This design comes from an exercise in tuning for small area and a short achievable clock period on the open sky130 flow, not from production work.
At most, simulation tests tie the RTL to the original design; equivalence was not proved.
Not every run is shown, and edits may drop behaviour that the tests do not exercise.
Only the layout flow was run in runs 4 to 6; the RTL was not checked for function there.
Power and IR-drop figures of this design are not reliable: the tool's default activity estimate is inflated in some of its runs.

==> flow/design.v <==
`timescale 1ns / 1ps
module cordic_advanced #(
    parameter DATA_WIDTH = 18,           
    parameter ANGLE_WIDTH = 32,          
    parameter ITERATIONS = 18,           
    parameter PIPELINE_STAGES = 18       
)(
    input  wire                         clk,
    input  wire                         rst_n,
    input  wire                         enable,
    input  wire signed [DATA_WIDTH-1:0] x_in,
    input  wire signed [DATA_WIDTH-1:0] y_in,
    input  wire signed [ANGLE_WIDTH-1:0] z_in,           
    input  wire                         data_valid_in,
    output wire                         data_ready_out,
    output wire signed [DATA_WIDTH:0]   x_out,
    output wire signed [DATA_WIDTH:0]   y_out,
    output wire signed [ANGLE_WIDTH-1:0] z_out,
    output wire                         data_valid_out,
    input  wire                         data_ready_in,
    output wire                         overflow,
    output wire [15:0]                  iterations_count,
    output wire [31:0]                  throughput_counter
);
    localparam real CORDIC_GAIN = 1.646760258121;
    localparam signed [DATA_WIDTH-1:0] K_INVERSE = 
        (DATA_WIDTH == 16) ? 16'd19898 :
        (DATA_WIDTH == 18) ? 18'd79593 :
        (DATA_WIDTH == 20) ? 20'd318371 : 16'd19898;
    function [ANGLE_WIDTH-1:0] atan_lut;
        input integer idx;
        begin
            case(idx)
                0:  atan_lut = 32'h20000000;   
                1:  atan_lut = 32'h12E4051E;   
                2:  atan_lut = 32'h09FB385B;   
                3:  atan_lut = 32'h051111D4;   
                4:  atan_lut = 32'h028B0D43;   
                5:  atan_lut = 32'h0145D7E1;   
                6:  atan_lut = 32'h00A2F61E;   
                7:  atan_lut = 32'h00517C55;   
                8:  atan_lut = 32'h0028BE53;   
                9:  atan_lut = 32'h00145F2E;   
                10: atan_lut = 32'h000A2F98;   
                11: atan_lut = 32'h000517CC;   
                12: atan_lut = 32'h00028BE6;   
                13: atan_lut = 32'h000145F3;   
                14: atan_lut = 32'h0000A2F9;
                15: atan_lut = 32'h0000517D;
                16: atan_lut = 32'h000028BE;
                17: atan_lut = 32'h0000145F;
                18: atan_lut = 32'h00000A2F;
                19: atan_lut = 32'h00000518;
                20: atan_lut = 32'h0000028C;
                21: atan_lut = 32'h00000146;
                22: atan_lut = 32'h000000A3;
                23: atan_lut = 32'h00000051;
                24: atan_lut = 32'h00000028;
                25: atan_lut = 32'h00000014;
                26: atan_lut = 32'h0000000A;
                27: atan_lut = 32'h00000005;
                28: atan_lut = 32'h00000002;
                29: atan_lut = 32'h00000001;
                default: atan_lut = 32'h00000000;
            endcase
        end
    endfunction
    reg signed [DATA_WIDTH:0]   x_pipe [0:PIPELINE_STAGES];
    reg signed [DATA_WIDTH:0]   y_pipe [0:PIPELINE_STAGES];
    reg signed [ANGLE_WIDTH-1:0] z_pipe [0:PIPELINE_STAGES];
    reg                         valid_pipe [0:PIPELINE_STAGES];
    reg [15:0] iteration_counter;
    reg [31:0] throughput_cnt;
    reg        overflow_flag;
    assign data_ready_out = enable;
    assign data_valid_out = valid_pipe[PIPELINE_STAGES];
    assign iterations_count = iteration_counter;
    assign throughput_counter = throughput_cnt;
    assign overflow = overflow_flag;
    wire [1:0] quadrant;
    assign quadrant = z_in[ANGLE_WIDTH-1:ANGLE_WIDTH-2];
    always @(posedge clk or negedge rst_n) begin
        if (!rst_n) begin
            x_pipe[0] <= 0;
            y_pipe[0] <= 0;
            z_pipe[0] <= 0;
            valid_pipe[0] <= 0;
        end else if (enable && data_valid_in) begin
            valid_pipe[0] <= 1'b1;
            case (quadrant)
                2'b00, 2'b11: begin   
                    x_pipe[0] <= {x_in[DATA_WIDTH-1], x_in};
                    y_pipe[0] <= {y_in[DATA_WIDTH-1], y_in};
                    z_pipe[0] <= z_in;
                end
                2'b01: begin   
                    x_pipe[0] <= -{y_in[DATA_WIDTH-1], y_in};
                    y_pipe[0] <= {x_in[DATA_WIDTH-1], x_in};
                    z_pipe[0] <= {2'b00, z_in[ANGLE_WIDTH-3:0]};
                end
                2'b10: begin   
                    x_pipe[0] <= {y_in[DATA_WIDTH-1], y_in};
                    y_pipe[0] <= -{x_in[DATA_WIDTH-1], x_in};
                    z_pipe[0] <= {2'b11, z_in[ANGLE_WIDTH-3:0]};
                end
            endcase
        end else if (enable) begin
            valid_pipe[0] <= 0;
        end
    end
    genvar i;
    generate
        for (i = 0; i < PIPELINE_STAGES; i = i + 1) begin : cordic_pipeline
            wire decision_sign;
            wire signed [DATA_WIDTH:0] x_shifted, y_shifted;
            assign x_shifted = x_pipe[i] >>> i;
            assign y_shifted = y_pipe[i] >>> i;
            assign decision_sign = z_pipe[i][ANGLE_WIDTH-1];
            always @(posedge clk or negedge rst_n) begin
                if (!rst_n) begin
                    x_pipe[i+1] <= 0;
                    y_pipe[i+1] <= 0;
                    z_pipe[i+1] <= 0;
                    valid_pipe[i+1] <= 0;
                end else if (enable) begin
                    valid_pipe[i+1] <= valid_pipe[i];
                    if (valid_pipe[i]) begin
                        if (decision_sign) begin   
                            x_pipe[i+1] <= x_pipe[i] + y_shifted;
                            y_pipe[i+1] <= y_pipe[i] - x_shifted;
                            z_pipe[i+1] <= z_pipe[i] + atan_lut(i);
                        end else begin   
                            x_pipe[i+1] <= x_pipe[i] - y_shifted;
                            y_pipe[i+1] <= y_pipe[i] + x_shifted;
                            z_pipe[i+1] <= z_pipe[i] - atan_lut(i);
                        end
                    end else begin
                        x_pipe[i+1] <= x_pipe[i];
                        y_pipe[i+1] <= y_pipe[i];
                        z_pipe[i+1] <= z_pipe[i];
                    end
                end
            end
        end
    endgenerate
    assign x_out = x_pipe[PIPELINE_STAGES];
    assign y_out = y_pipe[PIPELINE_STAGES];
    assign z_out = z_pipe[PIPELINE_STAGES];
    always @(posedge clk or negedge rst_n) begin
        if (!rst_n) begin
            overflow_flag <= 0;
        end else begin
            if (valid_pipe[PIPELINE_STAGES]) begin
                overflow_flag <= (x_pipe[PIPELINE_STAGES] == {1'b1, {DATA_WIDTH{1'b0}}}) ||
                                 (y_pipe[PIPELINE_STAGES] == {1'b1, {DATA_WIDTH{1'b0}}});
            end
        end
    end
    always @(posedge clk or negedge rst_n) begin
        if (!rst_n) begin
            iteration_counter <= 0;
            throughput_cnt <= 0;
        end else begin
            if (data_valid_in && enable)
                iteration_counter <= iteration_counter + 1;
            if (data_valid_out && data_ready_in)
                throughput_cnt <= throughput_cnt + 1;
        end
    end
endmodule
module cordic_sincos #(
    parameter DATA_WIDTH = 18,
    parameter ANGLE_WIDTH = 32,
    parameter PIPELINE_STAGES = 18
)(
    input  wire                         clk,
    input  wire                         rst_n,
    input  wire                         enable,
    input  wire signed [ANGLE_WIDTH-1:0] angle,
    input  wire                         angle_valid,
    output wire                         angle_ready,
    output wire signed [DATA_WIDTH:0]   cos_out,
    output wire signed [DATA_WIDTH:0]   sin_out,
    output wire                         result_valid,
    input  wire                         result_ready
);
    localparam signed [DATA_WIDTH-1:0] K_INV = 
        (DATA_WIDTH == 16) ? 16'd19898 :
        (DATA_WIDTH == 18) ? 18'd79593 :
        (DATA_WIDTH == 20) ? 20'd318371 : 16'd19898;
    wire overflow;
    wire [15:0] iter_count;
    wire [31:0] throughput;
    cordic_advanced #(
        .DATA_WIDTH(DATA_WIDTH),
        .ANGLE_WIDTH(ANGLE_WIDTH),
        .ITERATIONS(PIPELINE_STAGES),
        .PIPELINE_STAGES(PIPELINE_STAGES)
    ) cordic_core (
        .clk(clk),
        .rst_n(rst_n),
        .enable(enable),
        .x_in(K_INV),
        .y_in({DATA_WIDTH{1'b0}}),
        .z_in(angle),
        .data_valid_in(angle_valid),
        .data_ready_out(angle_ready),
        .x_out(cos_out),
        .y_out(sin_out),
        .z_out(),
        .data_valid_out(result_valid),
        .data_ready_in(result_ready),
        .overflow(overflow),
        .iterations_count(iter_count),
        .throughput_counter(throughput)
    );
endmodule
==> flow/run.sh <==
#!/bin/bash
# synth_recipe.tcl (not shown) runs the flow's synth.tcl, then flattens the netlist and writes it again
# the make line also repeats each setting of config.mk as NAME=value (left out here)
make -C /OpenROAD-flow-scripts/flow DESIGN_CONFIG=/design/flow/config.mk WORK_HOME=/design/flow/orfs CLKGATE_MAP_FILE= SYNTH_SCRIPT=/design/flow/synth_recipe.tcl finish
==> flow/config.mk <==
export PLATFORM = sky130hd
export DESIGN_NAME = cordic_advanced
export DESIGN_NICKNAME = cordic_advanced
export VERILOG_FILES = /design/flow/design.v
export SDC_FILE = /design/flow/constraint.sdc
export NUM_CORES = 4
export LEC_CHECK = 0
export CAP_MARGIN = 20
export CORE_MARGIN = 2
export CORE_UTILIZATION = 40
export SLEW_MARGIN = 20
==> flow/constraint.sdc <==
create_clock -name core_clock -period 4.5 [get_ports {clk}]
set_input_delay 0.9000 -clock core_clock [delete_from_list [all_inputs] [get_ports {clk}]]
set_output_delay 0.9000 -clock core_clock [all_outputs]
set_load 0.01 [all_outputs]
### The metal 1 layer, run 1

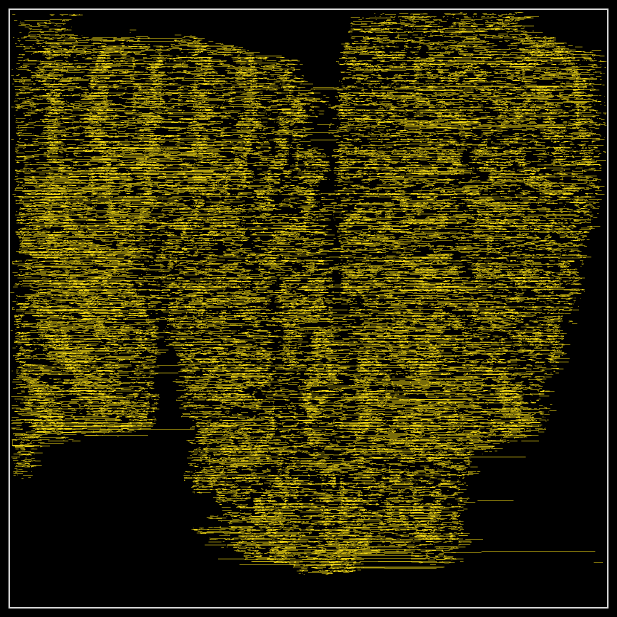
wire length on this layer: 160 mm
main direction: horizontal
longest straight run: 107 um

### The metal 2 layer, run 1

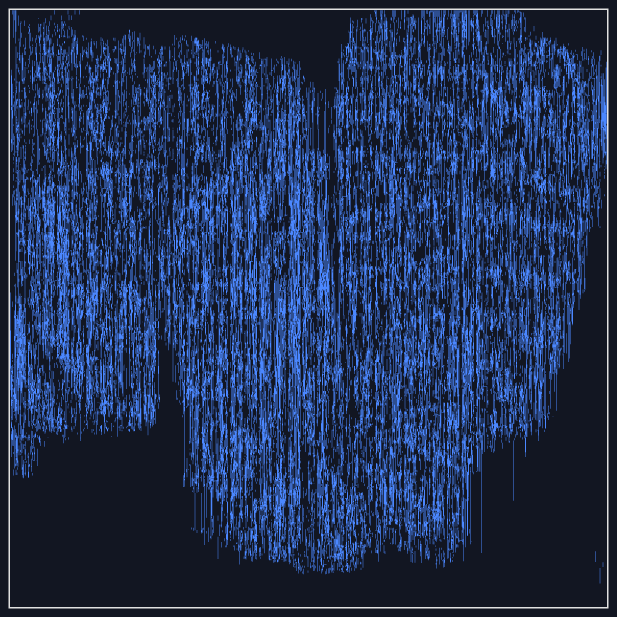
longest straight run: 115 um
main direction: vertical
share of all routed wire: 47%
wire length on this layer: 165 mm

### Met3 routing, run 1

Bar = 200 um.
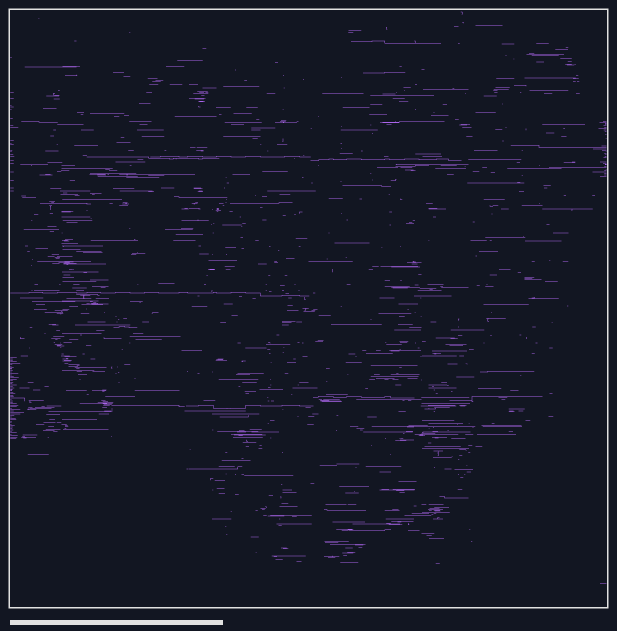
share of all routed wire: 3.5%
wire length on this layer: 12,300 um
nets with wire on the layer: 788
longest straight run: 97.1 um
main direction: horizontal

### M4 wires, run 1

Cells faint in the background.
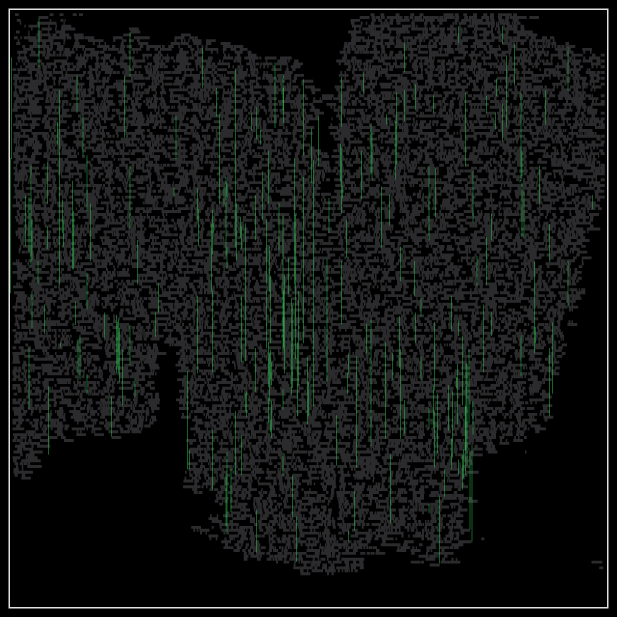
share of all routed wire: 3.0%
wire length on this layer: 10,400 um
main direction: vertical
nets with wire on the layer: 151

==> summary.md, run 1 <==
| Metric | Value |
|---|---|
| Post-CTS setup buffers | 0 |
| Worst path top cell family by delay | compound AO/OA/AOI/OAI gates |
| Synth async-reset ratio | 1.00 |
| Area of the core | 309,000 um2 |
| Layout cells sized above 1 | 0.0486 |
| Ranking of synthesized cells by area | dfrtp_1 (28%), ha_1 (13%), a21oi_1 (8.4%), xnor2_1 (6.4%), mux2i_1 (6.3%) |
| Final Wtd Congestion | around 0.9 |
| Htree depth | 4 |
| YS warnings | 5 |
| Cell mode on critical path | ha_1 |
| Period minus WS final | 4.18 ns |
| Number of global-route vias before repair | 101,158 |
| CTS tree | done |
| Share of cell area taken by multi-input logic gates | 0.617 |
| Final wirelength | ~350,000 um |
| Number of synthesized flops with an enable pin | 0 |
| Die Area | between 300,000 and 400,000 um2 |
| DRT Pass-1 Iters | 6 |
| Max_cap viols | 0 |
| Post-route setup slack | 0.320 ns |
| Clock latency on the worst-skew pair | 0.89 ns |
| DR vias/cell | 5.57 |
| Seq/Total Area, Yosys | 0.282 |
| Die H | 561 um |
| Hpwl dp | 263,000 um |
| Synth Area in Adders | 0.137 |
| Reg2reg start | x_pipe[10][10]$_DFFE_PN0P_ |
| CP Max Fanout | 5 |
| Critical Path Stages | 16 |
| CP max-delay cell | dfrtp_1 |
| Register-to-Register Path Depth | 16 |
| WL/cell | 18.2 um |
| Worst hold path type | reg2reg |
| Buffering overhead | 0.0290 |
| R2r endpoint | y_pipe[11][18]$_DFFE_PN0P_ |
| Layout Nets | 16,270 |
| Status | no timing/DRC/antenna violations |
| Die width | 561 um |
| CTS resizes | 0 |
| Antenna violations before repair | 3 |
| Compound-Gate Fraction of Synth Area | 0.228 |
| Slew HR | 0.268 |
| Main synth FF type | dfrtp_1 |
| Cells after synthesis | 14,926 |
| Sequential cell area share | 0.256 |
| Pin count of the biggest net entering global routing | around 170 |
| Fin cells | 19,138 |
| Top Ports | 194 |
| Crit start category | register |
| Grt ovf | 0 |
| Clk sinks | about 1,400 |
| Post-synthesis mux area share | 0.0716 |
| CP Cell Sequence | inv_1, ha_1, nor3b_1, nand3b_1, ha_1, mux2_2, ha_1, a21o_1, a21oi_1, o21ai_0, a211oi_1, nor3b_1, o21a_1, o41ai_1, o21ai_0, nand3_1 |
| IO buf count | just under 200 |
| N_diodes | 1 |
| Total vias in the final route | between 100k and 150k |
| Combinational family with the most area after synthesis | compound AO/OA/AOI/OAI gates |
| Yosys top cell by area | dfrtp_1 |
| Clock buffers | 236 |
| Worst setup path endpoint | y_pipe[11][18]$_DFFE_PN0P_ |
| Most frequent cells in the layout | a21oi_1 (2,076), nor2_1 (1,896), dfrtp_1 (1,378) |
| Arrival time at the worst endpoint | 4.97 ns |
| Worst Path Buf+Inv | 1 |
| Setup slack, reg-to-reg | approximately 0.32 ns |
| Setup WS pre-CTS | approximately 0.41 ns |
| F_max | ~0.24 GHz |
| Worst hold path startpoint | z_pipe[0][10]$_DFFE_PN0P_ |
| Syn Area/Cell | between 8 and 9 um2 |
| Final clock-cell share | 0.0445 |
| Post-Synth XOR/XNOR Area | 0.0908 |
| Clock edge transition at the registers on the reported setup and hold paths | 0.06 ns |
| Crit path kind | reg2reg |
| Layout Area Growth over Synthesis | 10.4% |
| Count leader, synth | a21oi_1 |
| GRT Overall Usage | 0.215 |
| Pin slew with the least headroom to its limit | 1.10 ns |
| Starting density of the core | 0.401 |
| First-pass GRT wire length | 559,000 um |
| Period utilisation layout | 0.929 |
| Clock Path Buffers | 4 |
| Critical path data required time | 5.29 ns |
run 1: stage by stage:
stage,area (um2),hold slack [ns]
3_5_place_dp,131000,0.457
2_1_floorplan,124000,0.440
5_1_grt,137000,0.479
3_3_place_gp,131000,0.457
4_1_cts,137000,0.444
6_report,137000,0.472
run 1: sequential cells by signal, indices dropped and copies added (netlist names):
| signal | flops |
|---|---|
| iteration_counter | 16 |
| overflow_flag | 1 |
| throughput_cnt | 32 |
| valid_pipe | 19 |
| x_pipe | 361 |
| y_pipe | 361 |
| z_pipe | 608 |
run 1: routing by layer:
| metal | wire (um) | up-vias | global-route usage |
|---|---|---|---|
| li1 | - | 53784 | - |
| met1 | 160000 | 50448 | 0.289 |
| met2 | 165000 | 1950 | 0.365 |
| met3 | 12300 | 488 | 0.0200 |
| met4 | 10400 | 0 | 0.0622 |
| met5 | 0 | - | 0 |
run 1: worst min-delay path: stages, from the launching register on:
cell	delay, ns
dfrtp_1	0.34
nand2_1	0.05
nand2_1	0.05
### Signal routing as the flow saved it, run 1

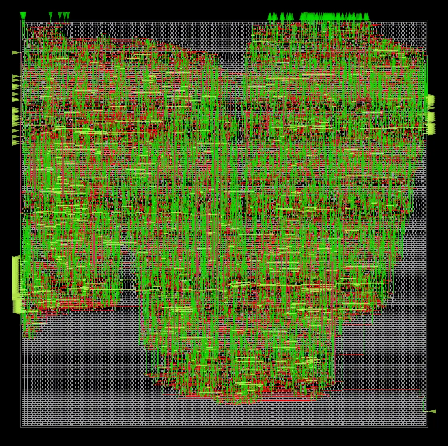

==> run 2: a larger rewrite; changed files in full <==
==> flow/design.v <==
module cordic_advanced #(
    parameter DATA_WIDTH = 18,
    parameter ANGLE_WIDTH = 32,
    parameter ITERATIONS = 18,
    parameter PIPELINE_STAGES = 18
)(
    input  wire                         clk,
    input  wire                         rst_n,
    input  wire                         enable,
    input  wire signed [DATA_WIDTH-1:0] x_in,
    input  wire signed [DATA_WIDTH-1:0] y_in,
    input  wire signed [ANGLE_WIDTH-1:0] z_in,
    input  wire                         data_valid_in,
    output wire                         data_ready_out,
    output wire signed [DATA_WIDTH:0]   x_out,
    output wire signed [DATA_WIDTH:0]   y_out,
    output wire signed [ANGLE_WIDTH-1:0] z_out,
    output wire                         data_valid_out,
    input  wire                         data_ready_in,
    output wire                         overflow,
    output wire [15:0]                  iterations_count,
    output wire [31:0]                  throughput_counter
);
    assign data_ready_out = enable;
    wire accept = enable & data_valid_in;
    wire [18:0] xe = {x_in[17], x_in};
    wire [18:0] ye = {y_in[17], y_in};
    wire [1:0] q = z_in[31:30];
    wire [18:0] x0 = (q == 2'b01) ? -ye : (q == 2'b10) ? ye : xe;
    wire [18:0] y0 = (q == 2'b01) ? xe : (q == 2'b10) ? -xe : ye;
    wire [30:0] z0 = {q[0] ^ q[1] ? q[1] : z_in[30], z_in[29:0]};
    wire v0 = data_valid_in;
    wire d0 = z0[30];
    wire [18:0] xs0 = y0;
    wire [18:0] ys0 = x0;
    wire [18:0] x1 = x0 + (xs0 ^ {19{~d0}}) + {18'd0, ~d0};
    wire [18:0] y1 = y0 + (ys0 ^ {19{d0}}) + {18'd0, d0};
    wire [29:0] z1 = z0[29:0] + (d0 ? 30'h20000000 : 30'h20000000);
    wire v1 = v0;
    reg [18:0] xq1, yq1;
    reg [29:0] zq1;
    reg vq1;
    always @(posedge clk) if (enable) begin xq1 <= x1; yq1 <= y1; zq1 <= z1; end
    always @(posedge clk or negedge rst_n)
        if (!rst_n) vq1 <= 1'b0; else if (enable) vq1 <= v1;
    wire d1 = zq1[29];
    wire [18:0] xs1 = {{1{yq1[18]}}, yq1[18:1]};
    wire [18:0] ys1 = {{1{xq1[18]}}, xq1[18:1]};
    wire [18:0] x2 = xq1 + (xs1 ^ {19{~d1}}) + {18'd0, ~d1};
    wire [18:0] y2 = yq1 + (ys1 ^ {19{d1}}) + {18'd0, d1};
    wire [29:0] z2 = zq1[29:0] + (d1 ? 30'h12e4051e : 30'h2d1bfae2);
    wire v2 = vq1;
    reg [18:0] xq2, yq2;
    reg [29:0] zq2;
    reg vq2;
    always @(posedge clk) if (enable) begin xq2 <= x2; yq2 <= y2; zq2 <= z2; end
    always @(posedge clk or negedge rst_n)
        if (!rst_n) vq2 <= 1'b0; else if (enable) vq2 <= v2;
    wire d2 = zq2[29];
    wire [18:0] xs2 = {{2{yq2[18]}}, yq2[18:2]};
    wire [18:0] ys2 = {{2{xq2[18]}}, xq2[18:2]};
    wire [18:0] x3 = xq2 + (xs2 ^ {19{~d2}}) + {18'd0, ~d2};
    wire [18:0] y3 = yq2 + (ys2 ^ {19{d2}}) + {18'd0, d2};
    wire [28:0] z3 = zq2[28:0] + (d2 ? 29'h9fb385b : 29'h1604c7a5);
    wire v3 = vq2;
    reg [18:0] xq3, yq3;
    reg [28:0] zq3;
    reg vq3;
    always @(posedge clk) if (enable) begin xq3 <= x3; yq3 <= y3; zq3 <= z3; end
    always @(posedge clk or negedge rst_n)
        if (!rst_n) vq3 <= 1'b0; else if (enable) vq3 <= v3;
    wire d3 = zq3[28];
    wire [18:0] xs3 = {{3{yq3[18]}}, yq3[18:3]};
    wire [18:0] ys3 = {{3{xq3[18]}}, xq3[18:3]};
    wire [18:0] x4 = xq3 + (xs3 ^ {19{~d3}}) + {18'd0, ~d3};
    wire [18:0] y4 = yq3 + (ys3 ^ {19{d3}}) + {18'd0, d3};
    wire [27:0] z4 = zq3[27:0] + (d3 ? 28'h51111d4 : 28'haeeee2c);
    wire v4 = vq3;
    reg [18:0] xq4, yq4;
    reg [27:0] zq4;
    reg vq4;
    always @(posedge clk) if (enable) begin xq4 <= x4; yq4 <= y4; zq4 <= z4; end
    always @(posedge clk or negedge rst_n)
        if (!rst_n) vq4 <= 1'b0; else if (enable) vq4 <= v4;
    wire d4 = zq4[27];
    wire [18:0] xs4 = {{4{yq4[18]}}, yq4[18:4]};
    wire [18:0] ys4 = {{4{xq4[18]}}, xq4[18:4]};
    wire [18:0] x5 = xq4 + (xs4 ^ {19{~d4}}) + {18'd0, ~d4};
    wire [18:0] y5 = yq4 + (ys4 ^ {19{d4}}) + {18'd0, d4};
    wire [26:0] z5 = zq4[26:0] + (d4 ? 27'h28b0d43 : 27'h574f2bd);
    wire v5 = vq4;
    reg [18:0] xq5, yq5;
    reg [26:0] zq5;
    reg vq5;
    always @(posedge clk) if (enable) begin xq5 <= x5; yq5 <= y5; zq5 <= z5; end
    always @(posedge clk or negedge rst_n)
        if (!rst_n) vq5 <= 1'b0; else if (enable) vq5 <= v5;
    wire d5 = zq5[26];
    wire [18:0] xs5 = {{5{yq5[18]}}, yq5[18:5]};
    wire [18:0] ys5 = {{5{xq5[18]}}, xq5[18:5]};
    wire [18:0] x6 = xq5 + (xs5 ^ {19{~d5}}) + {18'd0, ~d5};
    wire [18:0] y6 = yq5 + (ys5 ^ {19{d5}}) + {18'd0, d5};
    wire [25:0] z6 = zq5[25:0] + (d5 ? 26'h145d7e1 : 26'h2ba281f);
    wire v6 = vq5;
    reg [18:0] xq6, yq6;
    reg [25:0] zq6;
    reg vq6;
    always @(posedge clk) if (enable) begin xq6 <= x6; yq6 <= y6; zq6 <= z6; end
    always @(posedge clk or negedge rst_n)
        if (!rst_n) vq6 <= 1'b0; else if (enable) vq6 <= v6;
    wire d6 = zq6[25];
    wire [18:0] xs6 = {{6{yq6[18]}}, yq6[18:6]};
    wire [18:0] ys6 = {{6{xq6[18]}}, xq6[18:6]};
    wire [18:0] x7 = xq6 + (xs6 ^ {19{~d6}}) + {18'd0, ~d6};
    wire [18:0] y7 = yq6 + (ys6 ^ {19{d6}}) + {18'd0, d6};
    wire [24:0] z7 = zq6[24:0] + (d6 ? 25'ha2f61e : 25'h15d09e2);
    wire v7 = vq6;
    reg [18:0] xq7, yq7;
    reg [24:0] zq7;
    reg vq7;
    always @(posedge clk) if (enable) begin xq7 <= x7; yq7 <= y7; zq7 <= z7; end
    always @(posedge clk or negedge rst_n)
        if (!rst_n) vq7 <= 1'b0; else if (enable) vq7 <= v7;
    wire d7 = zq7[24];
    wire [18:0] xs7 = {{7{yq7[18]}}, yq7[18:7]};
    wire [18:0] ys7 = {{7{xq7[18]}}, xq7[18:7]};
    wire [18:0] x8 = xq7 + (xs7 ^ {19{~d7}}) + {18'd0, ~d7};
    wire [18:0] y8 = yq7 + (ys7 ^ {19{d7}}) + {18'd0, d7};
    wire [23:0] z8 = zq7[23:0] + (d7 ? 24'h517c55 : 24'hae83ab);
    wire v8 = vq7;
    reg [18:0] xq8, yq8;
    reg [23:0] zq8;
    reg vq8;
    always @(posedge clk) if (enable) begin xq8 <= x8; yq8 <= y8; zq8 <= z8; end
    always @(posedge clk or negedge rst_n)
        if (!rst_n) vq8 <= 1'b0; else if (enable) vq8 <= v8;
    wire d8 = zq8[23];
    wire [18:0] xs8 = {{8{yq8[18]}}, yq8[18:8]};
    wire [18:0] ys8 = {{8{xq8[18]}}, xq8[18:8]};
    wire [18:0] x9 = xq8 + (xs8 ^ {19{~d8}}) + {18'd0, ~d8};
    wire [18:0] y9 = yq8 + (ys8 ^ {19{d8}}) + {18'd0, d8};
    wire [22:0] z9 = zq8[22:0] + (d8 ? 23'h28be53 : 23'h5741ad);
    wire v9 = vq8;
    reg [18:0] xq9, yq9;
    reg [22:0] zq9;
    reg vq9;
    always @(posedge clk) if (enable) begin xq9 <= x9; yq9 <= y9; zq9 <= z9; end
    always @(posedge clk or negedge rst_n)
        if (!rst_n) vq9 <= 1'b0; else if (enable) vq9 <= v9;
    wire d9 = zq9[22];
    wire [18:0] xs9 = {{9{yq9[18]}}, yq9[18:9]};
    wire [18:0] ys9 = {{9{xq9[18]}}, xq9[18:9]};
    wire [18:0] x10 = xq9 + (xs9 ^ {19{~d9}}) + {18'd0, ~d9};
    wire [18:0] y10 = yq9 + (ys9 ^ {19{d9}}) + {18'd0, d9};
    wire [21:0] z10 = zq9[21:0] + (d9 ? 22'h145f2e : 22'h2ba0d2);
    wire v10 = vq9;
    reg [18:0] xq10, yq10;
    reg [21:0] zq10;
    reg vq10;
    always @(posedge clk) if (enable) begin xq10 <= x10; yq10 <= y10; zq10 <= z10; end
    always @(posedge clk or negedge rst_n)
        if (!rst_n) vq10 <= 1'b0; else if (enable) vq10 <= v10;
    wire d10 = zq10[21];
    wire [18:0] xs10 = {{10{yq10[18]}}, yq10[18:10]};
    wire [18:0] ys10 = {{10{xq10[18]}}, xq10[18:10]};
    wire [18:0] x11 = xq10 + (xs10 ^ {19{~d10}}) + {18'd0, ~d10};
    wire [18:0] y11 = yq10 + (ys10 ^ {19{d10}}) + {18'd0, d10};
    wire [20:0] z11 = zq10[20:0] + (d10 ? 21'ha2f98 : 21'h15d068);
    wire v11 = vq10;
    reg [18:0] xq11, yq11;
    reg [20:0] zq11;
    reg vq11;
    always @(posedge clk) if (enable) begin xq11 <= x11; yq11 <= y11; zq11 <= z11; end
    always @(posedge clk or negedge rst_n)
        if (!rst_n) vq11 <= 1'b0; else if (enable) vq11 <= v11;
    wire d11 = zq11[20];
    wire [18:0] xs11 = {{11{yq11[18]}}, yq11[18:11]};
    wire [18:0] ys11 = {{11{xq11[18]}}, xq11[18:11]};
    wire [18:0] x12 = xq11 + (xs11 ^ {19{~d11}}) + {18'd0, ~d11};
    wire [18:0] y12 = yq11 + (ys11 ^ {19{d11}}) + {18'd0, d11};
    wire [19:0] z12 = zq11[19:0] + (d11 ? 20'h517cc : 20'hae834);
    wire v12 = vq11;
    reg [18:0] xq12, yq12;
    reg [19:0] zq12;
    reg vq12;
    always @(posedge clk) if (enable) begin xq12 <= x12; yq12 <= y12; zq12 <= z12; end
    always @(posedge clk or negedge rst_n)
        if (!rst_n) vq12 <= 1'b0; else if (enable) vq12 <= v12;
    wire d12 = zq12[19];
    wire [18:0] xs12 = {{12{yq12[18]}}, yq12[18:12]};
    wire [18:0] ys12 = {{12{xq12[18]}}, xq12[18:12]};
    wire [18:0] x13 = xq12 + (xs12 ^ {19{~d12}}) + {18'd0, ~d12};
    wire [18:0] y13 = yq12 + (ys12 ^ {19{d12}}) + {18'd0, d12};
    wire [18:0] z13 = zq12[18:0] + (d12 ? 19'h28be6 : 19'h5741a);
    wire v13 = vq12;
    reg [18:0] xq13, yq13;
    reg [18:0] zq13;
    reg vq13;
    always @(posedge clk) if (enable) begin xq13 <= x13; yq13 <= y13; zq13 <= z13; end
    always @(posedge clk or negedge rst_n)
        if (!rst_n) vq13 <= 1'b0; else if (enable) vq13 <= v13;
    wire d13 = zq13[18];
    wire [18:0] xs13 = {{13{yq13[18]}}, yq13[18:13]};
    wire [18:0] ys13 = {{13{xq13[18]}}, xq13[18:13]};
    wire [18:0] x14 = xq13 + (xs13 ^ {19{~d13}}) + {18'd0, ~d13};
    wire [18:0] y14 = yq13 + (ys13 ^ {19{d13}}) + {18'd0, d13};
    wire [17:0] z14 = zq13[17:0] + (d13 ? 18'h145f3 : 18'h2ba0d);
    wire v14 = vq13;
    reg [18:0] xq14, yq14;
    reg [17:0] zq14;
    reg vq14;
    always @(posedge clk) if (enable) begin xq14 <= x14; yq14 <= y14; zq14 <= z14; end
    always @(posedge clk or negedge rst_n)
        if (!rst_n) vq14 <= 1'b0; else if (enable) vq14 <= v14;
    wire d14 = zq14[17];
    wire [18:0] xs14 = {{14{yq14[18]}}, yq14[18:14]};
    wire [18:0] ys14 = {{14{xq14[18]}}, xq14[18:14]};
    wire [18:0] x15 = xq14 + (xs14 ^ {19{~d14}}) + {18'd0, ~d14};
    wire [18:0] y15 = yq14 + (ys14 ^ {19{d14}}) + {18'd0, d14};
    wire [16:0] z15 = zq14[16:0] + (d14 ? 17'ha2f9 : 17'h15d07);
    wire v15 = vq14;
    reg [18:0] xq15, yq15;
    reg [16:0] zq15;
    reg vq15;
    always @(posedge clk) if (enable) begin xq15 <= x15; yq15 <= y15; zq15 <= z15; end
    always @(posedge clk or negedge rst_n)
        if (!rst_n) vq15 <= 1'b0; else if (enable) vq15 <= v15;
    wire d15 = zq15[16];
    wire [18:0] xs15 = {{15{yq15[18]}}, yq15[18:15]};
    wire [18:0] ys15 = {{15{xq15[18]}}, xq15[18:15]};
    wire [18:0] x16 = xq15 + (xs15 ^ {19{~d15}}) + {18'd0, ~d15};
    wire [18:0] y16 = yq15 + (ys15 ^ {19{d15}}) + {18'd0, d15};
    wire [15:0] z16 = zq15[15:0] + (d15 ? 16'h517d : 16'hae83);
    wire v16 = vq15;
    reg [18:0] xq16, yq16;
    reg [15:0] zq16;
    reg vq16;
    always @(posedge clk) if (enable) begin xq16 <= x16; yq16 <= y16; zq16 <= z16; end
    always @(posedge clk or negedge rst_n)
        if (!rst_n) vq16 <= 1'b0; else if (enable) vq16 <= v16;
    wire d16 = zq16[15];
    wire [18:0] xs16 = {{16{yq16[18]}}, yq16[18:16]};
    wire [18:0] ys16 = {{16{xq16[18]}}, xq16[18:16]};
    wire [18:0] x17 = xq16 + (xs16 ^ {19{~d16}}) + {18'd0, ~d16};
    wire [18:0] y17 = yq16 + (ys16 ^ {19{d16}}) + {18'd0, d16};
    wire [14:0] z17 = zq16[14:0] + (d16 ? 15'h28be : 15'h5742);
    wire v17 = vq16;
    reg [18:0] xq17, yq17;
    reg [14:0] zq17;
    reg vq17;
    always @(posedge clk) if (enable) begin xq17 <= x17; yq17 <= y17; zq17 <= z17; end
    always @(posedge clk or negedge rst_n)
        if (!rst_n) vq17 <= 1'b0; else if (enable) vq17 <= v17;
    wire d17 = zq17[14];
    wire [18:0] xs17 = {{17{yq17[18]}}, yq17[18:17]};
    wire [18:0] ys17 = {{17{xq17[18]}}, xq17[18:17]};
    wire [18:0] x18 = xq17 + (xs17 ^ {19{~d17}}) + {18'd0, ~d17};
    wire [18:0] y18 = yq17 + (ys17 ^ {19{d17}}) + {18'd0, d17};
    wire [13:0] z18 = zq17[13:0] + (d17 ? 14'h145f : 14'h2ba1);
    wire v18 = vq17;
    reg [18:0] xq18, yq18;
    reg [13:0] zq18;
    reg vq18;
    always @(posedge clk) if (enable) begin xq18 <= x18; yq18 <= y18; zq18 <= z18; end
    always @(posedge clk or negedge rst_n)
        if (!rst_n) vq18 <= 1'b0; else if (enable) vq18 <= v18;
    assign x_out = xq18;
    assign y_out = yq18;
    assign z_out = {{18{zq18[13]}}, zq18};
    assign data_valid_out = vq18;
    reg        overflow_flag;
    reg [15:0] iteration_counter;
    reg [31:0] throughput_cnt;
    assign overflow = overflow_flag;
    assign iterations_count = iteration_counter;
    assign throughput_counter = throughput_cnt;
    always @(posedge clk or negedge rst_n) begin
        if (!rst_n) begin
            overflow_flag <= 1'b0;
            iteration_counter <= 16'd0;
            throughput_cnt <= 32'd0;
        end else begin
            if (data_valid_out)
                overflow_flag <= (x_out == 19'h40000) || (y_out == 19'h40000);
            if (accept)
                iteration_counter <= iteration_counter + 16'd1;
            if (data_valid_out && data_ready_in)
                throughput_cnt <= throughput_cnt + 32'd1;
        end
    end
endmodule
### Signal routing as the flow saved it, run 2

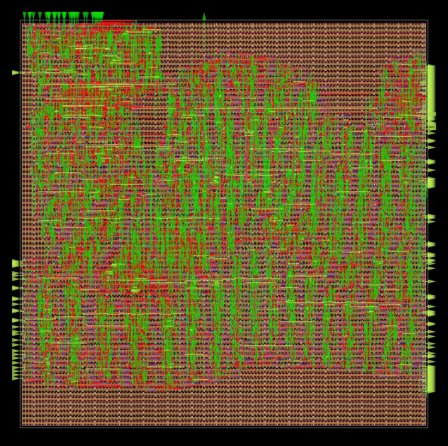
WL/cell: 15.5 um
highest routed layer: met4
GRT Overall Usage: 0.161
M1 WL: 76,200 um
Routed met2 length: 91,400 um

==> run 2 against run 1 <==
  * Global-route usage down 5.4 points
  * Sequential cell count down 244
  * Still clean on timing, DRC and antenna
  * Clock skew down 0.041 ns
  * Critical path type is now in2reg
  * Count of clock-buffer cells in the layout down 62
  * Routed wire length down 49%
  * Worst setup slack worse by 0.18 ns
  * Cell count down 40%
  * Synthesized area down 32%
  * Non-clock buffer count up 55
  * Critical endpoint is now yq1[18]$_DFFE_PP_
  * Largest cell class unchanged
  * Synthesized cell count down 46%
  * Design area down 30%
==> summary.md, run 2 <==
| Metric | Value |
|---|---|
| Top reg by flops | throughput_cnt |
| Synth top area share | 0.387 |
| Most frequent cells in the layout | edfxtp_1 (1,087), ha_1 (943), xnor2_1 (781) |
| Unrepaired setup endpoints after global routing | no |
| Yosys top cell by area | edfxtp_1 |
| Register-to-Register Path Depth | 11 (-5) |
| Ranking of synthesized cells by area | edfxtp_1 (39%), ha_1 (14%), xnor2_1 (8.1%), xor2_1 (5.0%), a21oi_1 (3.6%) |
| Max FFs per register | 32 (-95%) |
| CP max-delay cell | clkdlybuf4s50_1 |
| CP startpoint | y_in[2] |
| # rows | around 170 |
| Top Ports | 194 (unchanged) |
| CP Max Fanout | 4 (-1) |
| Antenna violations before repair | 1 (-2) |
| Pin slew with the least headroom to its limit | 0.962 ns (-0.134 ns) |
| Clock latency on the worst-skew pair | 0.77 ns (-0.12 ns) |
| Starting density of the core | 0.403 (+0.00109) |
| Commonest cells post-synth | edfxtp_1 (1,087), ha_1 (944), xnor2_1 (781) |
| Die H | 463 um (-17%) |
| Period utilisation layout | 0.968 (+0.0393) |
| Num CTS Buffers | 138 |
| Placed Cells | 11,203 |
| Combinational family with the most area after synthesis | compound AO/OA/AOI/OAI gates |
| Count leader, synth | edfxtp_1 |
| YS warnings | 1 (-4) |
| Clk sinks | 1,154 (-17%) |
| CP endpoint kind | register |
| Post-synthesis mux area share | 0.00550 (-0.0661) |
| Post-Syn Area | 84,400 um2 |
| R2r endpoint | zq9[21]$_DFFE_PP_ |
| Worst Path Buf+Inv | 2 (+1) |
| Critical path data required time | 4.99 ns (-0.30 ns) |
| Final Wtd Congestion | 0.880 (-2.8%) |
| Setup WS pre-CTS | -1.09 ns (-1.50 ns) |
| Grt ovf | 0 (unchanged) |
| Number of global-route vias before repair | 60,031 (-41%) |
| Clock edge transition at the registers on the reported setup and hold paths | 0.06 ns (about the same) |
| Max_cap viols | 0 (unchanged) |
| Multi-input gate area | 48,500 um2 |
| #FFs+latches synth | 1,154 |
| Cells after synthesis | 8,051 (-46%) |
| Synth Area in Adders | 0.153 (+0.0158) |
| Final Util | 0.457 |
| Fin cells | 11,452 (-40%) |
| Area after DPL | 91,400 um2 (-30%) |
| DRT iter0 DRCs | ~2,900 |
| Layout cells sized above 1 | 0.0704 (+0.0218) |
| Commonest non-fill, non-tap cell in the layout | edfxtp_1 |
| IO buf count | 193 (unchanged) |
| Number of synthesized flops with an enable pin | 1,087 (+1,087) |
| Slew HR | 0.358 (+0.0900) |
| Final Hold Fails | 0 |
| Worst path top cell family by delay | compound AO/OA/AOI/OAI gates |
| Seq/Total Area, Yosys | 0.407 (+0.124) |
| Max Slew Vio Count | 0 |
| CTS tree | done |
| Critical Path Stages | 17 (+1) |
| Worst setup path endpoint | yq1[18]$_DFFE_PP_ |
| Main synth FF type | edfxtp_1 |
| Crit start category | primary input |
| Hpwl dp | 138,000 um (-48%) |
| Layout Area Growth over Synthesis | 13.5% |
| Clock Path Buffers | 3 (-1) |
| Final hold slack | 0.295 ns (-0.177 ns) |
| Synth unique cells | a little under 90 |
| Antenna Nets Post-Route | 0 |
| Die Area | 215,000 um2 (-32%) |
| Root buffer cell | clkbuf_16 |
| Arrival time at the worst endpoint | 4.85 ns (-0.12 ns) |
| Post-Synth XOR/XNOR Area | 0.131 (+0.0403) |
| Period minus WS final | 4.36 ns (+0.177 ns) |
| CP Cell Sequence | clkdlybuf4s50_1, or3b_4, or3_4, or3_4, a22o_1, a221o_1, xnor2_1, ha_1, a21oi_2, nor2_1, a21oi_2, o31ai_4, nor4_2, buf_4, o311ai_2, o41ai_2, xnor2_1 |
| Area of the core | 210,000 um2 (-32%) |
| Synth Area in Simple Gates | 0.116 |
| F_max | 0.230 GHz (-4.1%) |
| Finished Cell Area | 95,700 um2 (-30%) |
| Post-CTS setup buffers | 0 (unchanged) |
| DRT Pass-1 Iters | 5 (-1) |
| Setup slack, reg-to-reg | 0.45 ns (+0.13 ns) |
| Worst hold path type | in2async |
| # DRC | 0 |
| Final setup vio count | 0 |
| Pin count of the biggest net entering global routing | 171 (-0.58%) |
| Synth async-reset ratio | 0.0581 (-0.942) |
| CP max stage delay | 0.42 ns |
| Compound-Gate Fraction of Synth Area | 0.169 (-0.0593) |
| Post-route setup slack | 0.143 ns (-0.177 ns) |
| Layout Nets | 9,610 (-41%) |
| Syn Area/Cell | 10.5 um2 (+26%) |
| First-pass GRT wire length | 292,000 um (-48%) |
| DR vias/cell | 5.29 (-5.0%) |
| CTS resizes | 2 (+2) |
| Crit path kind | in2reg |
| Htree depth | 4 (unchanged) |
| Top flop regs | throughput_cnt (32), zq1 (30), zq2 (30) |
| Reg2reg start | zq8[23]$_DFFE_PP_ |
| Status | no timing/DRC/antenna violations |
| Die width | 463 um (-17%) |
### The metal 1 layer, run 2

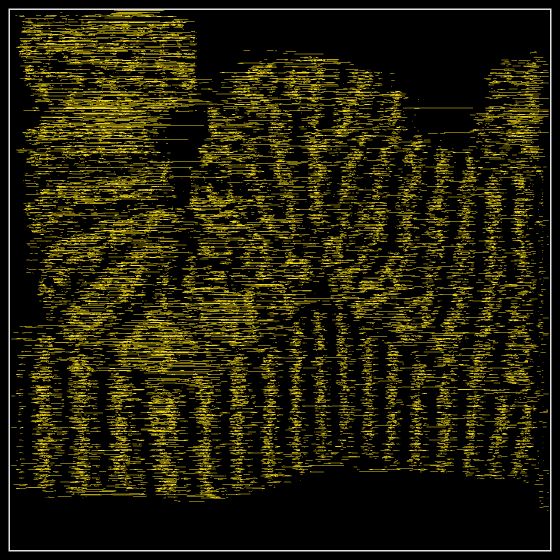
GR Util met1: 0.190
total vias in the final route: 60,621
final wirelength: 178,000 um

-- run 2: area by class of cell --
| type | instances | share of cell area |
|---|---|---|
| multi-input combinational | 6487 | 0.507 |
| sequential | 1154 | 0.358 |
| timing repair buffer | 461 | 0.0421 |
| clock buffer | 174 | 0.0380 |
| tap | 2805 | 0.0367 |
| inverter | 298 | 0.0117 |
| clock inverter | 71 | 0.00638 |
| antenna | 2 | 0.0000523 |
-- run 2: kinds of logic (layout without fill, tap and decap cells) --
| kind of cell | count (synthesis) | in the layout |
|---|---|---|
| adder cells (fa/ha/maj) | 997 | 997 |
| other | 0 | 2 |
| AND/OR/NAND/NOR | 2048 | 2048 |
| multiplexers | 42 | 42 |
| buffers and inverters | 410 | 1004 |
| AO/OA/AOI/OAI | 2137 | 2137 |
| XOR/XNOR | 1263 | 1263 |
| flip-flops | 1154 | 1154 |
-- run 2: layer usage --
layer / part of all wire / wire length [um] / track usage
met1: 0.43 / 76200 / 0.190
met2: 0.51 / 91400 / 0.303
met3: 0.032 / 5710 / 0.0217
met4: 0.024 / 4350 / 0.0446
met5: 0 / 0 / 0
### The metal 2 layer, run 2

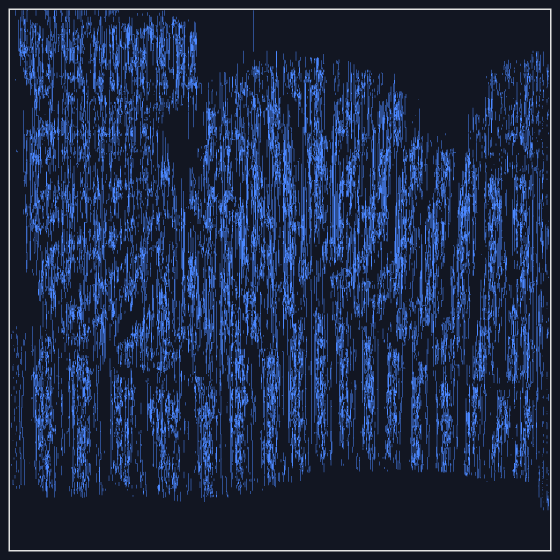

==> inputs of run 3 (changes only) <==
--- a/flow/design.v
+++ b/flow/design.v
@@ -23,13 +23,19 @@
 );
     assign data_ready_out = enable;
     wire accept = enable & data_valid_in;
-    wire [18:0] xe = {x_in[17], x_in};
-    wire [18:0] ye = {y_in[17], y_in};
-    wire [1:0] q = z_in[31:30];
+    reg [17:0] xr, yr;
+    reg [31:0] zr;
+    reg vin;
+    always @(posedge clk) if (enable) begin xr <= x_in; yr <= y_in; zr <= z_in; end
+    always @(posedge clk or negedge rst_n)
+        if (!rst_n) vin <= 1'b0; else if (enable) vin <= data_valid_in;
+    wire [18:0] xe = {xr[17], xr};
+    wire [18:0] ye = {yr[17], yr};
+    wire [1:0] q = zr[31:30];
     wire [18:0] x0 = (q == 2'b01) ? -ye : (q == 2'b10) ? ye : xe;
     wire [18:0] y0 = (q == 2'b01) ? xe : (q == 2'b10) ? -xe : ye;
-    wire [30:0] z0 = {q[0] ^ q[1] ? q[1] : z_in[30], z_in[29:0]};
-    wire v0 = data_valid_in;
+    wire [30:0] z0 = {q[0] ^ q[1] ? q[1] : zr[30], zr[29:0]};
+    wire v0 = vin;
     wire d0 = z0[30];
     wire [18:0] xs0 = y0;
     wire [18:0] ys0 = x0;
### The metal 2 layer, run 3

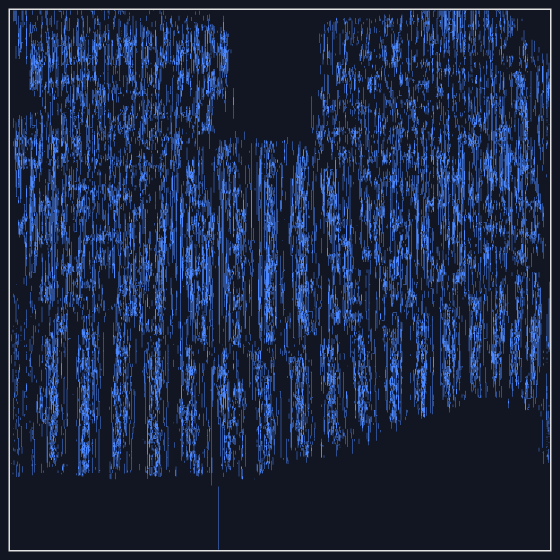
wire length on this layer: 87.4 mm
share of all routed wire: 48%
nets with wire on the layer: 7,881
longest straight run: 144 um
main direction: vertical

### Met3 routing, run 3

Bar = 100 um.
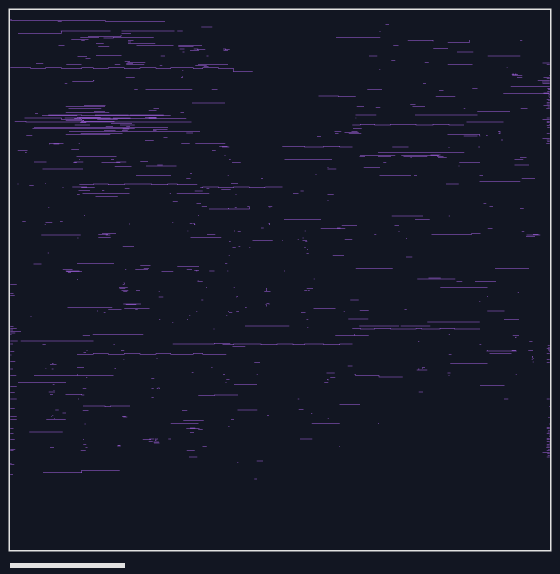
longest straight run: 143 um
nets with wire on the layer: 420
wire length on this layer: 6,930 um
share of all routed wire: 3.8%
main direction: horizontal

==> run 3 against run 2 <==
  * Global-route usage increased by 0.11 points
  * Cell count decreased by 1.8%
  * Synthesized cell count decreased by 1.2%
  * Largest cell class unchanged
  * Worst hold slack got worse by 0.028 ns
  * Clock skew increased by 0.0013 ns
  * Count of clock-buffer cells in the layout decreased by 1
  * Synthesized area increased by 2.0%
  * Critical path type is now reg2reg
  * Routed wire length increased by 2.0%
==> summary.md, run 3 <==
| Metric | Value |
|---|---|
| CP max stage delay | 0.39 ns (-0.03 ns) |
| GRT Overall Usage | 0.162 (+0.00105) |
| Top flop regs | throughput_cnt (32), zr (32) |
| Hpwl dp | 139,000 um (+0.66%) |
| Synth unique cells | 94 (+6.8%) |
| Layout cells sized above 1 | 0.0619 (-0.00851) |
| Met2 GRT Util | 0.283 (-0.0196) |
| Top Ports | 194 (unchanged) |
| # DRC | 0 (unchanged) |
| Compound-Gate Fraction of Synth Area | 0.179 (+0.0101) |
| Period minus WS final | 4.39 ns (+0.0328 ns) |
| Layout Nets | 9,367 (-2.5%) |
| CTS tree | done |
| Area of the core | 214,000 um2 (+2.2%) |
| Total vias in the final route | 60,267 (-0.58%) |
| Synth async-reset ratio | 0.0556 (-0.00246) |
| Seq/Total Area, Yosys | 0.423 (+0.0158) |
| Post-Synth XOR/XNOR Area | 0.134 (+0.00286) |
| Highest routed layer | met4 |
| CP max-delay cell | edfxtp_1 |
| Worst setup path endpoint | yq1[16]$_DFFE_PP_ |
| Arrival time at the worst endpoint | 4.90 ns (+0.05 ns) |
| Synth Area in Simple Gates | 0.0905 (-0.0257) |
| DR vias/cell | 5.36 (+1.2%) |
| R2r endpoint | yq1[16]$_DFFE_PP_ |
| Placed Cells | 10,984 (-2.0%) |
| Max Slew Vio Count | 0 (unchanged) |
| Pin count of the biggest net entering global routing | 155 (-9.4%) |
| # rows | 170 (+1.2%) |
| Worst Path Buf+Inv | 2 (unchanged) |
| Final Util | 0.454 (-0.00276) |
| CP Cell Sequence | inv_2, ha_2, or3b_4, or3_4, or2_4, a22o_1, a221o_1, xnor2_1, ha_1, and2_4, a221oi_4, o21ai_2, a21o_1, a21oi_2, buf_6, nor2b_4, o41ai_2, xnor2_1 |
| DRT iter0 DRCs | 3,290 (+13%) |
| CP Max Fanout | 4 (unchanged) |
| CP endpoint kind | register |
| N_diodes | 0 (-2) |
| Crit path kind | reg2reg |
| M1 WL | 82,000 um (+7.6%) |
| Crit start category | register |
| Main synth FF type | edfxtp_1 |
| IO buf count | 193 (unchanged) |
| Status | no timing/DRC/antenna violations |
| Antenna Nets Post-Route | 0 (unchanged) |
| #FFs+latches synth | 1,223 (+6.0%) |
| Final Hold Fails | 0 (unchanged) |
| Finished Cell Area | 97,300 um2 (+1.6%) |
| Area after DPL | 92,100 um2 (+0.78%) |
| Slew HR | 0.285 (-0.0736) |
| CP startpoint | yr[1]$_DFFE_PP_ |
| Final hold slack | 0.267 ns (-0.0283 ns) |
| DRT Pass-1 Iters | 6 (+1) |
| Clock Path Buffers | 3 (unchanged) |
| Layout Area Growth over Synthesis | 13.0% |
| Clk sinks | 1,223 (+6.0%) |
| GR Util met1 | 0.206 (+0.0152) |
| Final wirelength | 181,000 um (+2.0%) |
| Post-synthesis mux area share | 0.00519 (-0.000314) |
-- run 3: cell type report --
cell class,instances,area (um2),share of cell area
Multi-Input combinational cell,6309,48300,0.497
Sequential cell,1223,36400,0.374
Clock buffer,173,3830,0.0394
Tap cell,2838,3550,0.0365
Timing Repair Buffer,335,3130,0.0321
Inverter,284,1070,0.0110
Clock inverter,88,1000,0.0103
-- run 3: cells by family after synthesis --
family	Yosys count
flops	1223
fa+ha+maj	997
simple gates	1574
compound gates	2381
xor+xnor	1317
mux	40
buf+inv	419
-- run 3: how the worst min path moves through the flow --
stage,start,endpoint,slack (ns),cells past startpoint
finish,rst_n,throughput_cnt[27]$_DFFE_PN0P_,0.27,1
global placement,zr[22]$_DFFE_PP_,zq1[22]$_DFFE_PP_,0.40,0
CTS,rst_n,throughput_cnt[28]$_DFFE_PN0P_,0.23,1
global route,rst_n,throughput_cnt[28]$_DFFE_PN0P_,0.29,1
floorplan,zq9[0]$_DFFE_PP_,zq10[0]$_DFFE_PP_,0.40,0
detailed placement,zq16[0]$_DFFE_PP_,zq17[0]$_DFFE_PP_,0.40,0
-- run 3: what timing repair did --
item,in CTS,in global routing
endpoints found under the setup margin,6,10
buffers inserted,3,3
pin swaps,3,28
resized for setup,8,41
### IR drop map, run 3

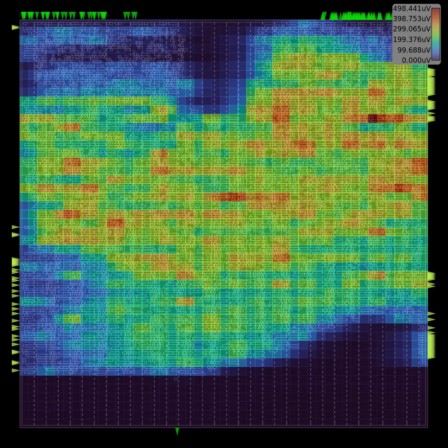

==> run 4: a larger rewrite; changed files in full <==
==> flow/design.v <==
module cordic_advanced #(
    parameter DATA_WIDTH = 18,
    parameter ANGLE_WIDTH = 32,
    parameter ITERATIONS = 18,
    parameter PIPELINE_STAGES = 18
)(
    input  wire                         clk,
    input  wire                         rst_n,
    input  wire                         enable,
    input  wire signed [DATA_WIDTH-1:0] x_in,
    input  wire signed [DATA_WIDTH-1:0] y_in,
    input  wire signed [ANGLE_WIDTH-1:0] z_in,
    input  wire                         data_valid_in,
    output wire                         data_ready_out,
    output wire signed [DATA_WIDTH:0]   x_out,
    output wire signed [DATA_WIDTH:0]   y_out,
    output wire signed [ANGLE_WIDTH-1:0] z_out,
    output wire                         data_valid_out,
    input  wire                         data_ready_in,
    output wire                         overflow,
    output wire [15:0]                  iterations_count,
    output wire [31:0]                  throughput_counter
);
    assign data_ready_out = enable;
    wire accept = enable & data_valid_in;
    wire [18:0] xe = {x_in[17], x_in};
    wire [18:0] ye = {y_in[17], y_in};
    wire [18:0] nxe = -xe;
    wire [18:0] nye = -ye;
    wire q1 = z_in[31], q0 = z_in[30];
    wire [18:0] xa = (q1 == q0) ? xe : nxe;
    wire [18:0] xb = q1 ? ye : nye;
    wire [18:0] ya = q1 ? nxe : xe;
    wire [18:0] yb = (q1 == q0) ? ye : nye;
    wire [18:0] x1;
    add_sk_19 u_x1 (.a(xa), .b(xb), .ci(1'b0), .s(x1));
    wire [18:0] y1;
    add_sk_19 u_y1 (.a(ya), .b(yb), .ci(1'b0), .s(y1));
    wire [29:0] z1 = {~z_in[29], z_in[28:0]};
    wire v1 = data_valid_in;
    reg [18:0] xq1, yq1;
    reg [29:0] zq1;
    reg vq1;
    always @(posedge clk) if (enable) begin xq1 <= x1; yq1 <= y1; zq1 <= z1; end
    always @(posedge clk or negedge rst_n)
        if (!rst_n) vq1 <= 1'b0; else if (enable) vq1 <= v1;
    wire d1 = zq1[29];
    wire d2;
    wire [28:0] z3;
    zpair_1 u_zp1 (.z(zq1), .dn(d2), .zo(z3));
    wire [18:0] xb1 = {{1{yq1[18]}}, yq1[18:1]} ^ {19{~d1}};
    wire [18:0] yb1 = {{1{xq1[18]}}, xq1[18:1]} ^ {19{d1}};
    wire [18:0] x1h;
    add_sk_19 u_x1h (.a(xq1), .b(xb1), .ci(~d1), .s(x1h));
    wire [18:0] y1h;
    add_sk_19 u_y1h (.a(yq1), .b(yb1), .ci(d1), .s(y1h));
    wire [18:0] xb2 = {{2{y1h[18]}}, y1h[18:2]} ^ {19{~d2}};
    wire [18:0] yb2 = {{2{x1h[18]}}, x1h[18:2]} ^ {19{d2}};
    wire [18:0] x3;
    add_sk_19 u_x3 (.a(x1h), .b(xb2), .ci(~d2), .s(x3));
    wire [18:0] y3;
    add_sk_19 u_y3 (.a(y1h), .b(yb2), .ci(d2), .s(y3));
    wire v3 = vq1;
    reg [18:0] xq3, yq3;
    reg [28:0] zq3;
    reg vq3;
    always @(posedge clk) if (enable) begin xq3 <= x3; yq3 <= y3; zq3 <= z3; end
    always @(posedge clk or negedge rst_n)
        if (!rst_n) vq3 <= 1'b0; else if (enable) vq3 <= v3;
    wire d3 = zq3[28];
    wire d4;
    wire [26:0] z5;
    zpair_3 u_zp3 (.z(zq3), .dn(d4), .zo(z5));
    wire [18:0] xb3 = {{3{yq3[18]}}, yq3[18:3]} ^ {19{~d3}};
    wire [18:0] yb3 = {{3{xq3[18]}}, xq3[18:3]} ^ {19{d3}};
    wire [18:0] x3h;
    add_sk_19 u_x3h (.a(xq3), .b(xb3), .ci(~d3), .s(x3h));
    wire [18:0] y3h;
    add_sk_19 u_y3h (.a(yq3), .b(yb3), .ci(d3), .s(y3h));
    wire [18:0] xb4 = {{4{y3h[18]}}, y3h[18:4]} ^ {19{~d4}};
    wire [18:0] yb4 = {{4{x3h[18]}}, x3h[18:4]} ^ {19{d4}};
    wire [18:0] x5;
    add_sk_19 u_x5 (.a(x3h), .b(xb4), .ci(~d4), .s(x5));
    wire [18:0] y5;
    add_sk_19 u_y5 (.a(y3h), .b(yb4), .ci(d4), .s(y5));
    wire v5 = vq3;
    reg [18:0] xq5, yq5;
    reg [26:0] zq5;
    reg vq5;
    always @(posedge clk) if (enable) begin xq5 <= x5; yq5 <= y5; zq5 <= z5; end
    always @(posedge clk or negedge rst_n)
        if (!rst_n) vq5 <= 1'b0; else if (enable) vq5 <= v5;
    wire d5 = zq5[26];
    wire d6;
    wire [24:0] z7;
    zpair_5 u_zp5 (.z(zq5), .dn(d6), .zo(z7));
    wire [18:0] xb5 = {{5{yq5[18]}}, yq5[18:5]} ^ {19{~d5}};
    wire [18:0] yb5 = {{5{xq5[18]}}, xq5[18:5]} ^ {19{d5}};
    wire [18:0] x5h;
    add_sk_19 u_x5h (.a(xq5), .b(xb5), .ci(~d5), .s(x5h));
    wire [18:0] y5h;
    add_sk_19 u_y5h (.a(yq5), .b(yb5), .ci(d5), .s(y5h));
    wire [18:0] xb6 = {{6{y5h[18]}}, y5h[18:6]} ^ {19{~d6}};
    wire [18:0] yb6 = {{6{x5h[18]}}, x5h[18:6]} ^ {19{d6}};
    wire [18:0] x7;
    add_sk_19 u_x7 (.a(x5h), .b(xb6), .ci(~d6), .s(x7));
    wire [18:0] y7;
    add_sk_19 u_y7 (.a(y5h), .b(yb6), .ci(d6), .s(y7));
    wire v7 = vq5;
    reg [18:0] xq7, yq7;
    reg [24:0] zq7;
    reg vq7;
    always @(posedge clk) if (enable) begin xq7 <= x7; yq7 <= y7; zq7 <= z7; end
    always @(posedge clk or negedge rst_n)
        if (!rst_n) vq7 <= 1'b0; else if (enable) vq7 <= v7;
    wire d7 = zq7[24];
    wire d8;
    wire [22:0] z9;
    zpair_7 u_zp7 (.z(zq7), .dn(d8), .zo(z9));
    wire [18:0] xb7 = {{7{yq7[18]}}, yq7[18:7]} ^ {19{~d7}};
    wire [18:0] yb7 = {{7{xq7[18]}}, xq7[18:7]} ^ {19{d7}};
    wire [18:0] x7h;
    add_sk_19 u_x7h (.a(xq7), .b(xb7), .ci(~d7), .s(x7h));
    wire [18:0] y7h;
    add_sk_19 u_y7h (.a(yq7), .b(yb7), .ci(d7), .s(y7h));
    wire [18:0] xb8 = {{8{y7h[18]}}, y7h[18:8]} ^ {19{~d8}};
    wire [18:0] yb8 = {{8{x7h[18]}}, x7h[18:8]} ^ {19{d8}};
    wire [18:0] x9;
    add_sk_19 u_x9 (.a(x7h), .b(xb8), .ci(~d8), .s(x9));
    wire [18:0] y9;
    add_sk_19 u_y9 (.a(y7h), .b(yb8), .ci(d8), .s(y9));
    wire v9 = vq7;
    reg [18:0] xq9, yq9;
    reg [22:0] zq9;
    reg vq9;
    always @(posedge clk) if (enable) begin xq9 <= x9; yq9 <= y9; zq9 <= z9; end
    always @(posedge clk or negedge rst_n)
        if (!rst_n) vq9 <= 1'b0; else if (enable) vq9 <= v9;
    wire d9 = zq9[22];
    wire d10;
    wire [20:0] z11;
    zpair_9 u_zp9 (.z(zq9), .dn(d10), .zo(z11));
    wire [18:0] xb9 = {{9{yq9[18]}}, yq9[18:9]} ^ {19{~d9}};
    wire [18:0] yb9 = {{9{xq9[18]}}, xq9[18:9]} ^ {19{d9}};
    wire [18:0] x9h;
    add_sk_19 u_x9h (.a(xq9), .b(xb9), .ci(~d9), .s(x9h));
    wire [18:0] y9h;
    add_sk_19 u_y9h (.a(yq9), .b(yb9), .ci(d9), .s(y9h));
    wire [18:0] xb10 = {{10{y9h[18]}}, y9h[18:10]} ^ {19{~d10}};
    wire [18:0] yb10 = {{10{x9h[18]}}, x9h[18:10]} ^ {19{d10}};
    wire [18:0] x11;
    add_sk_19 u_x11 (.a(x9h), .b(xb10), .ci(~d10), .s(x11));
    wire [18:0] y11;
    add_sk_19 u_y11 (.a(y9h), .b(yb10), .ci(d10), .s(y11));
    wire v11 = vq9;
    reg [18:0] xq11, yq11;
    reg [20:0] zq11;
    reg vq11;
    always @(posedge clk) if (enable) begin xq11 <= x11; yq11 <= y11; zq11 <= z11; end
    always @(posedge clk or negedge rst_n)
        if (!rst_n) vq11 <= 1'b0; else if (enable) vq11 <= v11;
    wire d11 = zq11[20];
    wire d12;
    wire [18:0] z13;
    zpair_11 u_zp11 (.z(zq11), .dn(d12), .zo(z13));
    wire [18:0] xb11 = {{11{yq11[18]}}, yq11[18:11]} ^ {19{~d11}};
    wire [18:0] yb11 = {{11{xq11[18]}}, xq11[18:11]} ^ {19{d11}};
    wire [18:0] x11h;
    add_sk_19 u_x11h (.a(xq11), .b(xb11), .ci(~d11), .s(x11h));
    wire [18:0] y11h;
    add_sk_19 u_y11h (.a(yq11), .b(yb11), .ci(d11), .s(y11h));
    wire [18:0] xb12 = {{12{y11h[18]}}, y11h[18:12]} ^ {19{~d12}};
    wire [18:0] yb12 = {{12{x11h[18]}}, x11h[18:12]} ^ {19{d12}};
    wire [18:0] x13;
    add_sk_19 u_x13 (.a(x11h), .b(xb12), .ci(~d12), .s(x13));
    wire [18:0] y13;
    add_sk_19 u_y13 (.a(y11h), .b(yb12), .ci(d12), .s(y13));
    wire v13 = vq11;
    reg [18:0] xq13, yq13;
    reg [18:0] zq13;
    reg vq13;
    always @(posedge clk) if (enable) begin xq13 <= x13; yq13 <= y13; zq13 <= z13; end
    always @(posedge clk or negedge rst_n)
        if (!rst_n) vq13 <= 1'b0; else if (enable) vq13 <= v13;
    wire d13 = zq13[18];
    wire d14;
    wire [16:0] z15;
    zpair_13 u_zp13 (.z(zq13), .dn(d14), .zo(z15));
    wire [18:0] xb13 = {{13{yq13[18]}}, yq13[18:13]} ^ {19{~d13}};
    wire [18:0] yb13 = {{13{xq13[18]}}, xq13[18:13]} ^ {19{d13}};
    wire [18:0] x13h;
    add_sk_19 u_x13h (.a(xq13), .b(xb13), .ci(~d13), .s(x13h));
    wire [18:0] y13h;
    add_sk_19 u_y13h (.a(yq13), .b(yb13), .ci(d13), .s(y13h));
    wire [18:0] xb14 = {{14{y13h[18]}}, y13h[18:14]} ^ {19{~d14}};
    wire [18:0] yb14 = {{14{x13h[18]}}, x13h[18:14]} ^ {19{d14}};
    wire [18:0] x15;
    add_sk_19 u_x15 (.a(x13h), .b(xb14), .ci(~d14), .s(x15));
    wire [18:0] y15;
    add_sk_19 u_y15 (.a(y13h), .b(yb14), .ci(d14), .s(y15));
    wire v15 = vq13;
    reg [18:0] xq15, yq15;
    reg [16:0] zq15;
    reg vq15;
    always @(posedge clk) if (enable) begin xq15 <= x15; yq15 <= y15; zq15 <= z15; end
    always @(posedge clk or negedge rst_n)
        if (!rst_n) vq15 <= 1'b0; else if (enable) vq15 <= v15;
    wire d15 = zq15[16];
    wire d16;
    wire [14:0] z17;
    zpair_15 u_zp15 (.z(zq15), .dn(d16), .zo(z17));
    wire [18:0] xb15 = {{15{yq15[18]}}, yq15[18:15]} ^ {19{~d15}};
    wire [18:0] yb15 = {{15{xq15[18]}}, xq15[18:15]} ^ {19{d15}};
    wire [18:0] x15h;
    add_sk_19 u_x15h (.a(xq15), .b(xb15), .ci(~d15), .s(x15h));
    wire [18:0] y15h;
    add_sk_19 u_y15h (.a(yq15), .b(yb15), .ci(d15), .s(y15h));
    wire [18:0] xb16 = {{16{y15h[18]}}, y15h[18:16]} ^ {19{~d16}};
    wire [18:0] yb16 = {{16{x15h[18]}}, x15h[18:16]} ^ {19{d16}};
    wire [18:0] x17;
    add_sk_19 u_x17 (.a(x15h), .b(xb16), .ci(~d16), .s(x17));
    wire [18:0] y17;
    add_sk_19 u_y17 (.a(y15h), .b(yb16), .ci(d16), .s(y17));
    wire v17 = vq15;
    reg [18:0] xq17, yq17;
    reg [14:0] zq17;
    reg vq17;
    always @(posedge clk) if (enable) begin xq17 <= x17; yq17 <= y17; zq17 <= z17; end
    always @(posedge clk or negedge rst_n)
        if (!rst_n) vq17 <= 1'b0; else if (enable) vq17 <= v17;
    wire d17 = zq17[14];
    wire [18:0] xb17 = {{17{yq17[18]}}, yq17[18:17]} ^ {19{~d17}};
    wire [18:0] yb17 = {{17{xq17[18]}}, xq17[18:17]} ^ {19{d17}};
    wire [18:0] x18;
    add_sk_19 u_x18 (.a(xq17), .b(xb17), .ci(~d17), .s(x18));
    wire [18:0] y18;
    add_sk_19 u_y18 (.a(yq17), .b(yb17), .ci(d17), .s(y18));
    wire [13:0] z18 = zq17[13:0] + (d17 ? 14'h145f : 14'h2ba1);
    assign x_out = x18;
    assign y_out = y18;
    assign z_out = {{18{z18[13]}}, z18};
    assign data_valid_out = vq17;
    reg        overflow_flag;
    reg [15:0] iteration_counter;
    reg [31:0] throughput_cnt;
    assign overflow = overflow_flag;
    assign iterations_count = iteration_counter;
    assign throughput_counter = throughput_cnt;
    always @(posedge clk or negedge rst_n) begin
        if (!rst_n) begin
            overflow_flag <= 1'b0;
            iteration_counter <= 16'd0;
            throughput_cnt <= 32'd0;
        end else begin
            if (data_valid_out)
                overflow_flag <= (x_out == 19'h40000) || (y_out == 19'h40000);
            if (accept)
                iteration_counter <= iteration_counter + 16'd1;
            if (data_valid_out && data_ready_in)
                throughput_cnt <= throughput_cnt + 32'd1;
        end
    end
endmodule
module add_sk_19 (input [18:0] a, input [18:0] b, input ci, output [18:0] s);
    wire [18:0] p = a ^ b;
    wire [18:0] g = a & b;
    wire [18:0] c;
    wire G0_17 = g[17] | (p[17] & g[16]);
    wire P0_17 = p[17] & p[16];
    wire G0_15 = g[15] | (p[15] & g[14]);
    wire P0_15 = p[15] & p[14];
    wire G0_13 = g[13] | (p[13] & g[12]);
    wire P0_13 = p[13] & p[12];
    wire G0_11 = g[11] | (p[11] & g[10]);
    wire P0_11 = p[11] & p[10];
    wire G0_9 = g[9] | (p[9] & g[8]);
    wire P0_9 = p[9] & p[8];
    wire G0_7 = g[7] | (p[7] & g[6]);
    wire P0_7 = p[7] & p[6];
    wire G0_5 = g[5] | (p[5] & g[4]);
    wire P0_5 = p[5] & p[4];
    wire G0_3 = g[3] | (p[3] & g[2]);
    wire P0_3 = p[3] & p[2];
    wire G0_1 = g[1] | (p[1] & (g[0] | (p[0] & ci)));
    wire G1_15 = G0_15 | (P0_15 & G0_13);
    wire P1_15 = P0_15 & P0_13;
    wire G1_14 = g[14] | (p[14] & G0_13);
    wire P1_14 = p[14] & P0_13;
    wire G1_11 = G0_11 | (P0_11 & G0_9);
    wire P1_11 = P0_11 & P0_9;
    wire G1_10 = g[10] | (p[10] & G0_9);
    wire P1_10 = p[10] & P0_9;
    wire G1_7 = G0_7 | (P0_7 & G0_5);
    wire P1_7 = P0_7 & P0_5;
    wire G1_6 = g[6] | (p[6] & G0_5);
    wire P1_6 = p[6] & P0_5;
    wire G1_3 = G0_3 | (P0_3 & G0_1);
    wire P1_3 = P0_3 & p[1];
    wire G1_2 = g[2] | (p[2] & G0_1);
    wire P1_2 = p[2] & p[1];
    wire G2_15 = G1_15 | (P1_15 & G1_11);
    wire P2_15 = P1_15 & P1_11;
    wire G2_14 = G1_14 | (P1_14 & G1_11);
    wire P2_14 = P1_14 & P1_11;
    wire G2_13 = G0_13 | (P0_13 & G1_11);
    wire P2_13 = P0_13 & P1_11;
    wire G2_12 = g[12] | (p[12] & G1_11);
    wire P2_12 = p[12] & P1_11;
    wire G2_7 = G1_7 | (P1_7 & G1_3);
    wire P2_7 = P1_7 & P1_3;
    wire G2_6 = G1_6 | (P1_6 & G1_3);
    wire P2_6 = P1_6 & P1_3;
    wire G2_5 = G0_5 | (P0_5 & G1_3);
    wire P2_5 = P0_5 & P1_3;
    wire G2_4 = g[4] | (p[4] & G1_3);
    wire P2_4 = p[4] & P1_3;
    wire G3_15 = G2_15 | (P2_15 & G2_7);
    wire P3_15 = P2_15 & P2_7;
    wire G3_14 = G2_14 | (P2_14 & G2_7);
    wire P3_14 = P2_14 & P2_7;
    wire G3_13 = G2_13 | (P2_13 & G2_7);
    wire P3_13 = P2_13 & P2_7;
    wire G3_12 = G2_12 | (P2_12 & G2_7);
    wire P3_12 = P2_12 & P2_7;
    wire G3_11 = G1_11 | (P1_11 & G2_7);
    wire P3_11 = P1_11 & P2_7;
    wire G3_10 = G1_10 | (P1_10 & G2_7);
    wire P3_10 = P1_10 & P2_7;
    wire G3_9 = G0_9 | (P0_9 & G2_7);
    wire P3_9 = P0_9 & P2_7;
    wire G3_8 = g[8] | (p[8] & G2_7);
    wire P3_8 = p[8] & P2_7;
    wire G4_17 = G0_17 | (P0_17 & G3_15);
    wire P4_17 = P0_17 & P3_15;
    wire G4_16 = g[16] | (p[16] & G3_15);
    wire P4_16 = p[16] & P3_15;
    assign c[0] = ci;
    assign c[1] = (g[0] | (p[0] & ci));
    assign c[2] = G0_1;
    assign c[3] = G1_2;
    assign c[4] = G1_3;
    assign c[5] = G2_4;
    assign c[6] = G2_5;
    assign c[7] = G2_6;
    assign c[8] = G2_7;
    assign c[9] = G3_8;
    assign c[10] = G3_9;
    assign c[11] = G3_10;
    assign c[12] = G3_11;
    assign c[13] = G3_12;
    assign c[14] = G3_13;
    assign c[15] = G3_14;
    assign c[16] = G3_15;
    assign c[17] = G4_16;
    assign c[18] = G4_17;
    assign s = p ^ c;
endmodule
module zpair_1 (input [29:0] z, output dn, output [28:0] zo);
    wire d = z[29];
    wire [29:0] zp = z[29:0] + 30'h12e4051e;
    wire [29:0] zm = z[29:0] + 30'h2d1bfae2;
    assign dn = d ? zp[29] : zm[29];
    wire [28:0] k = d ? (dn ? 29'h1cdf3d79 : 29'h8e8ccc3) : (dn ? 29'h1717333d : 29'h320c287);
    assign zo = z[28:0] + k;
endmodule
module zpair_11 (input [20:0] z, output dn, output [18:0] zo);
    wire d = z[20];
    wire [19:0] zp = z[19:0] + 20'h517cc;
    wire [19:0] zm = z[19:0] + 20'hae834;
    assign dn = d ? zp[19] : zm[19];
    wire [18:0] k = d ? (dn ? 19'h7a3b2 : 19'h28be6) : (dn ? 19'h5741a : 19'h5c4e);
    assign zo = z[18:0] + k;
endmodule
module zpair_13 (input [18:0] z, output dn, output [16:0] zo);
    wire d = z[18];
    wire [17:0] zp = z[17:0] + 18'h145f3;
    wire [17:0] zm = z[17:0] + 18'h2ba0d;
    assign dn = d ? zp[17] : zm[17];
    wire [16:0] k = d ? (dn ? 17'h1e8ec : 17'ha2fa) : (dn ? 17'h15d06 : 17'h1714);
    assign zo = z[16:0] + k;
endmodule
module zpair_15 (input [16:0] z, output dn, output [14:0] zo);
    wire d = z[16];
    wire [15:0] zp = z[15:0] + 16'h517d;
    wire [15:0] zm = z[15:0] + 16'hae83;
    assign dn = d ? zp[15] : zm[15];
    wire [14:0] k = d ? (dn ? 15'h7a3b : 15'h28bf) : (dn ? 15'h5741 : 15'h5c5);
    assign zo = z[14:0] + k;
endmodule
module zpair_3 (input [28:0] z, output dn, output [26:0] zo);
    wire d = z[28];
    wire [27:0] zp = z[27:0] + 28'h51111d4;
    wire [27:0] zm = z[27:0] + 28'haeeee2c;
    assign dn = d ? zp[27] : zm[27];
    wire [26:0] k = d ? (dn ? 27'h79c1f17 : 27'h2860491) : (dn ? 27'h579fb6f : 27'h63e0e9);
    assign zo = z[26:0] + k;
endmodule
module zpair_5 (input [26:0] z, output dn, output [24:0] zo);
    wire d = z[26];
    wire [25:0] zp = z[25:0] + 26'h145d7e1;
    wire [25:0] zm = z[25:0] + 26'h2ba281f;
    assign dn = d ? zp[25] : zm[25];
    wire [24:0] k = d ? (dn ? 25'h1e8cdff : 25'ha2e1c3) : (dn ? 25'h15d1e3d : 25'h173201);
    assign zo = z[24:0] + k;
endmodule
module zpair_7 (input [24:0] z, output dn, output [22:0] zo);
    wire d = z[24];
    wire [23:0] zp = z[23:0] + 24'h517c55;
    wire [23:0] zm = z[23:0] + 24'hae83ab;
    assign dn = d ? zp[23] : zm[23];
    wire [22:0] k = d ? (dn ? 23'h7a3aa8 : 23'h28be02) : (dn ? 23'h5741fe : 23'h5c558);
    assign zo = z[22:0] + k;
endmodule
module zpair_9 (input [22:0] z, output dn, output [20:0] zo);
    wire d = z[22];
    wire [21:0] zp = z[21:0] + 22'h145f2e;
    wire [21:0] zm = z[21:0] + 22'h2ba0d2;
    assign dn = d ? zp[21] : zm[21];
    wire [20:0] k = d ? (dn ? 21'h1e8ec6 : 21'ha2f96) : (dn ? 21'h15d06a : 21'h1713a);
    assign zo = z[20:0] + k;
endmodule
==> flow/config.mk <==
export PLATFORM = sky130hd
export DESIGN_NAME = cordic_advanced
export DESIGN_NICKNAME = cordic_advanced
export VERILOG_FILES = /design/flow/design.v
export SDC_FILE = /design/flow/constraint.sdc
export NUM_CORES = 4
export LEC_CHECK = 0
export CAP_MARGIN = 20
export CORE_MARGIN = 2
export CORE_UTILIZATION = 40
export SLEW_MARGIN = 20
export SYNTH_HIERARCHICAL = 1
### IR drop map, run 4

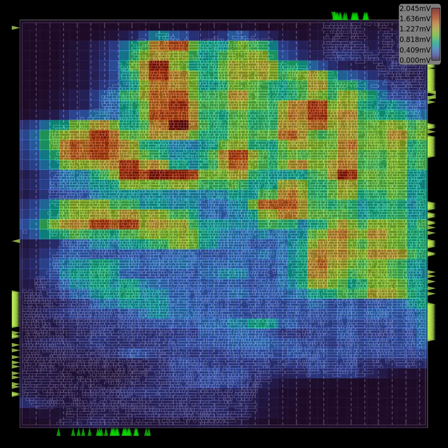

==> run 4 against run 3 <==
  * The layout now fails its checks (setup timing)
  * Via count down 0.14%
  * Worst hold slack worse by 0.032 ns
  * Critical path depth rose by 5
  * Routed wire length rose by 0.78%
  * Cell count rose by 3.5%
  * Synthesized cell count down 13%
  * Global-route usage is 5.0 points higher
  * Sequential cell count decreased by 617
  * Critical endpoint is now xq9[17]$_DFFE_PP_
  * Largest cell class unchanged
==> summary.md, run 4 <==
| Metric | Value |
|---|---|
| Status | finished with violations |
| Failed Checks | setup timing |
| CP endpoint kind | register |
| Period minus WS final | 5.20 ns (+0.809 ns) |
| Final hold slack | 0.235 ns (-0.0321 ns) |
| M1 WL | 76,200 um (-7.1%) |
| Final clock-cell share | 0.0271 (-0.0226) |
| CP Max Fanout | 5 (+1) |
| Antenna Nets Post-Route | 0 (unchanged) |
| Synth async-reset ratio | 0.0957 (+0.0401) |
| Layout Nets | 10,535 (+12%) |
| CTS resizes | 520 (+512) |
| Hpwl dp | 146,000 um (+5.1%) |
| Multi-Input Combinational | 5,492 (-13%) |
| Layout Area Growth over Synthesis | 45.3% |
| Layout cells sized above 1 | 0.352 (+0.290) |
| Max Slew Vio Count | 0 (unchanged) |
| Top Ports | 194 (unchanged) |
| CTS tree | done |
| DR vias/cell | 5.17 (-3.6%) |
| Clk sinks | 606 (-50%) |
| CP max stage delay | 0.45 ns (+0.06 ns) |
| Top flop regs | throughput_cnt (32), zq1 (30), zq3 (29) |
| Synth unique cells | 128 (+36%) |
| CP startpoint | zq7[24]$_DFFE_PP_ |
| # DRC | 0 (unchanged) |
| Signal buffers | 2,576 (+670%) |
| Compound-Gate Fraction of Synth Area | 0.192 (+0.0132) |
| GRT Overall Usage | 0.213 (+0.0502) |
| Total vias in the final route | 60,181 (-0.14%) |
| Sequential cell area share | 0.186 (-0.188) |
| Clock Path Buffers | 3 (unchanged) |
| R2r endpoint | xq9[17]$_DFFE_PP_ |
| Clock buffers | 92 (-47%) |
| #FFs+latches synth | 606 (-50%) |
| Signal inverters | 640 (+130%) |
| DRT iter0 DRCs | 2,661 (-19%) |
| CP Cell Sequence | buf_6, xor2_1, inv_1, fa_2, inv_2, fa_2, a211oi_4, buf_4, buf_4, nor3_1, o21a_1, buf_4, a2111oi_2, a211oi_1, buf_4, xnor2_4, ha_1, a21oi_1, o21ai_0, o2bb2ai_2, a211o_1, fa_2, xor2_1 |
| Post-synthesis mux area share | 0.0103 (+0.00511) |
| Post-CTS setup buffers | 165 (+162) |
| Slew HR | 0.329 (+0.0447) |
| Area of the core | 165,000 um2 (-23%) |
| Worst Path Buf+Inv | 7 (+5) |
| GR Util met1 | 0.250 (+0.0439) |
| Met2 GRT Util | 0.404 (+0.121) |
| Tap cell count | 2,189 (-23%) |
| Post-route setup slack | -0.699 ns |
| Final setup vio count | 325 |
| Synth Area in Simple Gates | 0.122 (+0.0310) |
| IO buf count | 193 (unchanged) |
| Seq. cell area | 17,900 um2 (-51%) |
| Main synth FF type | edfxtp_1 |
| Seq cells | 606 (-50%) |
| Multi-input gate area | 49,800 um2 (+3.2%) |
| Crit start category | register |
| Share of cell area taken by multi-input logic gates | 0.518 (+0.0215) |
| N_diodes | 3 (+3) |
| Final Hold Fails | 0 (unchanged) |
### The metal 1 layer, run 4

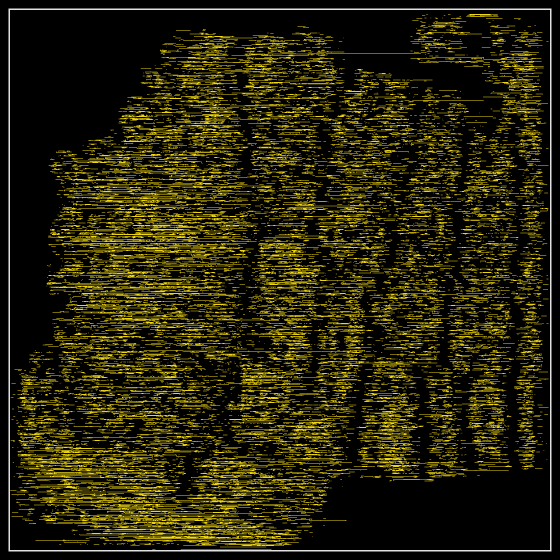
wire length on this layer: 76.2 mm
longest straight run: 72.2 um

## run 4: cell types whose count changed in the layout (fill, tap and decap cells not counted), moves of 90 or more
cell | previous run | this run
a21o_1 | 384 | 243
a21oi_1 | 789 | 390
buf_4 | 131 | 2274
edfxtp_1 | 1155 | 548
fa_2 | 0 | 95
ha_1 | 940 | 749
ha_4 | 3 | 93
inv_1 | 283 | 588
nand2_1 | 325 | 232
o21ai_0 | 362 | 186
o21bai_1 | 108 | 12
xnor2_1 | 848 | 475
xor2_1 | 468 | 377
## run 4: cells by family after synthesis
kind of cell,count (synthesis)
AOI/OAI and AO/OA,1820
xor gates and xnor gates,959
adders and majority gates,1085
muxes,66
buffers and inverters,788
DFF,606
and+or+nand+nor,1560
other,1
## run 4: stage by stage
stage	util	setup TNS (ns)	cells	area [um2]
after floorplan	-	-188.67	6886	67800
after global placement	0.534	-95.64	11259	87900
after detailed placement	0.534	-112.96	11259	87900
after CTS	0.572	-96.48	11564	94200
after global routing	0.584	-170.59	11647	96200
final	0.584	-91.15	11648	96200
### Signal routing as the flow saved it, run 4

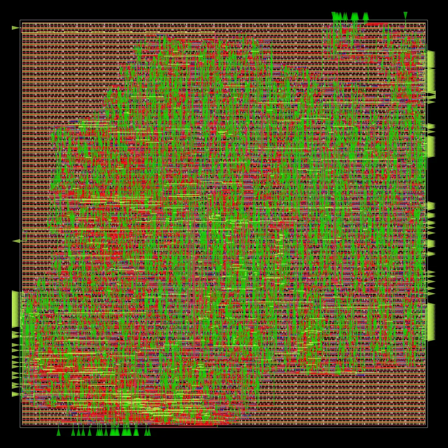

## Run 5: files that changed since run 4, shown whole
==> flow/design.v <==
module cordic_advanced #(
    parameter DATA_WIDTH = 18,
    parameter ANGLE_WIDTH = 32,
    parameter ITERATIONS = 18,
    parameter PIPELINE_STAGES = 18
)(
    input  wire                         clk,
    input  wire                         rst_n,
    input  wire                         enable,
    input  wire signed [DATA_WIDTH-1:0] x_in,
    input  wire signed [DATA_WIDTH-1:0] y_in,
    input  wire signed [ANGLE_WIDTH-1:0] z_in,
    input  wire                         data_valid_in,
    output wire                         data_ready_out,
    output wire signed [DATA_WIDTH:0]   x_out,
    output wire signed [DATA_WIDTH:0]   y_out,
    output wire signed [ANGLE_WIDTH-1:0] z_out,
    output wire                         data_valid_out,
    input  wire                         data_ready_in,
    output wire                         overflow,
    output wire [15:0]                  iterations_count,
    output wire [31:0]                  throughput_counter
);
    assign data_ready_out = enable;
    wire accept = enable & data_valid_in;
    wire [18:0] xe = {x_in[17], x_in};
    wire [18:0] ye = {y_in[17], y_in};
    wire [18:0] nxe = -xe;
    wire [18:0] nye = -ye;
    wire q1 = z_in[31], q0 = z_in[30];
    wire [18:0] xa = (q1 == q0) ? xe : nxe;
    wire [18:0] xb = q1 ? ye : nye;
    wire [18:0] ya = q1 ? nxe : xe;
    wire [18:0] yb = (q1 == q0) ? ye : nye;
    wire [18:0] x1;
    add_bk_19 u_x1 (.a(xa), .b(xb), .ci(1'b0), .s(x1));
    wire [18:0] y1;
    add_bk_19 u_y1 (.a(ya), .b(yb), .ci(1'b0), .s(y1));
    wire [29:0] z1 = {~z_in[29], z_in[28:0]};
    wire v1 = data_valid_in;
    reg [18:0] xq1, yq1;
    reg [29:0] zq1;
    reg vq1;
    always @(posedge clk) if (enable) begin xq1 <= x1; yq1 <= y1; zq1 <= z1; end
    always @(posedge clk or negedge rst_n)
        if (!rst_n) vq1 <= 1'b0; else if (enable) vq1 <= v1;
    wire d1 = zq1[29];
    wire d2;
    wire [28:0] z3;
    zpair_1 u_zp1 (.z(zq1), .dn(d2), .zo(z3));
    wire [18:0] xb1 = {{1{yq1[18]}}, yq1[18:1]} ^ {19{~d1}};
    wire [18:0] yb1 = {{1{xq1[18]}}, xq1[18:1]} ^ {19{d1}};
    wire [18:0] x1h;
    add_bk_19 u_x1h (.a(xq1), .b(xb1), .ci(~d1), .s(x1h));
    wire [18:0] y1h;
    add_bk_19 u_y1h (.a(yq1), .b(yb1), .ci(d1), .s(y1h));
    wire [18:0] xb2 = {{2{y1h[18]}}, y1h[18:2]} ^ {19{~d2}};
    wire [18:0] yb2 = {{2{x1h[18]}}, x1h[18:2]} ^ {19{d2}};
    wire [18:0] x3;
    add_bk_19 u_x3 (.a(x1h), .b(xb2), .ci(~d2), .s(x3));
    wire [18:0] y3;
    add_bk_19 u_y3 (.a(y1h), .b(yb2), .ci(d2), .s(y3));
    wire v3 = vq1;
    reg [18:0] xq3, yq3;
    reg [28:0] zq3;
    reg vq3;
    always @(posedge clk) if (enable) begin xq3 <= x3; yq3 <= y3; zq3 <= z3; end
    always @(posedge clk or negedge rst_n)
        if (!rst_n) vq3 <= 1'b0; else if (enable) vq3 <= v3;
    wire d3 = zq3[28];
    wire d4;
    wire [26:0] z5;
    zpair_3 u_zp3 (.z(zq3), .dn(d4), .zo(z5));
    wire [18:0] xb3 = {{3{yq3[18]}}, yq3[18:3]} ^ {19{~d3}};
    wire [18:0] yb3 = {{3{xq3[18]}}, xq3[18:3]} ^ {19{d3}};
    wire [18:0] x3h;
    add_bk_19 u_x3h (.a(xq3), .b(xb3), .ci(~d3), .s(x3h));
    wire [18:0] y3h;
    add_bk_19 u_y3h (.a(yq3), .b(yb3), .ci(d3), .s(y3h));
    wire [18:0] xb4 = {{4{y3h[18]}}, y3h[18:4]} ^ {19{~d4}};
    wire [18:0] yb4 = {{4{x3h[18]}}, x3h[18:4]} ^ {19{d4}};
    wire [18:0] x5;
    add_bk_19 u_x5 (.a(x3h), .b(xb4), .ci(~d4), .s(x5));
    wire [18:0] y5;
    add_bk_19 u_y5 (.a(y3h), .b(yb4), .ci(d4), .s(y5));
    wire v5 = vq3;
    reg [18:0] xq5, yq5;
    reg [26:0] zq5;
    reg vq5;
    always @(posedge clk) if (enable) begin xq5 <= x5; yq5 <= y5; zq5 <= z5; end
    always @(posedge clk or negedge rst_n)
        if (!rst_n) vq5 <= 1'b0; else if (enable) vq5 <= v5;
    wire d5 = zq5[26];
    wire d6;
    wire [24:0] z7;
    zpair_5 u_zp5 (.z(zq5), .dn(d6), .zo(z7));
    wire [18:0] xb5 = {{5{yq5[18]}}, yq5[18:5]} ^ {19{~d5}};
    wire [18:0] yb5 = {{5{xq5[18]}}, xq5[18:5]} ^ {19{d5}};
    wire [18:0] x5h;
    add_bk_19 u_x5h (.a(xq5), .b(xb5), .ci(~d5), .s(x5h));
    wire [18:0] y5h;
    add_bk_19 u_y5h (.a(yq5), .b(yb5), .ci(d5), .s(y5h));
    wire [18:0] xb6 = {{6{y5h[18]}}, y5h[18:6]} ^ {19{~d6}};
    wire [18:0] yb6 = {{6{x5h[18]}}, x5h[18:6]} ^ {19{d6}};
    wire [18:0] x7;
    add_bk_19 u_x7 (.a(x5h), .b(xb6), .ci(~d6), .s(x7));
    wire [18:0] y7;
    add_bk_19 u_y7 (.a(y5h), .b(yb6), .ci(d6), .s(y7));
    wire v7 = vq5;
    reg [18:0] xq7, yq7;
    reg [24:0] zq7;
    reg vq7;
    always @(posedge clk) if (enable) begin xq7 <= x7; yq7 <= y7; zq7 <= z7; end
    always @(posedge clk or negedge rst_n)
        if (!rst_n) vq7 <= 1'b0; else if (enable) vq7 <= v7;
    wire d7 = zq7[24];
    wire d8;
    wire [22:0] z9;
    zpair_7 u_zp7 (.z(zq7), .dn(d8), .zo(z9));
    wire [18:0] xb7 = {{7{yq7[18]}}, yq7[18:7]} ^ {19{~d7}};
    wire [18:0] yb7 = {{7{xq7[18]}}, xq7[18:7]} ^ {19{d7}};
    wire [18:0] x7h;
    add_bk_19 u_x7h (.a(xq7), .b(xb7), .ci(~d7), .s(x7h));
    wire [18:0] y7h;
    add_bk_19 u_y7h (.a(yq7), .b(yb7), .ci(d7), .s(y7h));
    wire [18:0] xb8 = {{8{y7h[18]}}, y7h[18:8]} ^ {19{~d8}};
    wire [18:0] yb8 = {{8{x7h[18]}}, x7h[18:8]} ^ {19{d8}};
    wire [18:0] x9;
    add_bk_19 u_x9 (.a(x7h), .b(xb8), .ci(~d8), .s(x9));
    wire [18:0] y9;
    add_bk_19 u_y9 (.a(y7h), .b(yb8), .ci(d8), .s(y9));
    wire v9 = vq7;
    reg [18:0] xq9, yq9;
    reg [22:0] zq9;
    reg vq9;
    always @(posedge clk) if (enable) begin xq9 <= x9; yq9 <= y9; zq9 <= z9; end
    always @(posedge clk or negedge rst_n)
        if (!rst_n) vq9 <= 1'b0; else if (enable) vq9 <= v9;
    wire d9 = zq9[22];
    wire d10;
    wire [20:0] z11;
    zpair_9 u_zp9 (.z(zq9), .dn(d10), .zo(z11));
    wire [18:0] xb9 = {{9{yq9[18]}}, yq9[18:9]} ^ {19{~d9}};
    wire [18:0] yb9 = {{9{xq9[18]}}, xq9[18:9]} ^ {19{d9}};
    wire [18:0] x9h;
    add_bk_19 u_x9h (.a(xq9), .b(xb9), .ci(~d9), .s(x9h));
    wire [18:0] y9h;
    add_bk_19 u_y9h (.a(yq9), .b(yb9), .ci(d9), .s(y9h));
    wire [18:0] xb10 = {{10{y9h[18]}}, y9h[18:10]} ^ {19{~d10}};
    wire [18:0] yb10 = {{10{x9h[18]}}, x9h[18:10]} ^ {19{d10}};
    wire [18:0] x11;
    add_bk_19 u_x11 (.a(x9h), .b(xb10), .ci(~d10), .s(x11));
    wire [18:0] y11;
    add_bk_19 u_y11 (.a(y9h), .b(yb10), .ci(d10), .s(y11));
    wire v11 = vq9;
    reg [18:0] xq11, yq11;
    reg [20:0] zq11;
    reg vq11;
    always @(posedge clk) if (enable) begin xq11 <= x11; yq11 <= y11; zq11 <= z11; end
    always @(posedge clk or negedge rst_n)
        if (!rst_n) vq11 <= 1'b0; else if (enable) vq11 <= v11;
    wire d11 = zq11[20];
    wire d12;
    wire [18:0] z13;
    zpair_11 u_zp11 (.z(zq11), .dn(d12), .zo(z13));
    wire [18:0] xb11 = {{11{yq11[18]}}, yq11[18:11]} ^ {19{~d11}};
    wire [18:0] yb11 = {{11{xq11[18]}}, xq11[18:11]} ^ {19{d11}};
    wire [18:0] x11h;
    add_bk_19 u_x11h (.a(xq11), .b(xb11), .ci(~d11), .s(x11h));
    wire [18:0] y11h;
    add_bk_19 u_y11h (.a(yq11), .b(yb11), .ci(d11), .s(y11h));
    wire [18:0] xb12 = {{12{y11h[18]}}, y11h[18:12]} ^ {19{~d12}};
    wire [18:0] yb12 = {{12{x11h[18]}}, x11h[18:12]} ^ {19{d12}};
    wire [18:0] x13;
    add_bk_19 u_x13 (.a(x11h), .b(xb12), .ci(~d12), .s(x13));
    wire [18:0] y13;
    add_bk_19 u_y13 (.a(y11h), .b(yb12), .ci(d12), .s(y13));
    wire v13 = vq11;
    reg [18:0] xq13, yq13;
    reg [18:0] zq13;
    reg vq13;
    always @(posedge clk) if (enable) begin xq13 <= x13; yq13 <= y13; zq13 <= z13; end
    always @(posedge clk or negedge rst_n)
        if (!rst_n) vq13 <= 1'b0; else if (enable) vq13 <= v13;
    wire d13 = zq13[18];
    wire d14;
    wire [16:0] z15;
    zpair_13 u_zp13 (.z(zq13), .dn(d14), .zo(z15));
    wire [18:0] xb13 = {{13{yq13[18]}}, yq13[18:13]} ^ {19{~d13}};
    wire [18:0] yb13 = {{13{xq13[18]}}, xq13[18:13]} ^ {19{d13}};
    wire [18:0] x13h;
    add_bk_19 u_x13h (.a(xq13), .b(xb13), .ci(~d13), .s(x13h));
    wire [18:0] y13h;
    add_bk_19 u_y13h (.a(yq13), .b(yb13), .ci(d13), .s(y13h));
    wire [18:0] xb14 = {{14{y13h[18]}}, y13h[18:14]} ^ {19{~d14}};
    wire [18:0] yb14 = {{14{x13h[18]}}, x13h[18:14]} ^ {19{d14}};
    wire [18:0] x15;
    add_bk_19 u_x15 (.a(x13h), .b(xb14), .ci(~d14), .s(x15));
    wire [18:0] y15;
    add_bk_19 u_y15 (.a(y13h), .b(yb14), .ci(d14), .s(y15));
    wire v15 = vq13;
    reg [18:0] xq15, yq15;
    reg [16:0] zq15;
    reg vq15;
    always @(posedge clk) if (enable) begin xq15 <= x15; yq15 <= y15; zq15 <= z15; end
    always @(posedge clk or negedge rst_n)
        if (!rst_n) vq15 <= 1'b0; else if (enable) vq15 <= v15;
    wire d15 = zq15[16];
    wire d16;
    wire [14:0] z17;
    zpair_15 u_zp15 (.z(zq15), .dn(d16), .zo(z17));
    wire [18:0] xb15 = {{15{yq15[18]}}, yq15[18:15]} ^ {19{~d15}};
    wire [18:0] yb15 = {{15{xq15[18]}}, xq15[18:15]} ^ {19{d15}};
    wire [18:0] x15h;
    add_bk_19 u_x15h (.a(xq15), .b(xb15), .ci(~d15), .s(x15h));
    wire [18:0] y15h;
    add_bk_19 u_y15h (.a(yq15), .b(yb15), .ci(d15), .s(y15h));
    wire [18:0] xb16 = {{16{y15h[18]}}, y15h[18:16]} ^ {19{~d16}};
    wire [18:0] yb16 = {{16{x15h[18]}}, x15h[18:16]} ^ {19{d16}};
    wire [18:0] x17;
    add_bk_19 u_x17 (.a(x15h), .b(xb16), .ci(~d16), .s(x17));
    wire [18:0] y17;
    add_bk_19 u_y17 (.a(y15h), .b(yb16), .ci(d16), .s(y17));
    wire v17 = vq15;
    reg [18:0] xq17, yq17;
    reg [14:0] zq17;
    reg vq17;
    always @(posedge clk) if (enable) begin xq17 <= x17; yq17 <= y17; zq17 <= z17; end
    always @(posedge clk or negedge rst_n)
        if (!rst_n) vq17 <= 1'b0; else if (enable) vq17 <= v17;
    wire d17 = zq17[14];
    wire [18:0] xb17 = {{17{yq17[18]}}, yq17[18:17]} ^ {19{~d17}};
    wire [18:0] yb17 = {{17{xq17[18]}}, xq17[18:17]} ^ {19{d17}};
    wire [18:0] x18;
    add_bk_19 u_x18 (.a(xq17), .b(xb17), .ci(~d17), .s(x18));
    wire [18:0] y18;
    add_bk_19 u_y18 (.a(yq17), .b(yb17), .ci(d17), .s(y18));
    wire [13:0] z18 = zq17[13:0] + (d17 ? 14'h145f : 14'h2ba1);
    assign x_out = x18;
    assign y_out = y18;
    assign z_out = {{18{z18[13]}}, z18};
    assign data_valid_out = vq17;
    reg        overflow_flag;
    reg [15:0] iteration_counter;
    reg [31:0] throughput_cnt;
    assign overflow = overflow_flag;
    assign iterations_count = iteration_counter;
    assign throughput_counter = throughput_cnt;
    always @(posedge clk or negedge rst_n) begin
        if (!rst_n) begin
            overflow_flag <= 1'b0;
            iteration_counter <= 16'd0;
            throughput_cnt <= 32'd0;
        end else begin
            if (data_valid_out)
                overflow_flag <= (x_out == 19'h40000) || (y_out == 19'h40000);
            if (accept)
                iteration_counter <= iteration_counter + 16'd1;
            if (data_valid_out && data_ready_in)
                throughput_cnt <= throughput_cnt + 32'd1;
        end
    end
endmodule
module add_bk_19 (input [18:0] a, input [18:0] b, input ci, output [18:0] s);
    wire [18:0] p = a ^ b;
    wire [18:0] g = a & b;
    wire [18:0] c;
    wire Gu0_1 = g[1] | (p[1] & (g[0] | (p[0] & ci)));
    wire Gu0_3 = g[3] | (p[3] & g[2]);
    wire Pu0_3 = p[3] & p[2];
    wire Gu0_5 = g[5] | (p[5] & g[4]);
    wire Pu0_5 = p[5] & p[4];
    wire Gu0_7 = g[7] | (p[7] & g[6]);
    wire Pu0_7 = p[7] & p[6];
    wire Gu0_9 = g[9] | (p[9] & g[8]);
    wire Pu0_9 = p[9] & p[8];
    wire Gu0_11 = g[11] | (p[11] & g[10]);
    wire Pu0_11 = p[11] & p[10];
    wire Gu0_13 = g[13] | (p[13] & g[12]);
    wire Pu0_13 = p[13] & p[12];
    wire Gu0_15 = g[15] | (p[15] & g[14]);
    wire Pu0_15 = p[15] & p[14];
    wire Gu0_17 = g[17] | (p[17] & g[16]);
    wire Pu0_17 = p[17] & p[16];
    wire Gu1_3 = Gu0_3 | (Pu0_3 & Gu0_1);
    wire Pu1_3 = Pu0_3 & p[1];
    wire Gu1_7 = Gu0_7 | (Pu0_7 & Gu0_5);
    wire Pu1_7 = Pu0_7 & Pu0_5;
    wire Gu1_11 = Gu0_11 | (Pu0_11 & Gu0_9);
    wire Pu1_11 = Pu0_11 & Pu0_9;
    wire Gu1_15 = Gu0_15 | (Pu0_15 & Gu0_13);
    wire Pu1_15 = Pu0_15 & Pu0_13;
    wire Gu2_7 = Gu1_7 | (Pu1_7 & Gu1_3);
    wire Pu2_7 = Pu1_7 & Pu1_3;
    wire Gu2_15 = Gu1_15 | (Pu1_15 & Gu1_11);
    wire Pu2_15 = Pu1_15 & Pu1_11;
    wire Gu3_15 = Gu2_15 | (Pu2_15 & Gu2_7);
    wire Pu3_15 = Pu2_15 & Pu2_7;
    wire Gd2_11 = Gu1_11 | (Pu1_11 & Gu2_7);
    wire Pd2_11 = Pu1_11 & Pu2_7;
    wire Gd1_5 = Gu0_5 | (Pu0_5 & Gu1_3);
    wire Pd1_5 = Pu0_5 & Pu1_3;
    wire Gd1_9 = Gu0_9 | (Pu0_9 & Gu2_7);
    wire Pd1_9 = Pu0_9 & Pu2_7;
    wire Gd1_13 = Gu0_13 | (Pu0_13 & Gd2_11);
    wire Pd1_13 = Pu0_13 & Pd2_11;
    wire Gd1_17 = Gu0_17 | (Pu0_17 & Gu3_15);
    wire Pd1_17 = Pu0_17 & Pu3_15;
    wire Gd0_2 = g[2] | (p[2] & Gu0_1);
    wire Pd0_2 = p[2] & p[1];
    wire Gd0_4 = g[4] | (p[4] & Gu1_3);
    wire Pd0_4 = p[4] & Pu1_3;
    wire Gd0_6 = g[6] | (p[6] & Gd1_5);
    wire Pd0_6 = p[6] & Pd1_5;
    wire Gd0_8 = g[8] | (p[8] & Gu2_7);
    wire Pd0_8 = p[8] & Pu2_7;
    wire Gd0_10 = g[10] | (p[10] & Gd1_9);
    wire Pd0_10 = p[10] & Pd1_9;
    wire Gd0_12 = g[12] | (p[12] & Gd2_11);
    wire Pd0_12 = p[12] & Pd2_11;
    wire Gd0_14 = g[14] | (p[14] & Gd1_13);
    wire Pd0_14 = p[14] & Pd1_13;
    wire Gd0_16 = g[16] | (p[16] & Gu3_15);
    wire Pd0_16 = p[16] & Pu3_15;
    assign c[0] = ci;
    assign c[1] = (g[0] | (p[0] & ci));
    assign c[2] = Gu0_1;
    assign c[3] = Gd0_2;
    assign c[4] = Gu1_3;
    assign c[5] = Gd0_4;
    assign c[6] = Gd1_5;
    assign c[7] = Gd0_6;
    assign c[8] = Gu2_7;
    assign c[9] = Gd0_8;
    assign c[10] = Gd1_9;
    assign c[11] = Gd0_10;
    assign c[12] = Gd2_11;
    assign c[13] = Gd0_12;
    assign c[14] = Gd1_13;
    assign c[15] = Gd0_14;
    assign c[16] = Gu3_15;
    assign c[17] = Gd0_16;
    assign c[18] = Gd1_17;
    assign s = p ^ c;
endmodule
module zpair_1 (input [29:0] z, output dn, output [28:0] zo);
    wire d = z[29];
    wire [29:0] zp = z[29:0] + 30'h12e4051e;
    wire [29:0] zm = z[29:0] + 30'h2d1bfae2;
    assign dn = d ? zp[29] : zm[29];
    wire [28:0] k = d ? (dn ? 29'h1cdf3d79 : 29'h8e8ccc3) : (dn ? 29'h1717333d : 29'h320c287);
    assign zo = z[28:0] + k;
endmodule
module zpair_11 (input [20:0] z, output dn, output [18:0] zo);
    wire d = z[20];
    wire [19:0] zp = z[19:0] + 20'h517cc;
    wire [19:0] zm = z[19:0] + 20'hae834;
    assign dn = d ? zp[19] : zm[19];
    wire [18:0] k = d ? (dn ? 19'h7a3b2 : 19'h28be6) : (dn ? 19'h5741a : 19'h5c4e);
    assign zo = z[18:0] + k;
endmodule
module zpair_13 (input [18:0] z, output dn, output [16:0] zo);
    wire d = z[18];
    wire [17:0] zp = z[17:0] + 18'h145f3;
    wire [17:0] zm = z[17:0] + 18'h2ba0d;
    assign dn = d ? zp[17] : zm[17];
    wire [16:0] k = d ? (dn ? 17'h1e8ec : 17'ha2fa) : (dn ? 17'h15d06 : 17'h1714);
    assign zo = z[16:0] + k;
endmodule
module zpair_15 (input [16:0] z, output dn, output [14:0] zo);
    wire d = z[16];
    wire [15:0] zp = z[15:0] + 16'h517d;
    wire [15:0] zm = z[15:0] + 16'hae83;
    assign dn = d ? zp[15] : zm[15];
    wire [14:0] k = d ? (dn ? 15'h7a3b : 15'h28bf) : (dn ? 15'h5741 : 15'h5c5);
    assign zo = z[14:0] + k;
endmodule
module zpair_3 (input [28:0] z, output dn, output [26:0] zo);
    wire d = z[28];
    wire [27:0] zp = z[27:0] + 28'h51111d4;
    wire [27:0] zm = z[27:0] + 28'haeeee2c;
    assign dn = d ? zp[27] : zm[27];
    wire [26:0] k = d ? (dn ? 27'h79c1f17 : 27'h2860491) : (dn ? 27'h579fb6f : 27'h63e0e9);
    assign zo = z[26:0] + k;
endmodule
module zpair_5 (input [26:0] z, output dn, output [24:0] zo);
    wire d = z[26];
    wire [25:0] zp = z[25:0] + 26'h145d7e1;
    wire [25:0] zm = z[25:0] + 26'h2ba281f;
    assign dn = d ? zp[25] : zm[25];
    wire [24:0] k = d ? (dn ? 25'h1e8cdff : 25'ha2e1c3) : (dn ? 25'h15d1e3d : 25'h173201);
    assign zo = z[24:0] + k;
endmodule
module zpair_7 (input [24:0] z, output dn, output [22:0] zo);
    wire d = z[24];
    wire [23:0] zp = z[23:0] + 24'h517c55;
    wire [23:0] zm = z[23:0] + 24'hae83ab;
    assign dn = d ? zp[23] : zm[23];
    wire [22:0] k = d ? (dn ? 23'h7a3aa8 : 23'h28be02) : (dn ? 23'h5741fe : 23'h5c558);
    assign zo = z[22:0] + k;
endmodule
module zpair_9 (input [22:0] z, output dn, output [20:0] zo);
    wire d = z[22];
    wire [21:0] zp = z[21:0] + 22'h145f2e;
    wire [21:0] zm = z[21:0] + 22'h2ba0d2;
    assign dn = d ? zp[21] : zm[21];
    wire [20:0] k = d ? (dn ? 21'h1e8ec6 : 21'ha2f96) : (dn ? 21'h15d06a : 21'h1713a);
    assign zo = z[20:0] + k;
endmodule
### Signal routing as the flow saved it, run 5

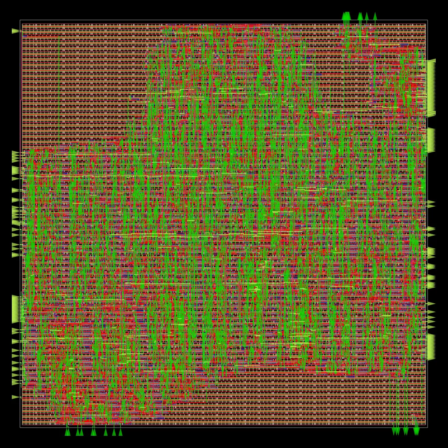
Routed met2 length: 85,000 um
GRT Overall Usage: 0.187
WL/cell: 15.2 um
M1 WL: 60,700 um
final wirelength: 154,000 um

### The metal 2 layer, run 5

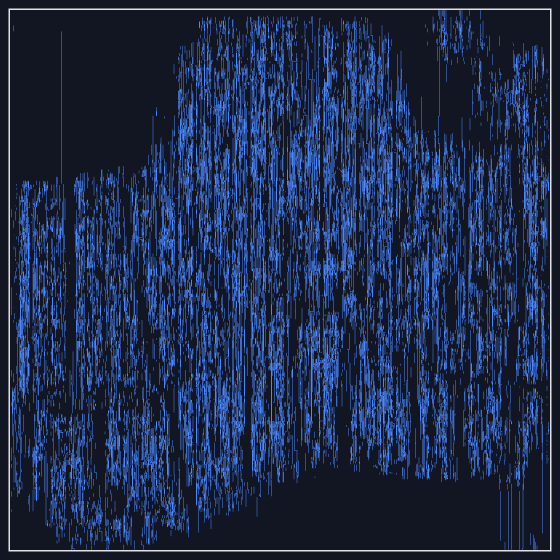
share of all routed wire: 55%
main direction: vertical

==> run 5 against run 4 <==
  * Still fails the layout checks on setup timing
  * Worst setup slack worse by 0.39 ns
  * Routed wire length is 16% lower
  * Non-clock buffer count is 603 lower
  * Global-route usage down 2.6 points
  * Critical path type unchanged
  * Highest routed layer unchanged
==> summary.md, run 5 <==
| Metric | Value |
|---|---|
| Antenna violations before repair | 0 |
| Layout cells sized above 1 | 0.344 (-0.00832) |
| Worst hold path type | in2async |
| Period minus WS final | 5.59 ns (+0.387 ns) |
| Signal inverters | 570 (-11%) |
| Top cell category | multi-input combinational cells |
| Yosys top cell by area | edfxtp_1 |
| # rows | 146 |
| CP Cell Sequence | buf_6, buf_4, buf_8, xnor2_4, fa_2, a211o_1, a211oi_2, o31ai_4, buf_4, a21o_1, a21o_1, fa_2, xor2_2, ha_1, a211o_1, a211oi_4, o31ai_4, a21o_1, a21o_1, fa_2, xor2_1 |
| Antenna Nets Post-Route | 0 (unchanged) |
| Final setup vio count | 280 (-14%) |
| Slew HR | 0.450 (+0.121) |
| Clock edge transition at the registers on the reported setup and hold paths | 0.06 ns |
| DR vias/cell | 5.03 (-2.7%) |
| Synth unique cells | 124 (-3.1%) |
| Area of the core | 159,000 um2 (-3.7%) |
| Final hold slack | 0.186 ns (-0.0487 ns) |
| Share of cell area taken by multi-input logic gates | 0.533 (+0.0147) |
| Main synth FF type | edfxtp_1 |
| Seq. cell area | 17,900 um2 (unchanged) |
| Compound-Gate Fraction of Synth Area | 0.173 (-0.0188) |
| #FFs+latches synth | 606 (unchanged) |
| Final Util | 0.562 (-0.0227) |
| Hpwl dp | 122,000 um (-17%) |
| CP max-delay cell | fa_2 |
| Tap cell count | 2,072 (-5.3%) |
| Total vias in the final route | 50,778 (-16%) |
| Post-route setup slack | -1.09 ns (-0.387 ns) |
| Max Slew Vio Count | 0 (unchanged) |
| Final Hold Fails | 0 (unchanged) |
| Signal buffers | 1,973 (-23%) |
| Clock Path Buffers | 3 (unchanged) |
| Post-synthesis mux area share | 0.00529 (-0.00501) |
| Seq cells | 606 (unchanged) |
| Synth async-reset ratio | 0.0957 (unchanged) |
| Cells after synthesis | 6,062 |
| IO buf count | 193 (unchanged) |
| Syn Area/Cell | 10.5 um2 |
| # DRC | 0 (unchanged) |
| Sequential cell area share | 0.201 (+0.0149) |
| Worst Path Buf+Inv | 4 (-3) |
| Layout Area Growth over Synthesis | 39.4% |
| Seq/Total Area, Yosys | 0.280 |
| CP Max Fanout | 4 (-1) |
| N_diodes | 0 (-3) |
| Clk sinks | 606 (unchanged) |
| CP max stage delay | 0.56 ns (+0.11 ns) |
| Synth Area in Simple Gates | 0.0737 (-0.0478) |
| Number of global-route vias before repair | 53,403 |
| Multi-Input Combinational | 4,740 (-14%) |
| Most frequent cells in the layout | buf_4 (1,635), ha_1 (765), edfxtp_1 (548) |
| Finished Cell Area | 89,100 um2 (-7.4%) |
| CP endpoint kind | register |
| Final clock-cell share | 0.0307 (+0.00364) |
| Top Ports | 194 (unchanged) |
| Area after DPL | 80,600 um2 (-8.2%) |
| Status | finished with violations |
| CTS tree | done |
| DRT iter0 DRCs | 2,027 (-24%) |
| Clock buffers | 95 (+3.3%) |
| Failed Checks | setup timing |
| Multi-input gate area | 47,400 um2 (-4.8%) |
| R2r endpoint | yq13[15]$_DFFE_PP_ |
| Unrepaired setup endpoints after global routing | yes |
| Crit start category | register |
| Pin slew with the least headroom to its limit | between 0.8 and 0.9 ns |
| CP startpoint | zq11[20]$_DFFE_PP_ |
| Top flop regs | throughput_cnt (32), zq1 (30), zq3 (29) |
| Layout Nets | 9,254 (-12%) |
run 5: timing repair:
| action | CTS | global route |
|---|---|---|
| gates resized for setup | 643 | 185 |
| setup endpoints to repair | 356 | 364 |
| pin swaps | 375 | 232 |
| setup buffers | 196 | 95 |
| gates cloned | 6 | 0 |
run 5: routing by layer:
| layer | vias to the layer above | share of wire | wire length [um] | GRT usage |
|---|---|---|---|---|
| met5 | - | 0 | 0 | 0 |
| met4 | 0 | 0.028 | 4340 | 0.0578 |
| met3 | 235 | 0.023 | 3560 | 0.0180 |
| met2 | 621 | 0.55 | 85000 | 0.376 |
| met1 | 24383 | 0.40 | 60700 | 0.201 |
| li1 | 25539 | - | - | - |
run 5: per-stage QoR:
stage | setup slack (ns) | TNS (ns) | cells
after floorplan | -1.59 | -270.10 | 6063
after global placement | -1.04 | -150.57 | 9702
after detailed placement | -1.17 | -171.39 | 9702
after CTS | -1.08 | -131.48 | 10027
after global routing | -1.23 | -192.67 | 10101
final | -1.09 | -136.46 | 10101
### M4 wires, run 5

Cells faint in the background.
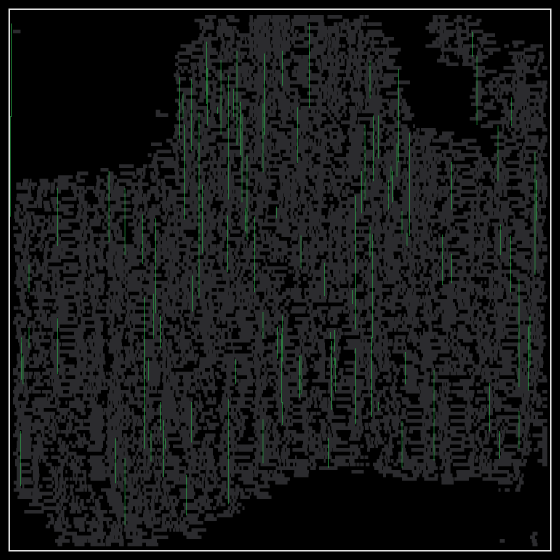

## Run 6: large edit since run 5, in outline
flow/design.v: 409 -> 1804 lines; modules unchanged: 0
  cordic_advanced: edited, 263 -> 248 lines
  add_sk_15: new, 58 lines
  add_sk_17: new, 72 lines
  add_sk_19: new, 78 lines
  add_sk_21: new, 88 lines
  add_sk_23: new, 98 lines
  add_sk_25: new, 112 lines
  add_sk_27: new, 122 lines
  add_sk_29: new, 136 lines
  msb_11m: new, 39 lines
  msb_11p: new, 39 lines
  msb_13m: new, 35 lines
  msb_13p: new, 35 lines
  msb_15m: new, 31 lines
  msb_15p: new, 31 lines
  msb_1m: new, 59 lines
  msb_1p: new, 59 lines
  msb_3m: new, 55 lines
  msb_3p: new, 55 lines
  msb_5m: new, 51 lines
  msb_5p: new, 51 lines
  msb_7m: new, 47 lines
  msb_7p: new, 47 lines
  msb_9m: new, 43 lines
  msb_9p: new, 43 lines
  zpair_1: edited, 8 -> 9 lines
  zpair_11: edited, 8 -> 9 lines
  zpair_13: edited, 8 -> 9 lines
  zpair_15: edited, 8 -> 9 lines
  zpair_3: edited, 8 -> 9 lines
  and 3 more new or edited modules
  removed: add_bk_19
==> module zpair_5 as of run 6 <==
module zpair_5 (input [26:0] z, output d, output dn, output [24:0] zo);
    assign d = z[26];
    wire sp, sm;
    msb_5p u_p (.z(z[25:0]), .o(sp));
    msb_5m u_m (.z(z[25:0]), .o(sm));
    assign dn = d ? sp : sm;
    wire [24:0] k = d ? (dn ? 25'h1e8cdff : 25'ha2e1c3) : (dn ? 25'h15d1e3d : 25'h173201);
    add_sk_25 u_add (.a(z[24:0]), .b(k), .ci(1'b0), .s(zo));
endmodule
==> module add_sk_15 as of run 6 <==
module add_sk_15 (input [14:0] a, input [14:0] b, input ci, output [14:0] s);
    wire [14:0] p = a ^ b;
    wire [14:0] g = a & b;
    wire [14:0] c;
    wire G0_13 = g[13] | (p[13] & g[12]);
    wire P0_13 = p[13] & p[12];
    wire G0_11 = g[11] | (p[11] & g[10]);
    wire P0_11 = p[11] & p[10];
    wire G0_9 = g[9] | (p[9] & g[8]);
    wire P0_9 = p[9] & p[8];
    wire G0_7 = g[7] | (p[7] & g[6]);
    wire P0_7 = p[7] & p[6];
    wire G0_5 = g[5] | (p[5] & g[4]);
    wire P0_5 = p[5] & p[4];
    wire G0_3 = g[3] | (p[3] & g[2]);
    wire P0_3 = p[3] & p[2];
    wire G0_1 = g[1] | (p[1] & (g[0] | (p[0] & ci)));
    wire G1_11 = G0_11 | (P0_11 & G0_9);
    wire P1_11 = P0_11 & P0_9;
    wire G1_10 = g[10] | (p[10] & G0_9);
    wire P1_10 = p[10] & P0_9;
    wire G1_7 = G0_7 | (P0_7 & G0_5);
    wire P1_7 = P0_7 & P0_5;
    wire G1_6 = g[6] | (p[6] & G0_5);
    wire P1_6 = p[6] & P0_5;
    wire G1_3 = G0_3 | (P0_3 & G0_1);
    wire G1_2 = g[2] | (p[2] & G0_1);
    wire G2_13 = G0_13 | (P0_13 & G1_11);
    wire P2_13 = P0_13 & P1_11;
    wire G2_12 = g[12] | (p[12] & G1_11);
    wire P2_12 = p[12] & P1_11;
    wire G2_7 = G1_7 | (P1_7 & G1_3);
    wire G2_6 = G1_6 | (P1_6 & G1_3);
    wire G2_5 = G0_5 | (P0_5 & G1_3);
    wire G2_4 = g[4] | (p[4] & G1_3);
    wire G3_13 = G2_13 | (P2_13 & G2_7);
    wire G3_12 = G2_12 | (P2_12 & G2_7);
    wire G3_11 = G1_11 | (P1_11 & G2_7);
    wire G3_10 = G1_10 | (P1_10 & G2_7);
    wire G3_9 = G0_9 | (P0_9 & G2_7);
    wire G3_8 = g[8] | (p[8] & G2_7);
    assign c[0] = ci;
    assign c[1] = (g[0] | (p[0] & ci));
    assign c[2] = G0_1;
    assign c[3] = G1_2;
    assign c[4] = G1_3;
    assign c[5] = G2_4;
    assign c[6] = G2_5;
    assign c[7] = G2_6;
    assign c[8] = G2_7;
    assign c[9] = G3_8;
    assign c[10] = G3_9;
    assign c[11] = G3_10;
    assign c[12] = G3_11;
    assign c[13] = G3_12;
    assign c[14] = G3_13;
    assign s = p ^ c;
endmodule
==> module msb_3m as of run 6 <==
module msb_3m (input [27:0] z, output o);
    wire t0g = 1'b0 | (z[1] & 1'b0);
    wire t0p = z[1] & z[0];
    wire t1g = z[3] | (~z[3] & z[2]);
    wire t1p = ~z[3] & ~z[2];
    wire t2g = z[5] | (~z[5] & 1'b0);
    wire t2p = ~z[5] & z[4];
    wire t3g = 1'b0 | (z[7] & 1'b0);
    wire t3p = z[7] & z[6];
    wire t4g = z[9] | (~z[9] & 1'b0);
    wire t4p = ~z[9] & z[8];
    wire t5g = z[11] | (~z[11] & z[10]);
    wire t5p = ~z[11] & ~z[10];
    wire t6g = z[13] | (~z[13] & 1'b0);
    wire t6p = ~z[13] & z[12];
    wire t7g = z[15] | (~z[15] & z[14]);
    wire t7p = ~z[15] & ~z[14];
    wire t8g = z[17] | (~z[17] & 1'b0);
    wire t8p = ~z[17] & z[16];
    wire t9g = z[19] | (~z[19] & z[18]);
    wire t9p = ~z[19] & ~z[18];
    wire t10g = z[21] | (~z[21] & 1'b0);
    wire t10p = ~z[21] & z[20];
    wire t11g = z[23] | (~z[23] & z[22]);
    wire t11p = ~z[23] & ~z[22];
    wire t12g = z[25] | (~z[25] & 1'b0);
    wire t12p = ~z[25] & z[24];
    wire t13g = t1g | (t1p & t0g);
    wire t13p = t1p & t0p;
    wire t14g = t3g | (t3p & t2g);
    wire t14p = t3p & t2p;
    wire t15g = t5g | (t5p & t4g);
    wire t15p = t5p & t4p;
    wire t16g = t7g | (t7p & t6g);
    wire t16p = t7p & t6p;
    wire t17g = t9g | (t9p & t8g);
    wire t17p = t9p & t8p;
    wire t18g = t11g | (t11p & t10g);
    wire t18p = t11p & t10p;
    wire t19g = 1'b0 | (z[26] & t12g);
    wire t19p = z[26] & t12p;
    wire t20g = t14g | (t14p & t13g);
    wire t20p = t14p & t13p;
    wire t21g = t16g | (t16p & t15g);
    wire t21p = t16p & t15p;
    wire t22g = t18g | (t18p & t17g);
    wire t22p = t18p & t17p;
    wire t23g = t21g | (t21p & t20g);
    wire t23p = t21p & t20p;
    wire t24g = t19g | (t19p & t22g);
    wire t24p = t19p & t22p;
    wire t25g = t24g | (t24p & t23g);
    wire t25p = t24p & t23p;
    assign o = z[27] ^ t25g ^ 1'b1;
endmodule
==> module zpair_15 as of run 6 <==
module zpair_15 (input [16:0] z, output d, output dn, output [14:0] zo);
    assign d = z[16];
    wire sp, sm;
    msb_15p u_p (.z(z[15:0]), .o(sp));
    msb_15m u_m (.z(z[15:0]), .o(sm));
    assign dn = d ? sp : sm;
    wire [14:0] k = d ? (dn ? 15'h7a3b : 15'h28bf) : (dn ? 15'h5741 : 15'h5c5);
    add_sk_15 u_add (.a(z[14:0]), .b(k), .ci(1'b0), .s(zo));
endmodule
### M4 wires, run 6

Cells faint in the background.
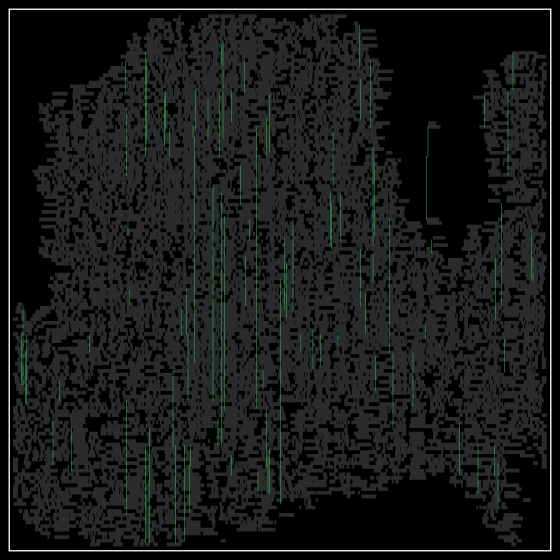
nets with wire on the layer: 67
wire length on this layer: 4,240 um
longest straight run: 207 um
share of all routed wire: 2.6%
main direction: vertical

### The metal 1 layer, run 6

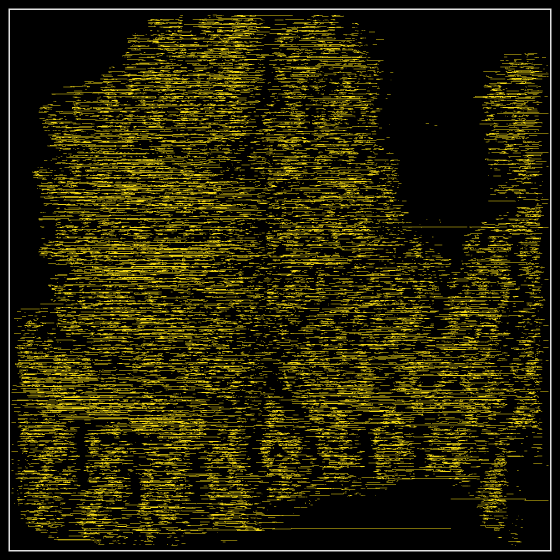
nets with wire on the layer: 9,040
share of all routed wire: 44%
wire length on this layer: 73.3 mm

==> run 6 against run 5 <==
  * Still fails the layout checks on setup timing
  * Routed wire length up 7.3%
  * First-iteration DRC count increased by 14%
  * Register-to-register slack better by 0.35 ns
  * Core utilization increased by 1.9 points
  * Via count increased by 5.3%
  * Synthesized area decreased by 3.1%
  * Sequential share of layout area about the same
  * Fmax grew 6.7%
  * Largest cell class unchanged
  * Highest routed layer unchanged
==> summary.md, run 6 <==
| Metric | Value |
|---|---|
| Die H | between 300 and 400 um |
| Synth Area in Adders | 0.235 |
| Fin cells | 10,444 (+3.4%) |
| Max_cap viols | 0 |
| Pin slew with the least headroom to its limit | 1.32 ns (+0.493 ns) |
| Worst Skew | 0.0430 ns |
| Seq/Total Area, Yosys | 0.290 (+0.00931) |
| Period utilisation layout | 1.16 |
| Num CTS Buffers | 76 |
| Finished Cell Area | 89,400 um2 (+0.34%) |
| Max Slew Vio Count | 0 (unchanged) |
| Number of synthesized flops with an enable pin | 549 |
| Clock Path Buffers | 3 (unchanged) |
| Final hold slack | 0.229 ns (+0.0437 ns) |
| CP endpoint kind | register |
| YS warnings | 7 |
| GRT Overall Usage | 0.204 (+0.0172) |
| Setup TNS | -56.55 ns (+79.91 ns) |
| Top flop regs | throughput_cnt (32), zq1 (29), zq3 (27) |
| Yosys top cell by area | edfxtp_1 |
| Crit path kind | reg2reg |
| # DRC | 0 (unchanged) |
| Top reg by flops | throughput_cnt |
| Antenna violations before repair | 0 (unchanged) |
| Failed Checks | setup timing |
| Antenna Nets Post-Route | 0 (unchanged) |
| Post-synthesis mux area share | 0.0111 (+0.00584) |
| Critical path data required time | 4.91 ns |
| Final Wtd Congestion | 0.856 |
| Area of the core | 154,000 um2 (-3.0%) |
| Setup WS pre-CTS | -0.763 ns (+0.403 ns) |
| Top Ports | 194 (unchanged) |
| CP Cell Sequence | xnor2_2, inv_1, fa_2, inv_2, fa_2, a211oi_4, buf_4, nor3_1, o21a_1, a211o_1, buf_4, a211oi_4, buf_6, xor2_4, buf_12, buf_6, ha_1, a21o_1, a21oi_2, o2bb2ai_1, a211o_1, fa_2, xor2_1 |
| Htree depth | 3 |
| Post-Syn Area | slightly above 60,000 um2 |
| Main synth FF type | edfxtp_1 |
| DR vias/cell | 5.12 (+1.8%) |
| Hpwl dp | 130,000 um (+6.5%) |
| Clk sinks | 607 (+0.17%) |
| F_max | 0.191 GHz |
| Status | finished with violations |
| Total vias in the final route | 53,450 (+5.3%) |
| Synth async-reset ratio | 0.0956 (-0.000158) |
| Final setup vio count | 207 (-26%) |
| CTS resizes | 618 (-3.9%) |
| Cell mode on critical path | fa_2 |
| Commonest cells post-synth | ha_1 (744), inv_1 (671), edfxtp_1 (549) |
| Crit start category | register |
| Setup slack, reg-to-reg | -0.73 ns |
| Die Area | ~160,000 um2 |
| Final wirelength | 165,000 um (+7.3%) |
| Max FFs per register | 32 |
| N_diodes | 0 (unchanged) |
| Arrival time at the worst endpoint | 5.65 ns |
| R2r endpoint | yq9[17]$_DFFE_PP_ |
| Compound-Gate Fraction of Synth Area | 0.175 (+0.00155) |
| Synth Area in Simple Gates | 0.112 (+0.0384) |
| Clock latency on the worst-skew pair | a little under 0.7 ns |
| Die width | 397 um |
| Layout cells sized above 1 | 0.358 (+0.0140) |
| Cells after synthesis | 6,220 (+2.6%) |
| Pin count of the biggest net entering global routing | 158 |
| Post-CTS setup buffers | 210 (+7.1%) |
| Most frequent cells in the layout | buf_4 (1,805), ha_1 (698), inv_1 (614) |
| IO buf count | 193 (unchanged) |
| CP startpoint | dq7[0]$_DFFE_PP_ |
| Grt ovf | 0 |
| Unrepaired setup endpoints after global routing | yes |
| Root buffer cell | clkbuf_16 |
| First-pass GRT wire length | 269,000 um |
| Layout Nets | 9,421 (+1.8%) |
| Ranking of synthesized cells by area | edfxtp_1 (27%), ha_1 (15%), fa_1 (8.5%), xnor2_1 (7.1%), xor2_1 (5.8%) |
| CP Max Fanout | 5 (+1) |
| Starting density of the core | 0.403 |
| Post-route setup slack | -0.734 ns (+0.352 ns) |
| CTS tree | done |
| Critical Path Stages | 23 |
| Period minus WS final | 5.23 ns (-0.352 ns) |
| Worst path top cell family by delay | compound AO/OA/AOI/OAI gates |
| Syn Area/Cell | 9.96 um2 (-5.5%) |
| Worst hold path type | in2async |
| Count leader, synth | ha_1 |
| WL/cell | 15.8 um (+3.8%) |
| Reg2reg start | dq7[0]$_DFFE_PP_ |
| Final Util | 0.581 (+0.0191) |
| Post-Synth XOR/XNOR Area | 0.129 |
| CP max-delay cell | edfxtp_1 |
| Worst Path Buf+Inv | 7 (+3) |
| # rows | 144 (-1.4%) |
| DRT iter0 DRCs | 2,320 (+14%) |
| Placed Cells | 10,034 (+3.4%) |
| Synth top area share | 0.266 |
| CP max stage delay | 0.50 ns (-0.06 ns) |
| DRT Pass-1 Iters | 5 |
| Register-to-Register Path Depth | 23 |
| Combinational family with the most area after synthesis | adder cells |
| Worst setup path endpoint | yq9[17]$_DFFE_PP_ |
| Layout Area Growth over Synthesis | 44.3% |
| Final Hold Fails | 0 (unchanged) |
| Area after DPL | 79,800 um2 (-0.98%) |
| Commonest non-fill, non-tap cell in the layout | buf_4 |
| #FFs+latches synth | 607 (+0.17%) |
| Number of global-route vias before repair | 55,150 (+3.3%) |
| Slew HR | 0.121 (-0.329) |
| Synth unique cells | 120 (-3.2%) |
| Clock edge transition at the registers on the reported setup and hold paths | 0.06 ns (about the same) |
| CTS Hold Bufs | 0 |
-- run 6: changes by cell type in the layout (fill, tap and decap cells not counted), moves of 43 or more --
cell,delta
o31a_1,-43
xor2_1,-66
nand2b_1,-46
nand2_1,-87
a21o_1,-49
fa_2,-92
and2_1,+53
a31oi_1,+66
buf_4,+170
nor2_1,+164
inv_1,+115
ha_1,-67
-- run 6: layout make-up --
type | count | area, um2
tap | 2044 | 2560
clock buffer | 85 | 1990
clock inverter | 52 | 818
multi-input combinational | 4859 | 46500
timing repair buffer | 2125 | 17000
inverter | 672 | 2520
sequential | 607 | 17900
fill | 12876 | 64500
-- run 6: metal layers --
metal / wire (um) / vias up / global-route usage
li1: - / 26823 / -
met1: 73300 / 25732 / 0.258
met2: 82800 / 696 / 0.368
met3: 4510 / 199 / 0.0187
met4: 4240 / 0 / 0.0581
met5: 0 / - / 0

[afterwards: timing with drivers on the ports]
The results above use ideal ports. As a check the final layouts listed here were re-extracted and re-timed, cells and wires unchanged.
Step 1 assumes that a clkbuf_16 drives the clock port and a buf_2 every other input.
Step 2, shift: input delay + t, output delay - t, t = (earliest + latest rising clock arrival at the registers) / 2. This alone moves slack from input paths to output paths.
Slacks: ideal / step 1 / step 2; pairs: ideal / step 1.
run | t, ns | setup WS [ns] | worst hold slack (ns)
run 1 | 0.946 | 0.320 / 0.320 / 0.320 | 0.472 / 0.462 / 0.472
run 2 | 0.847 | 0.143 / 0.208 / -0.639 | 0.295 / 0.232 / 0.411
run 3 | 0.853 | 0.110 / 0.110 / 0.110 | 0.267 / 0.209 / 0.416
run 4 | 0.768 | -0.699 / -0.699 / -0.699 | 0.235 / 0.172 / 0.423
run 5 | 0.754 | -1.086 / -1.086 / -1.086 | 0.186 / 0.130 / 0.431
run 6 | 0.746 | -0.734 / -0.734 / -0.734 | 0.229 / 0.172 / 0.469
Met with ideal ports but missed after step 2: setup timing in run 2. The setup slack of run 2, which loses most, moves by +0.065 ns with the drivers and by -0.782 ns with both steps.
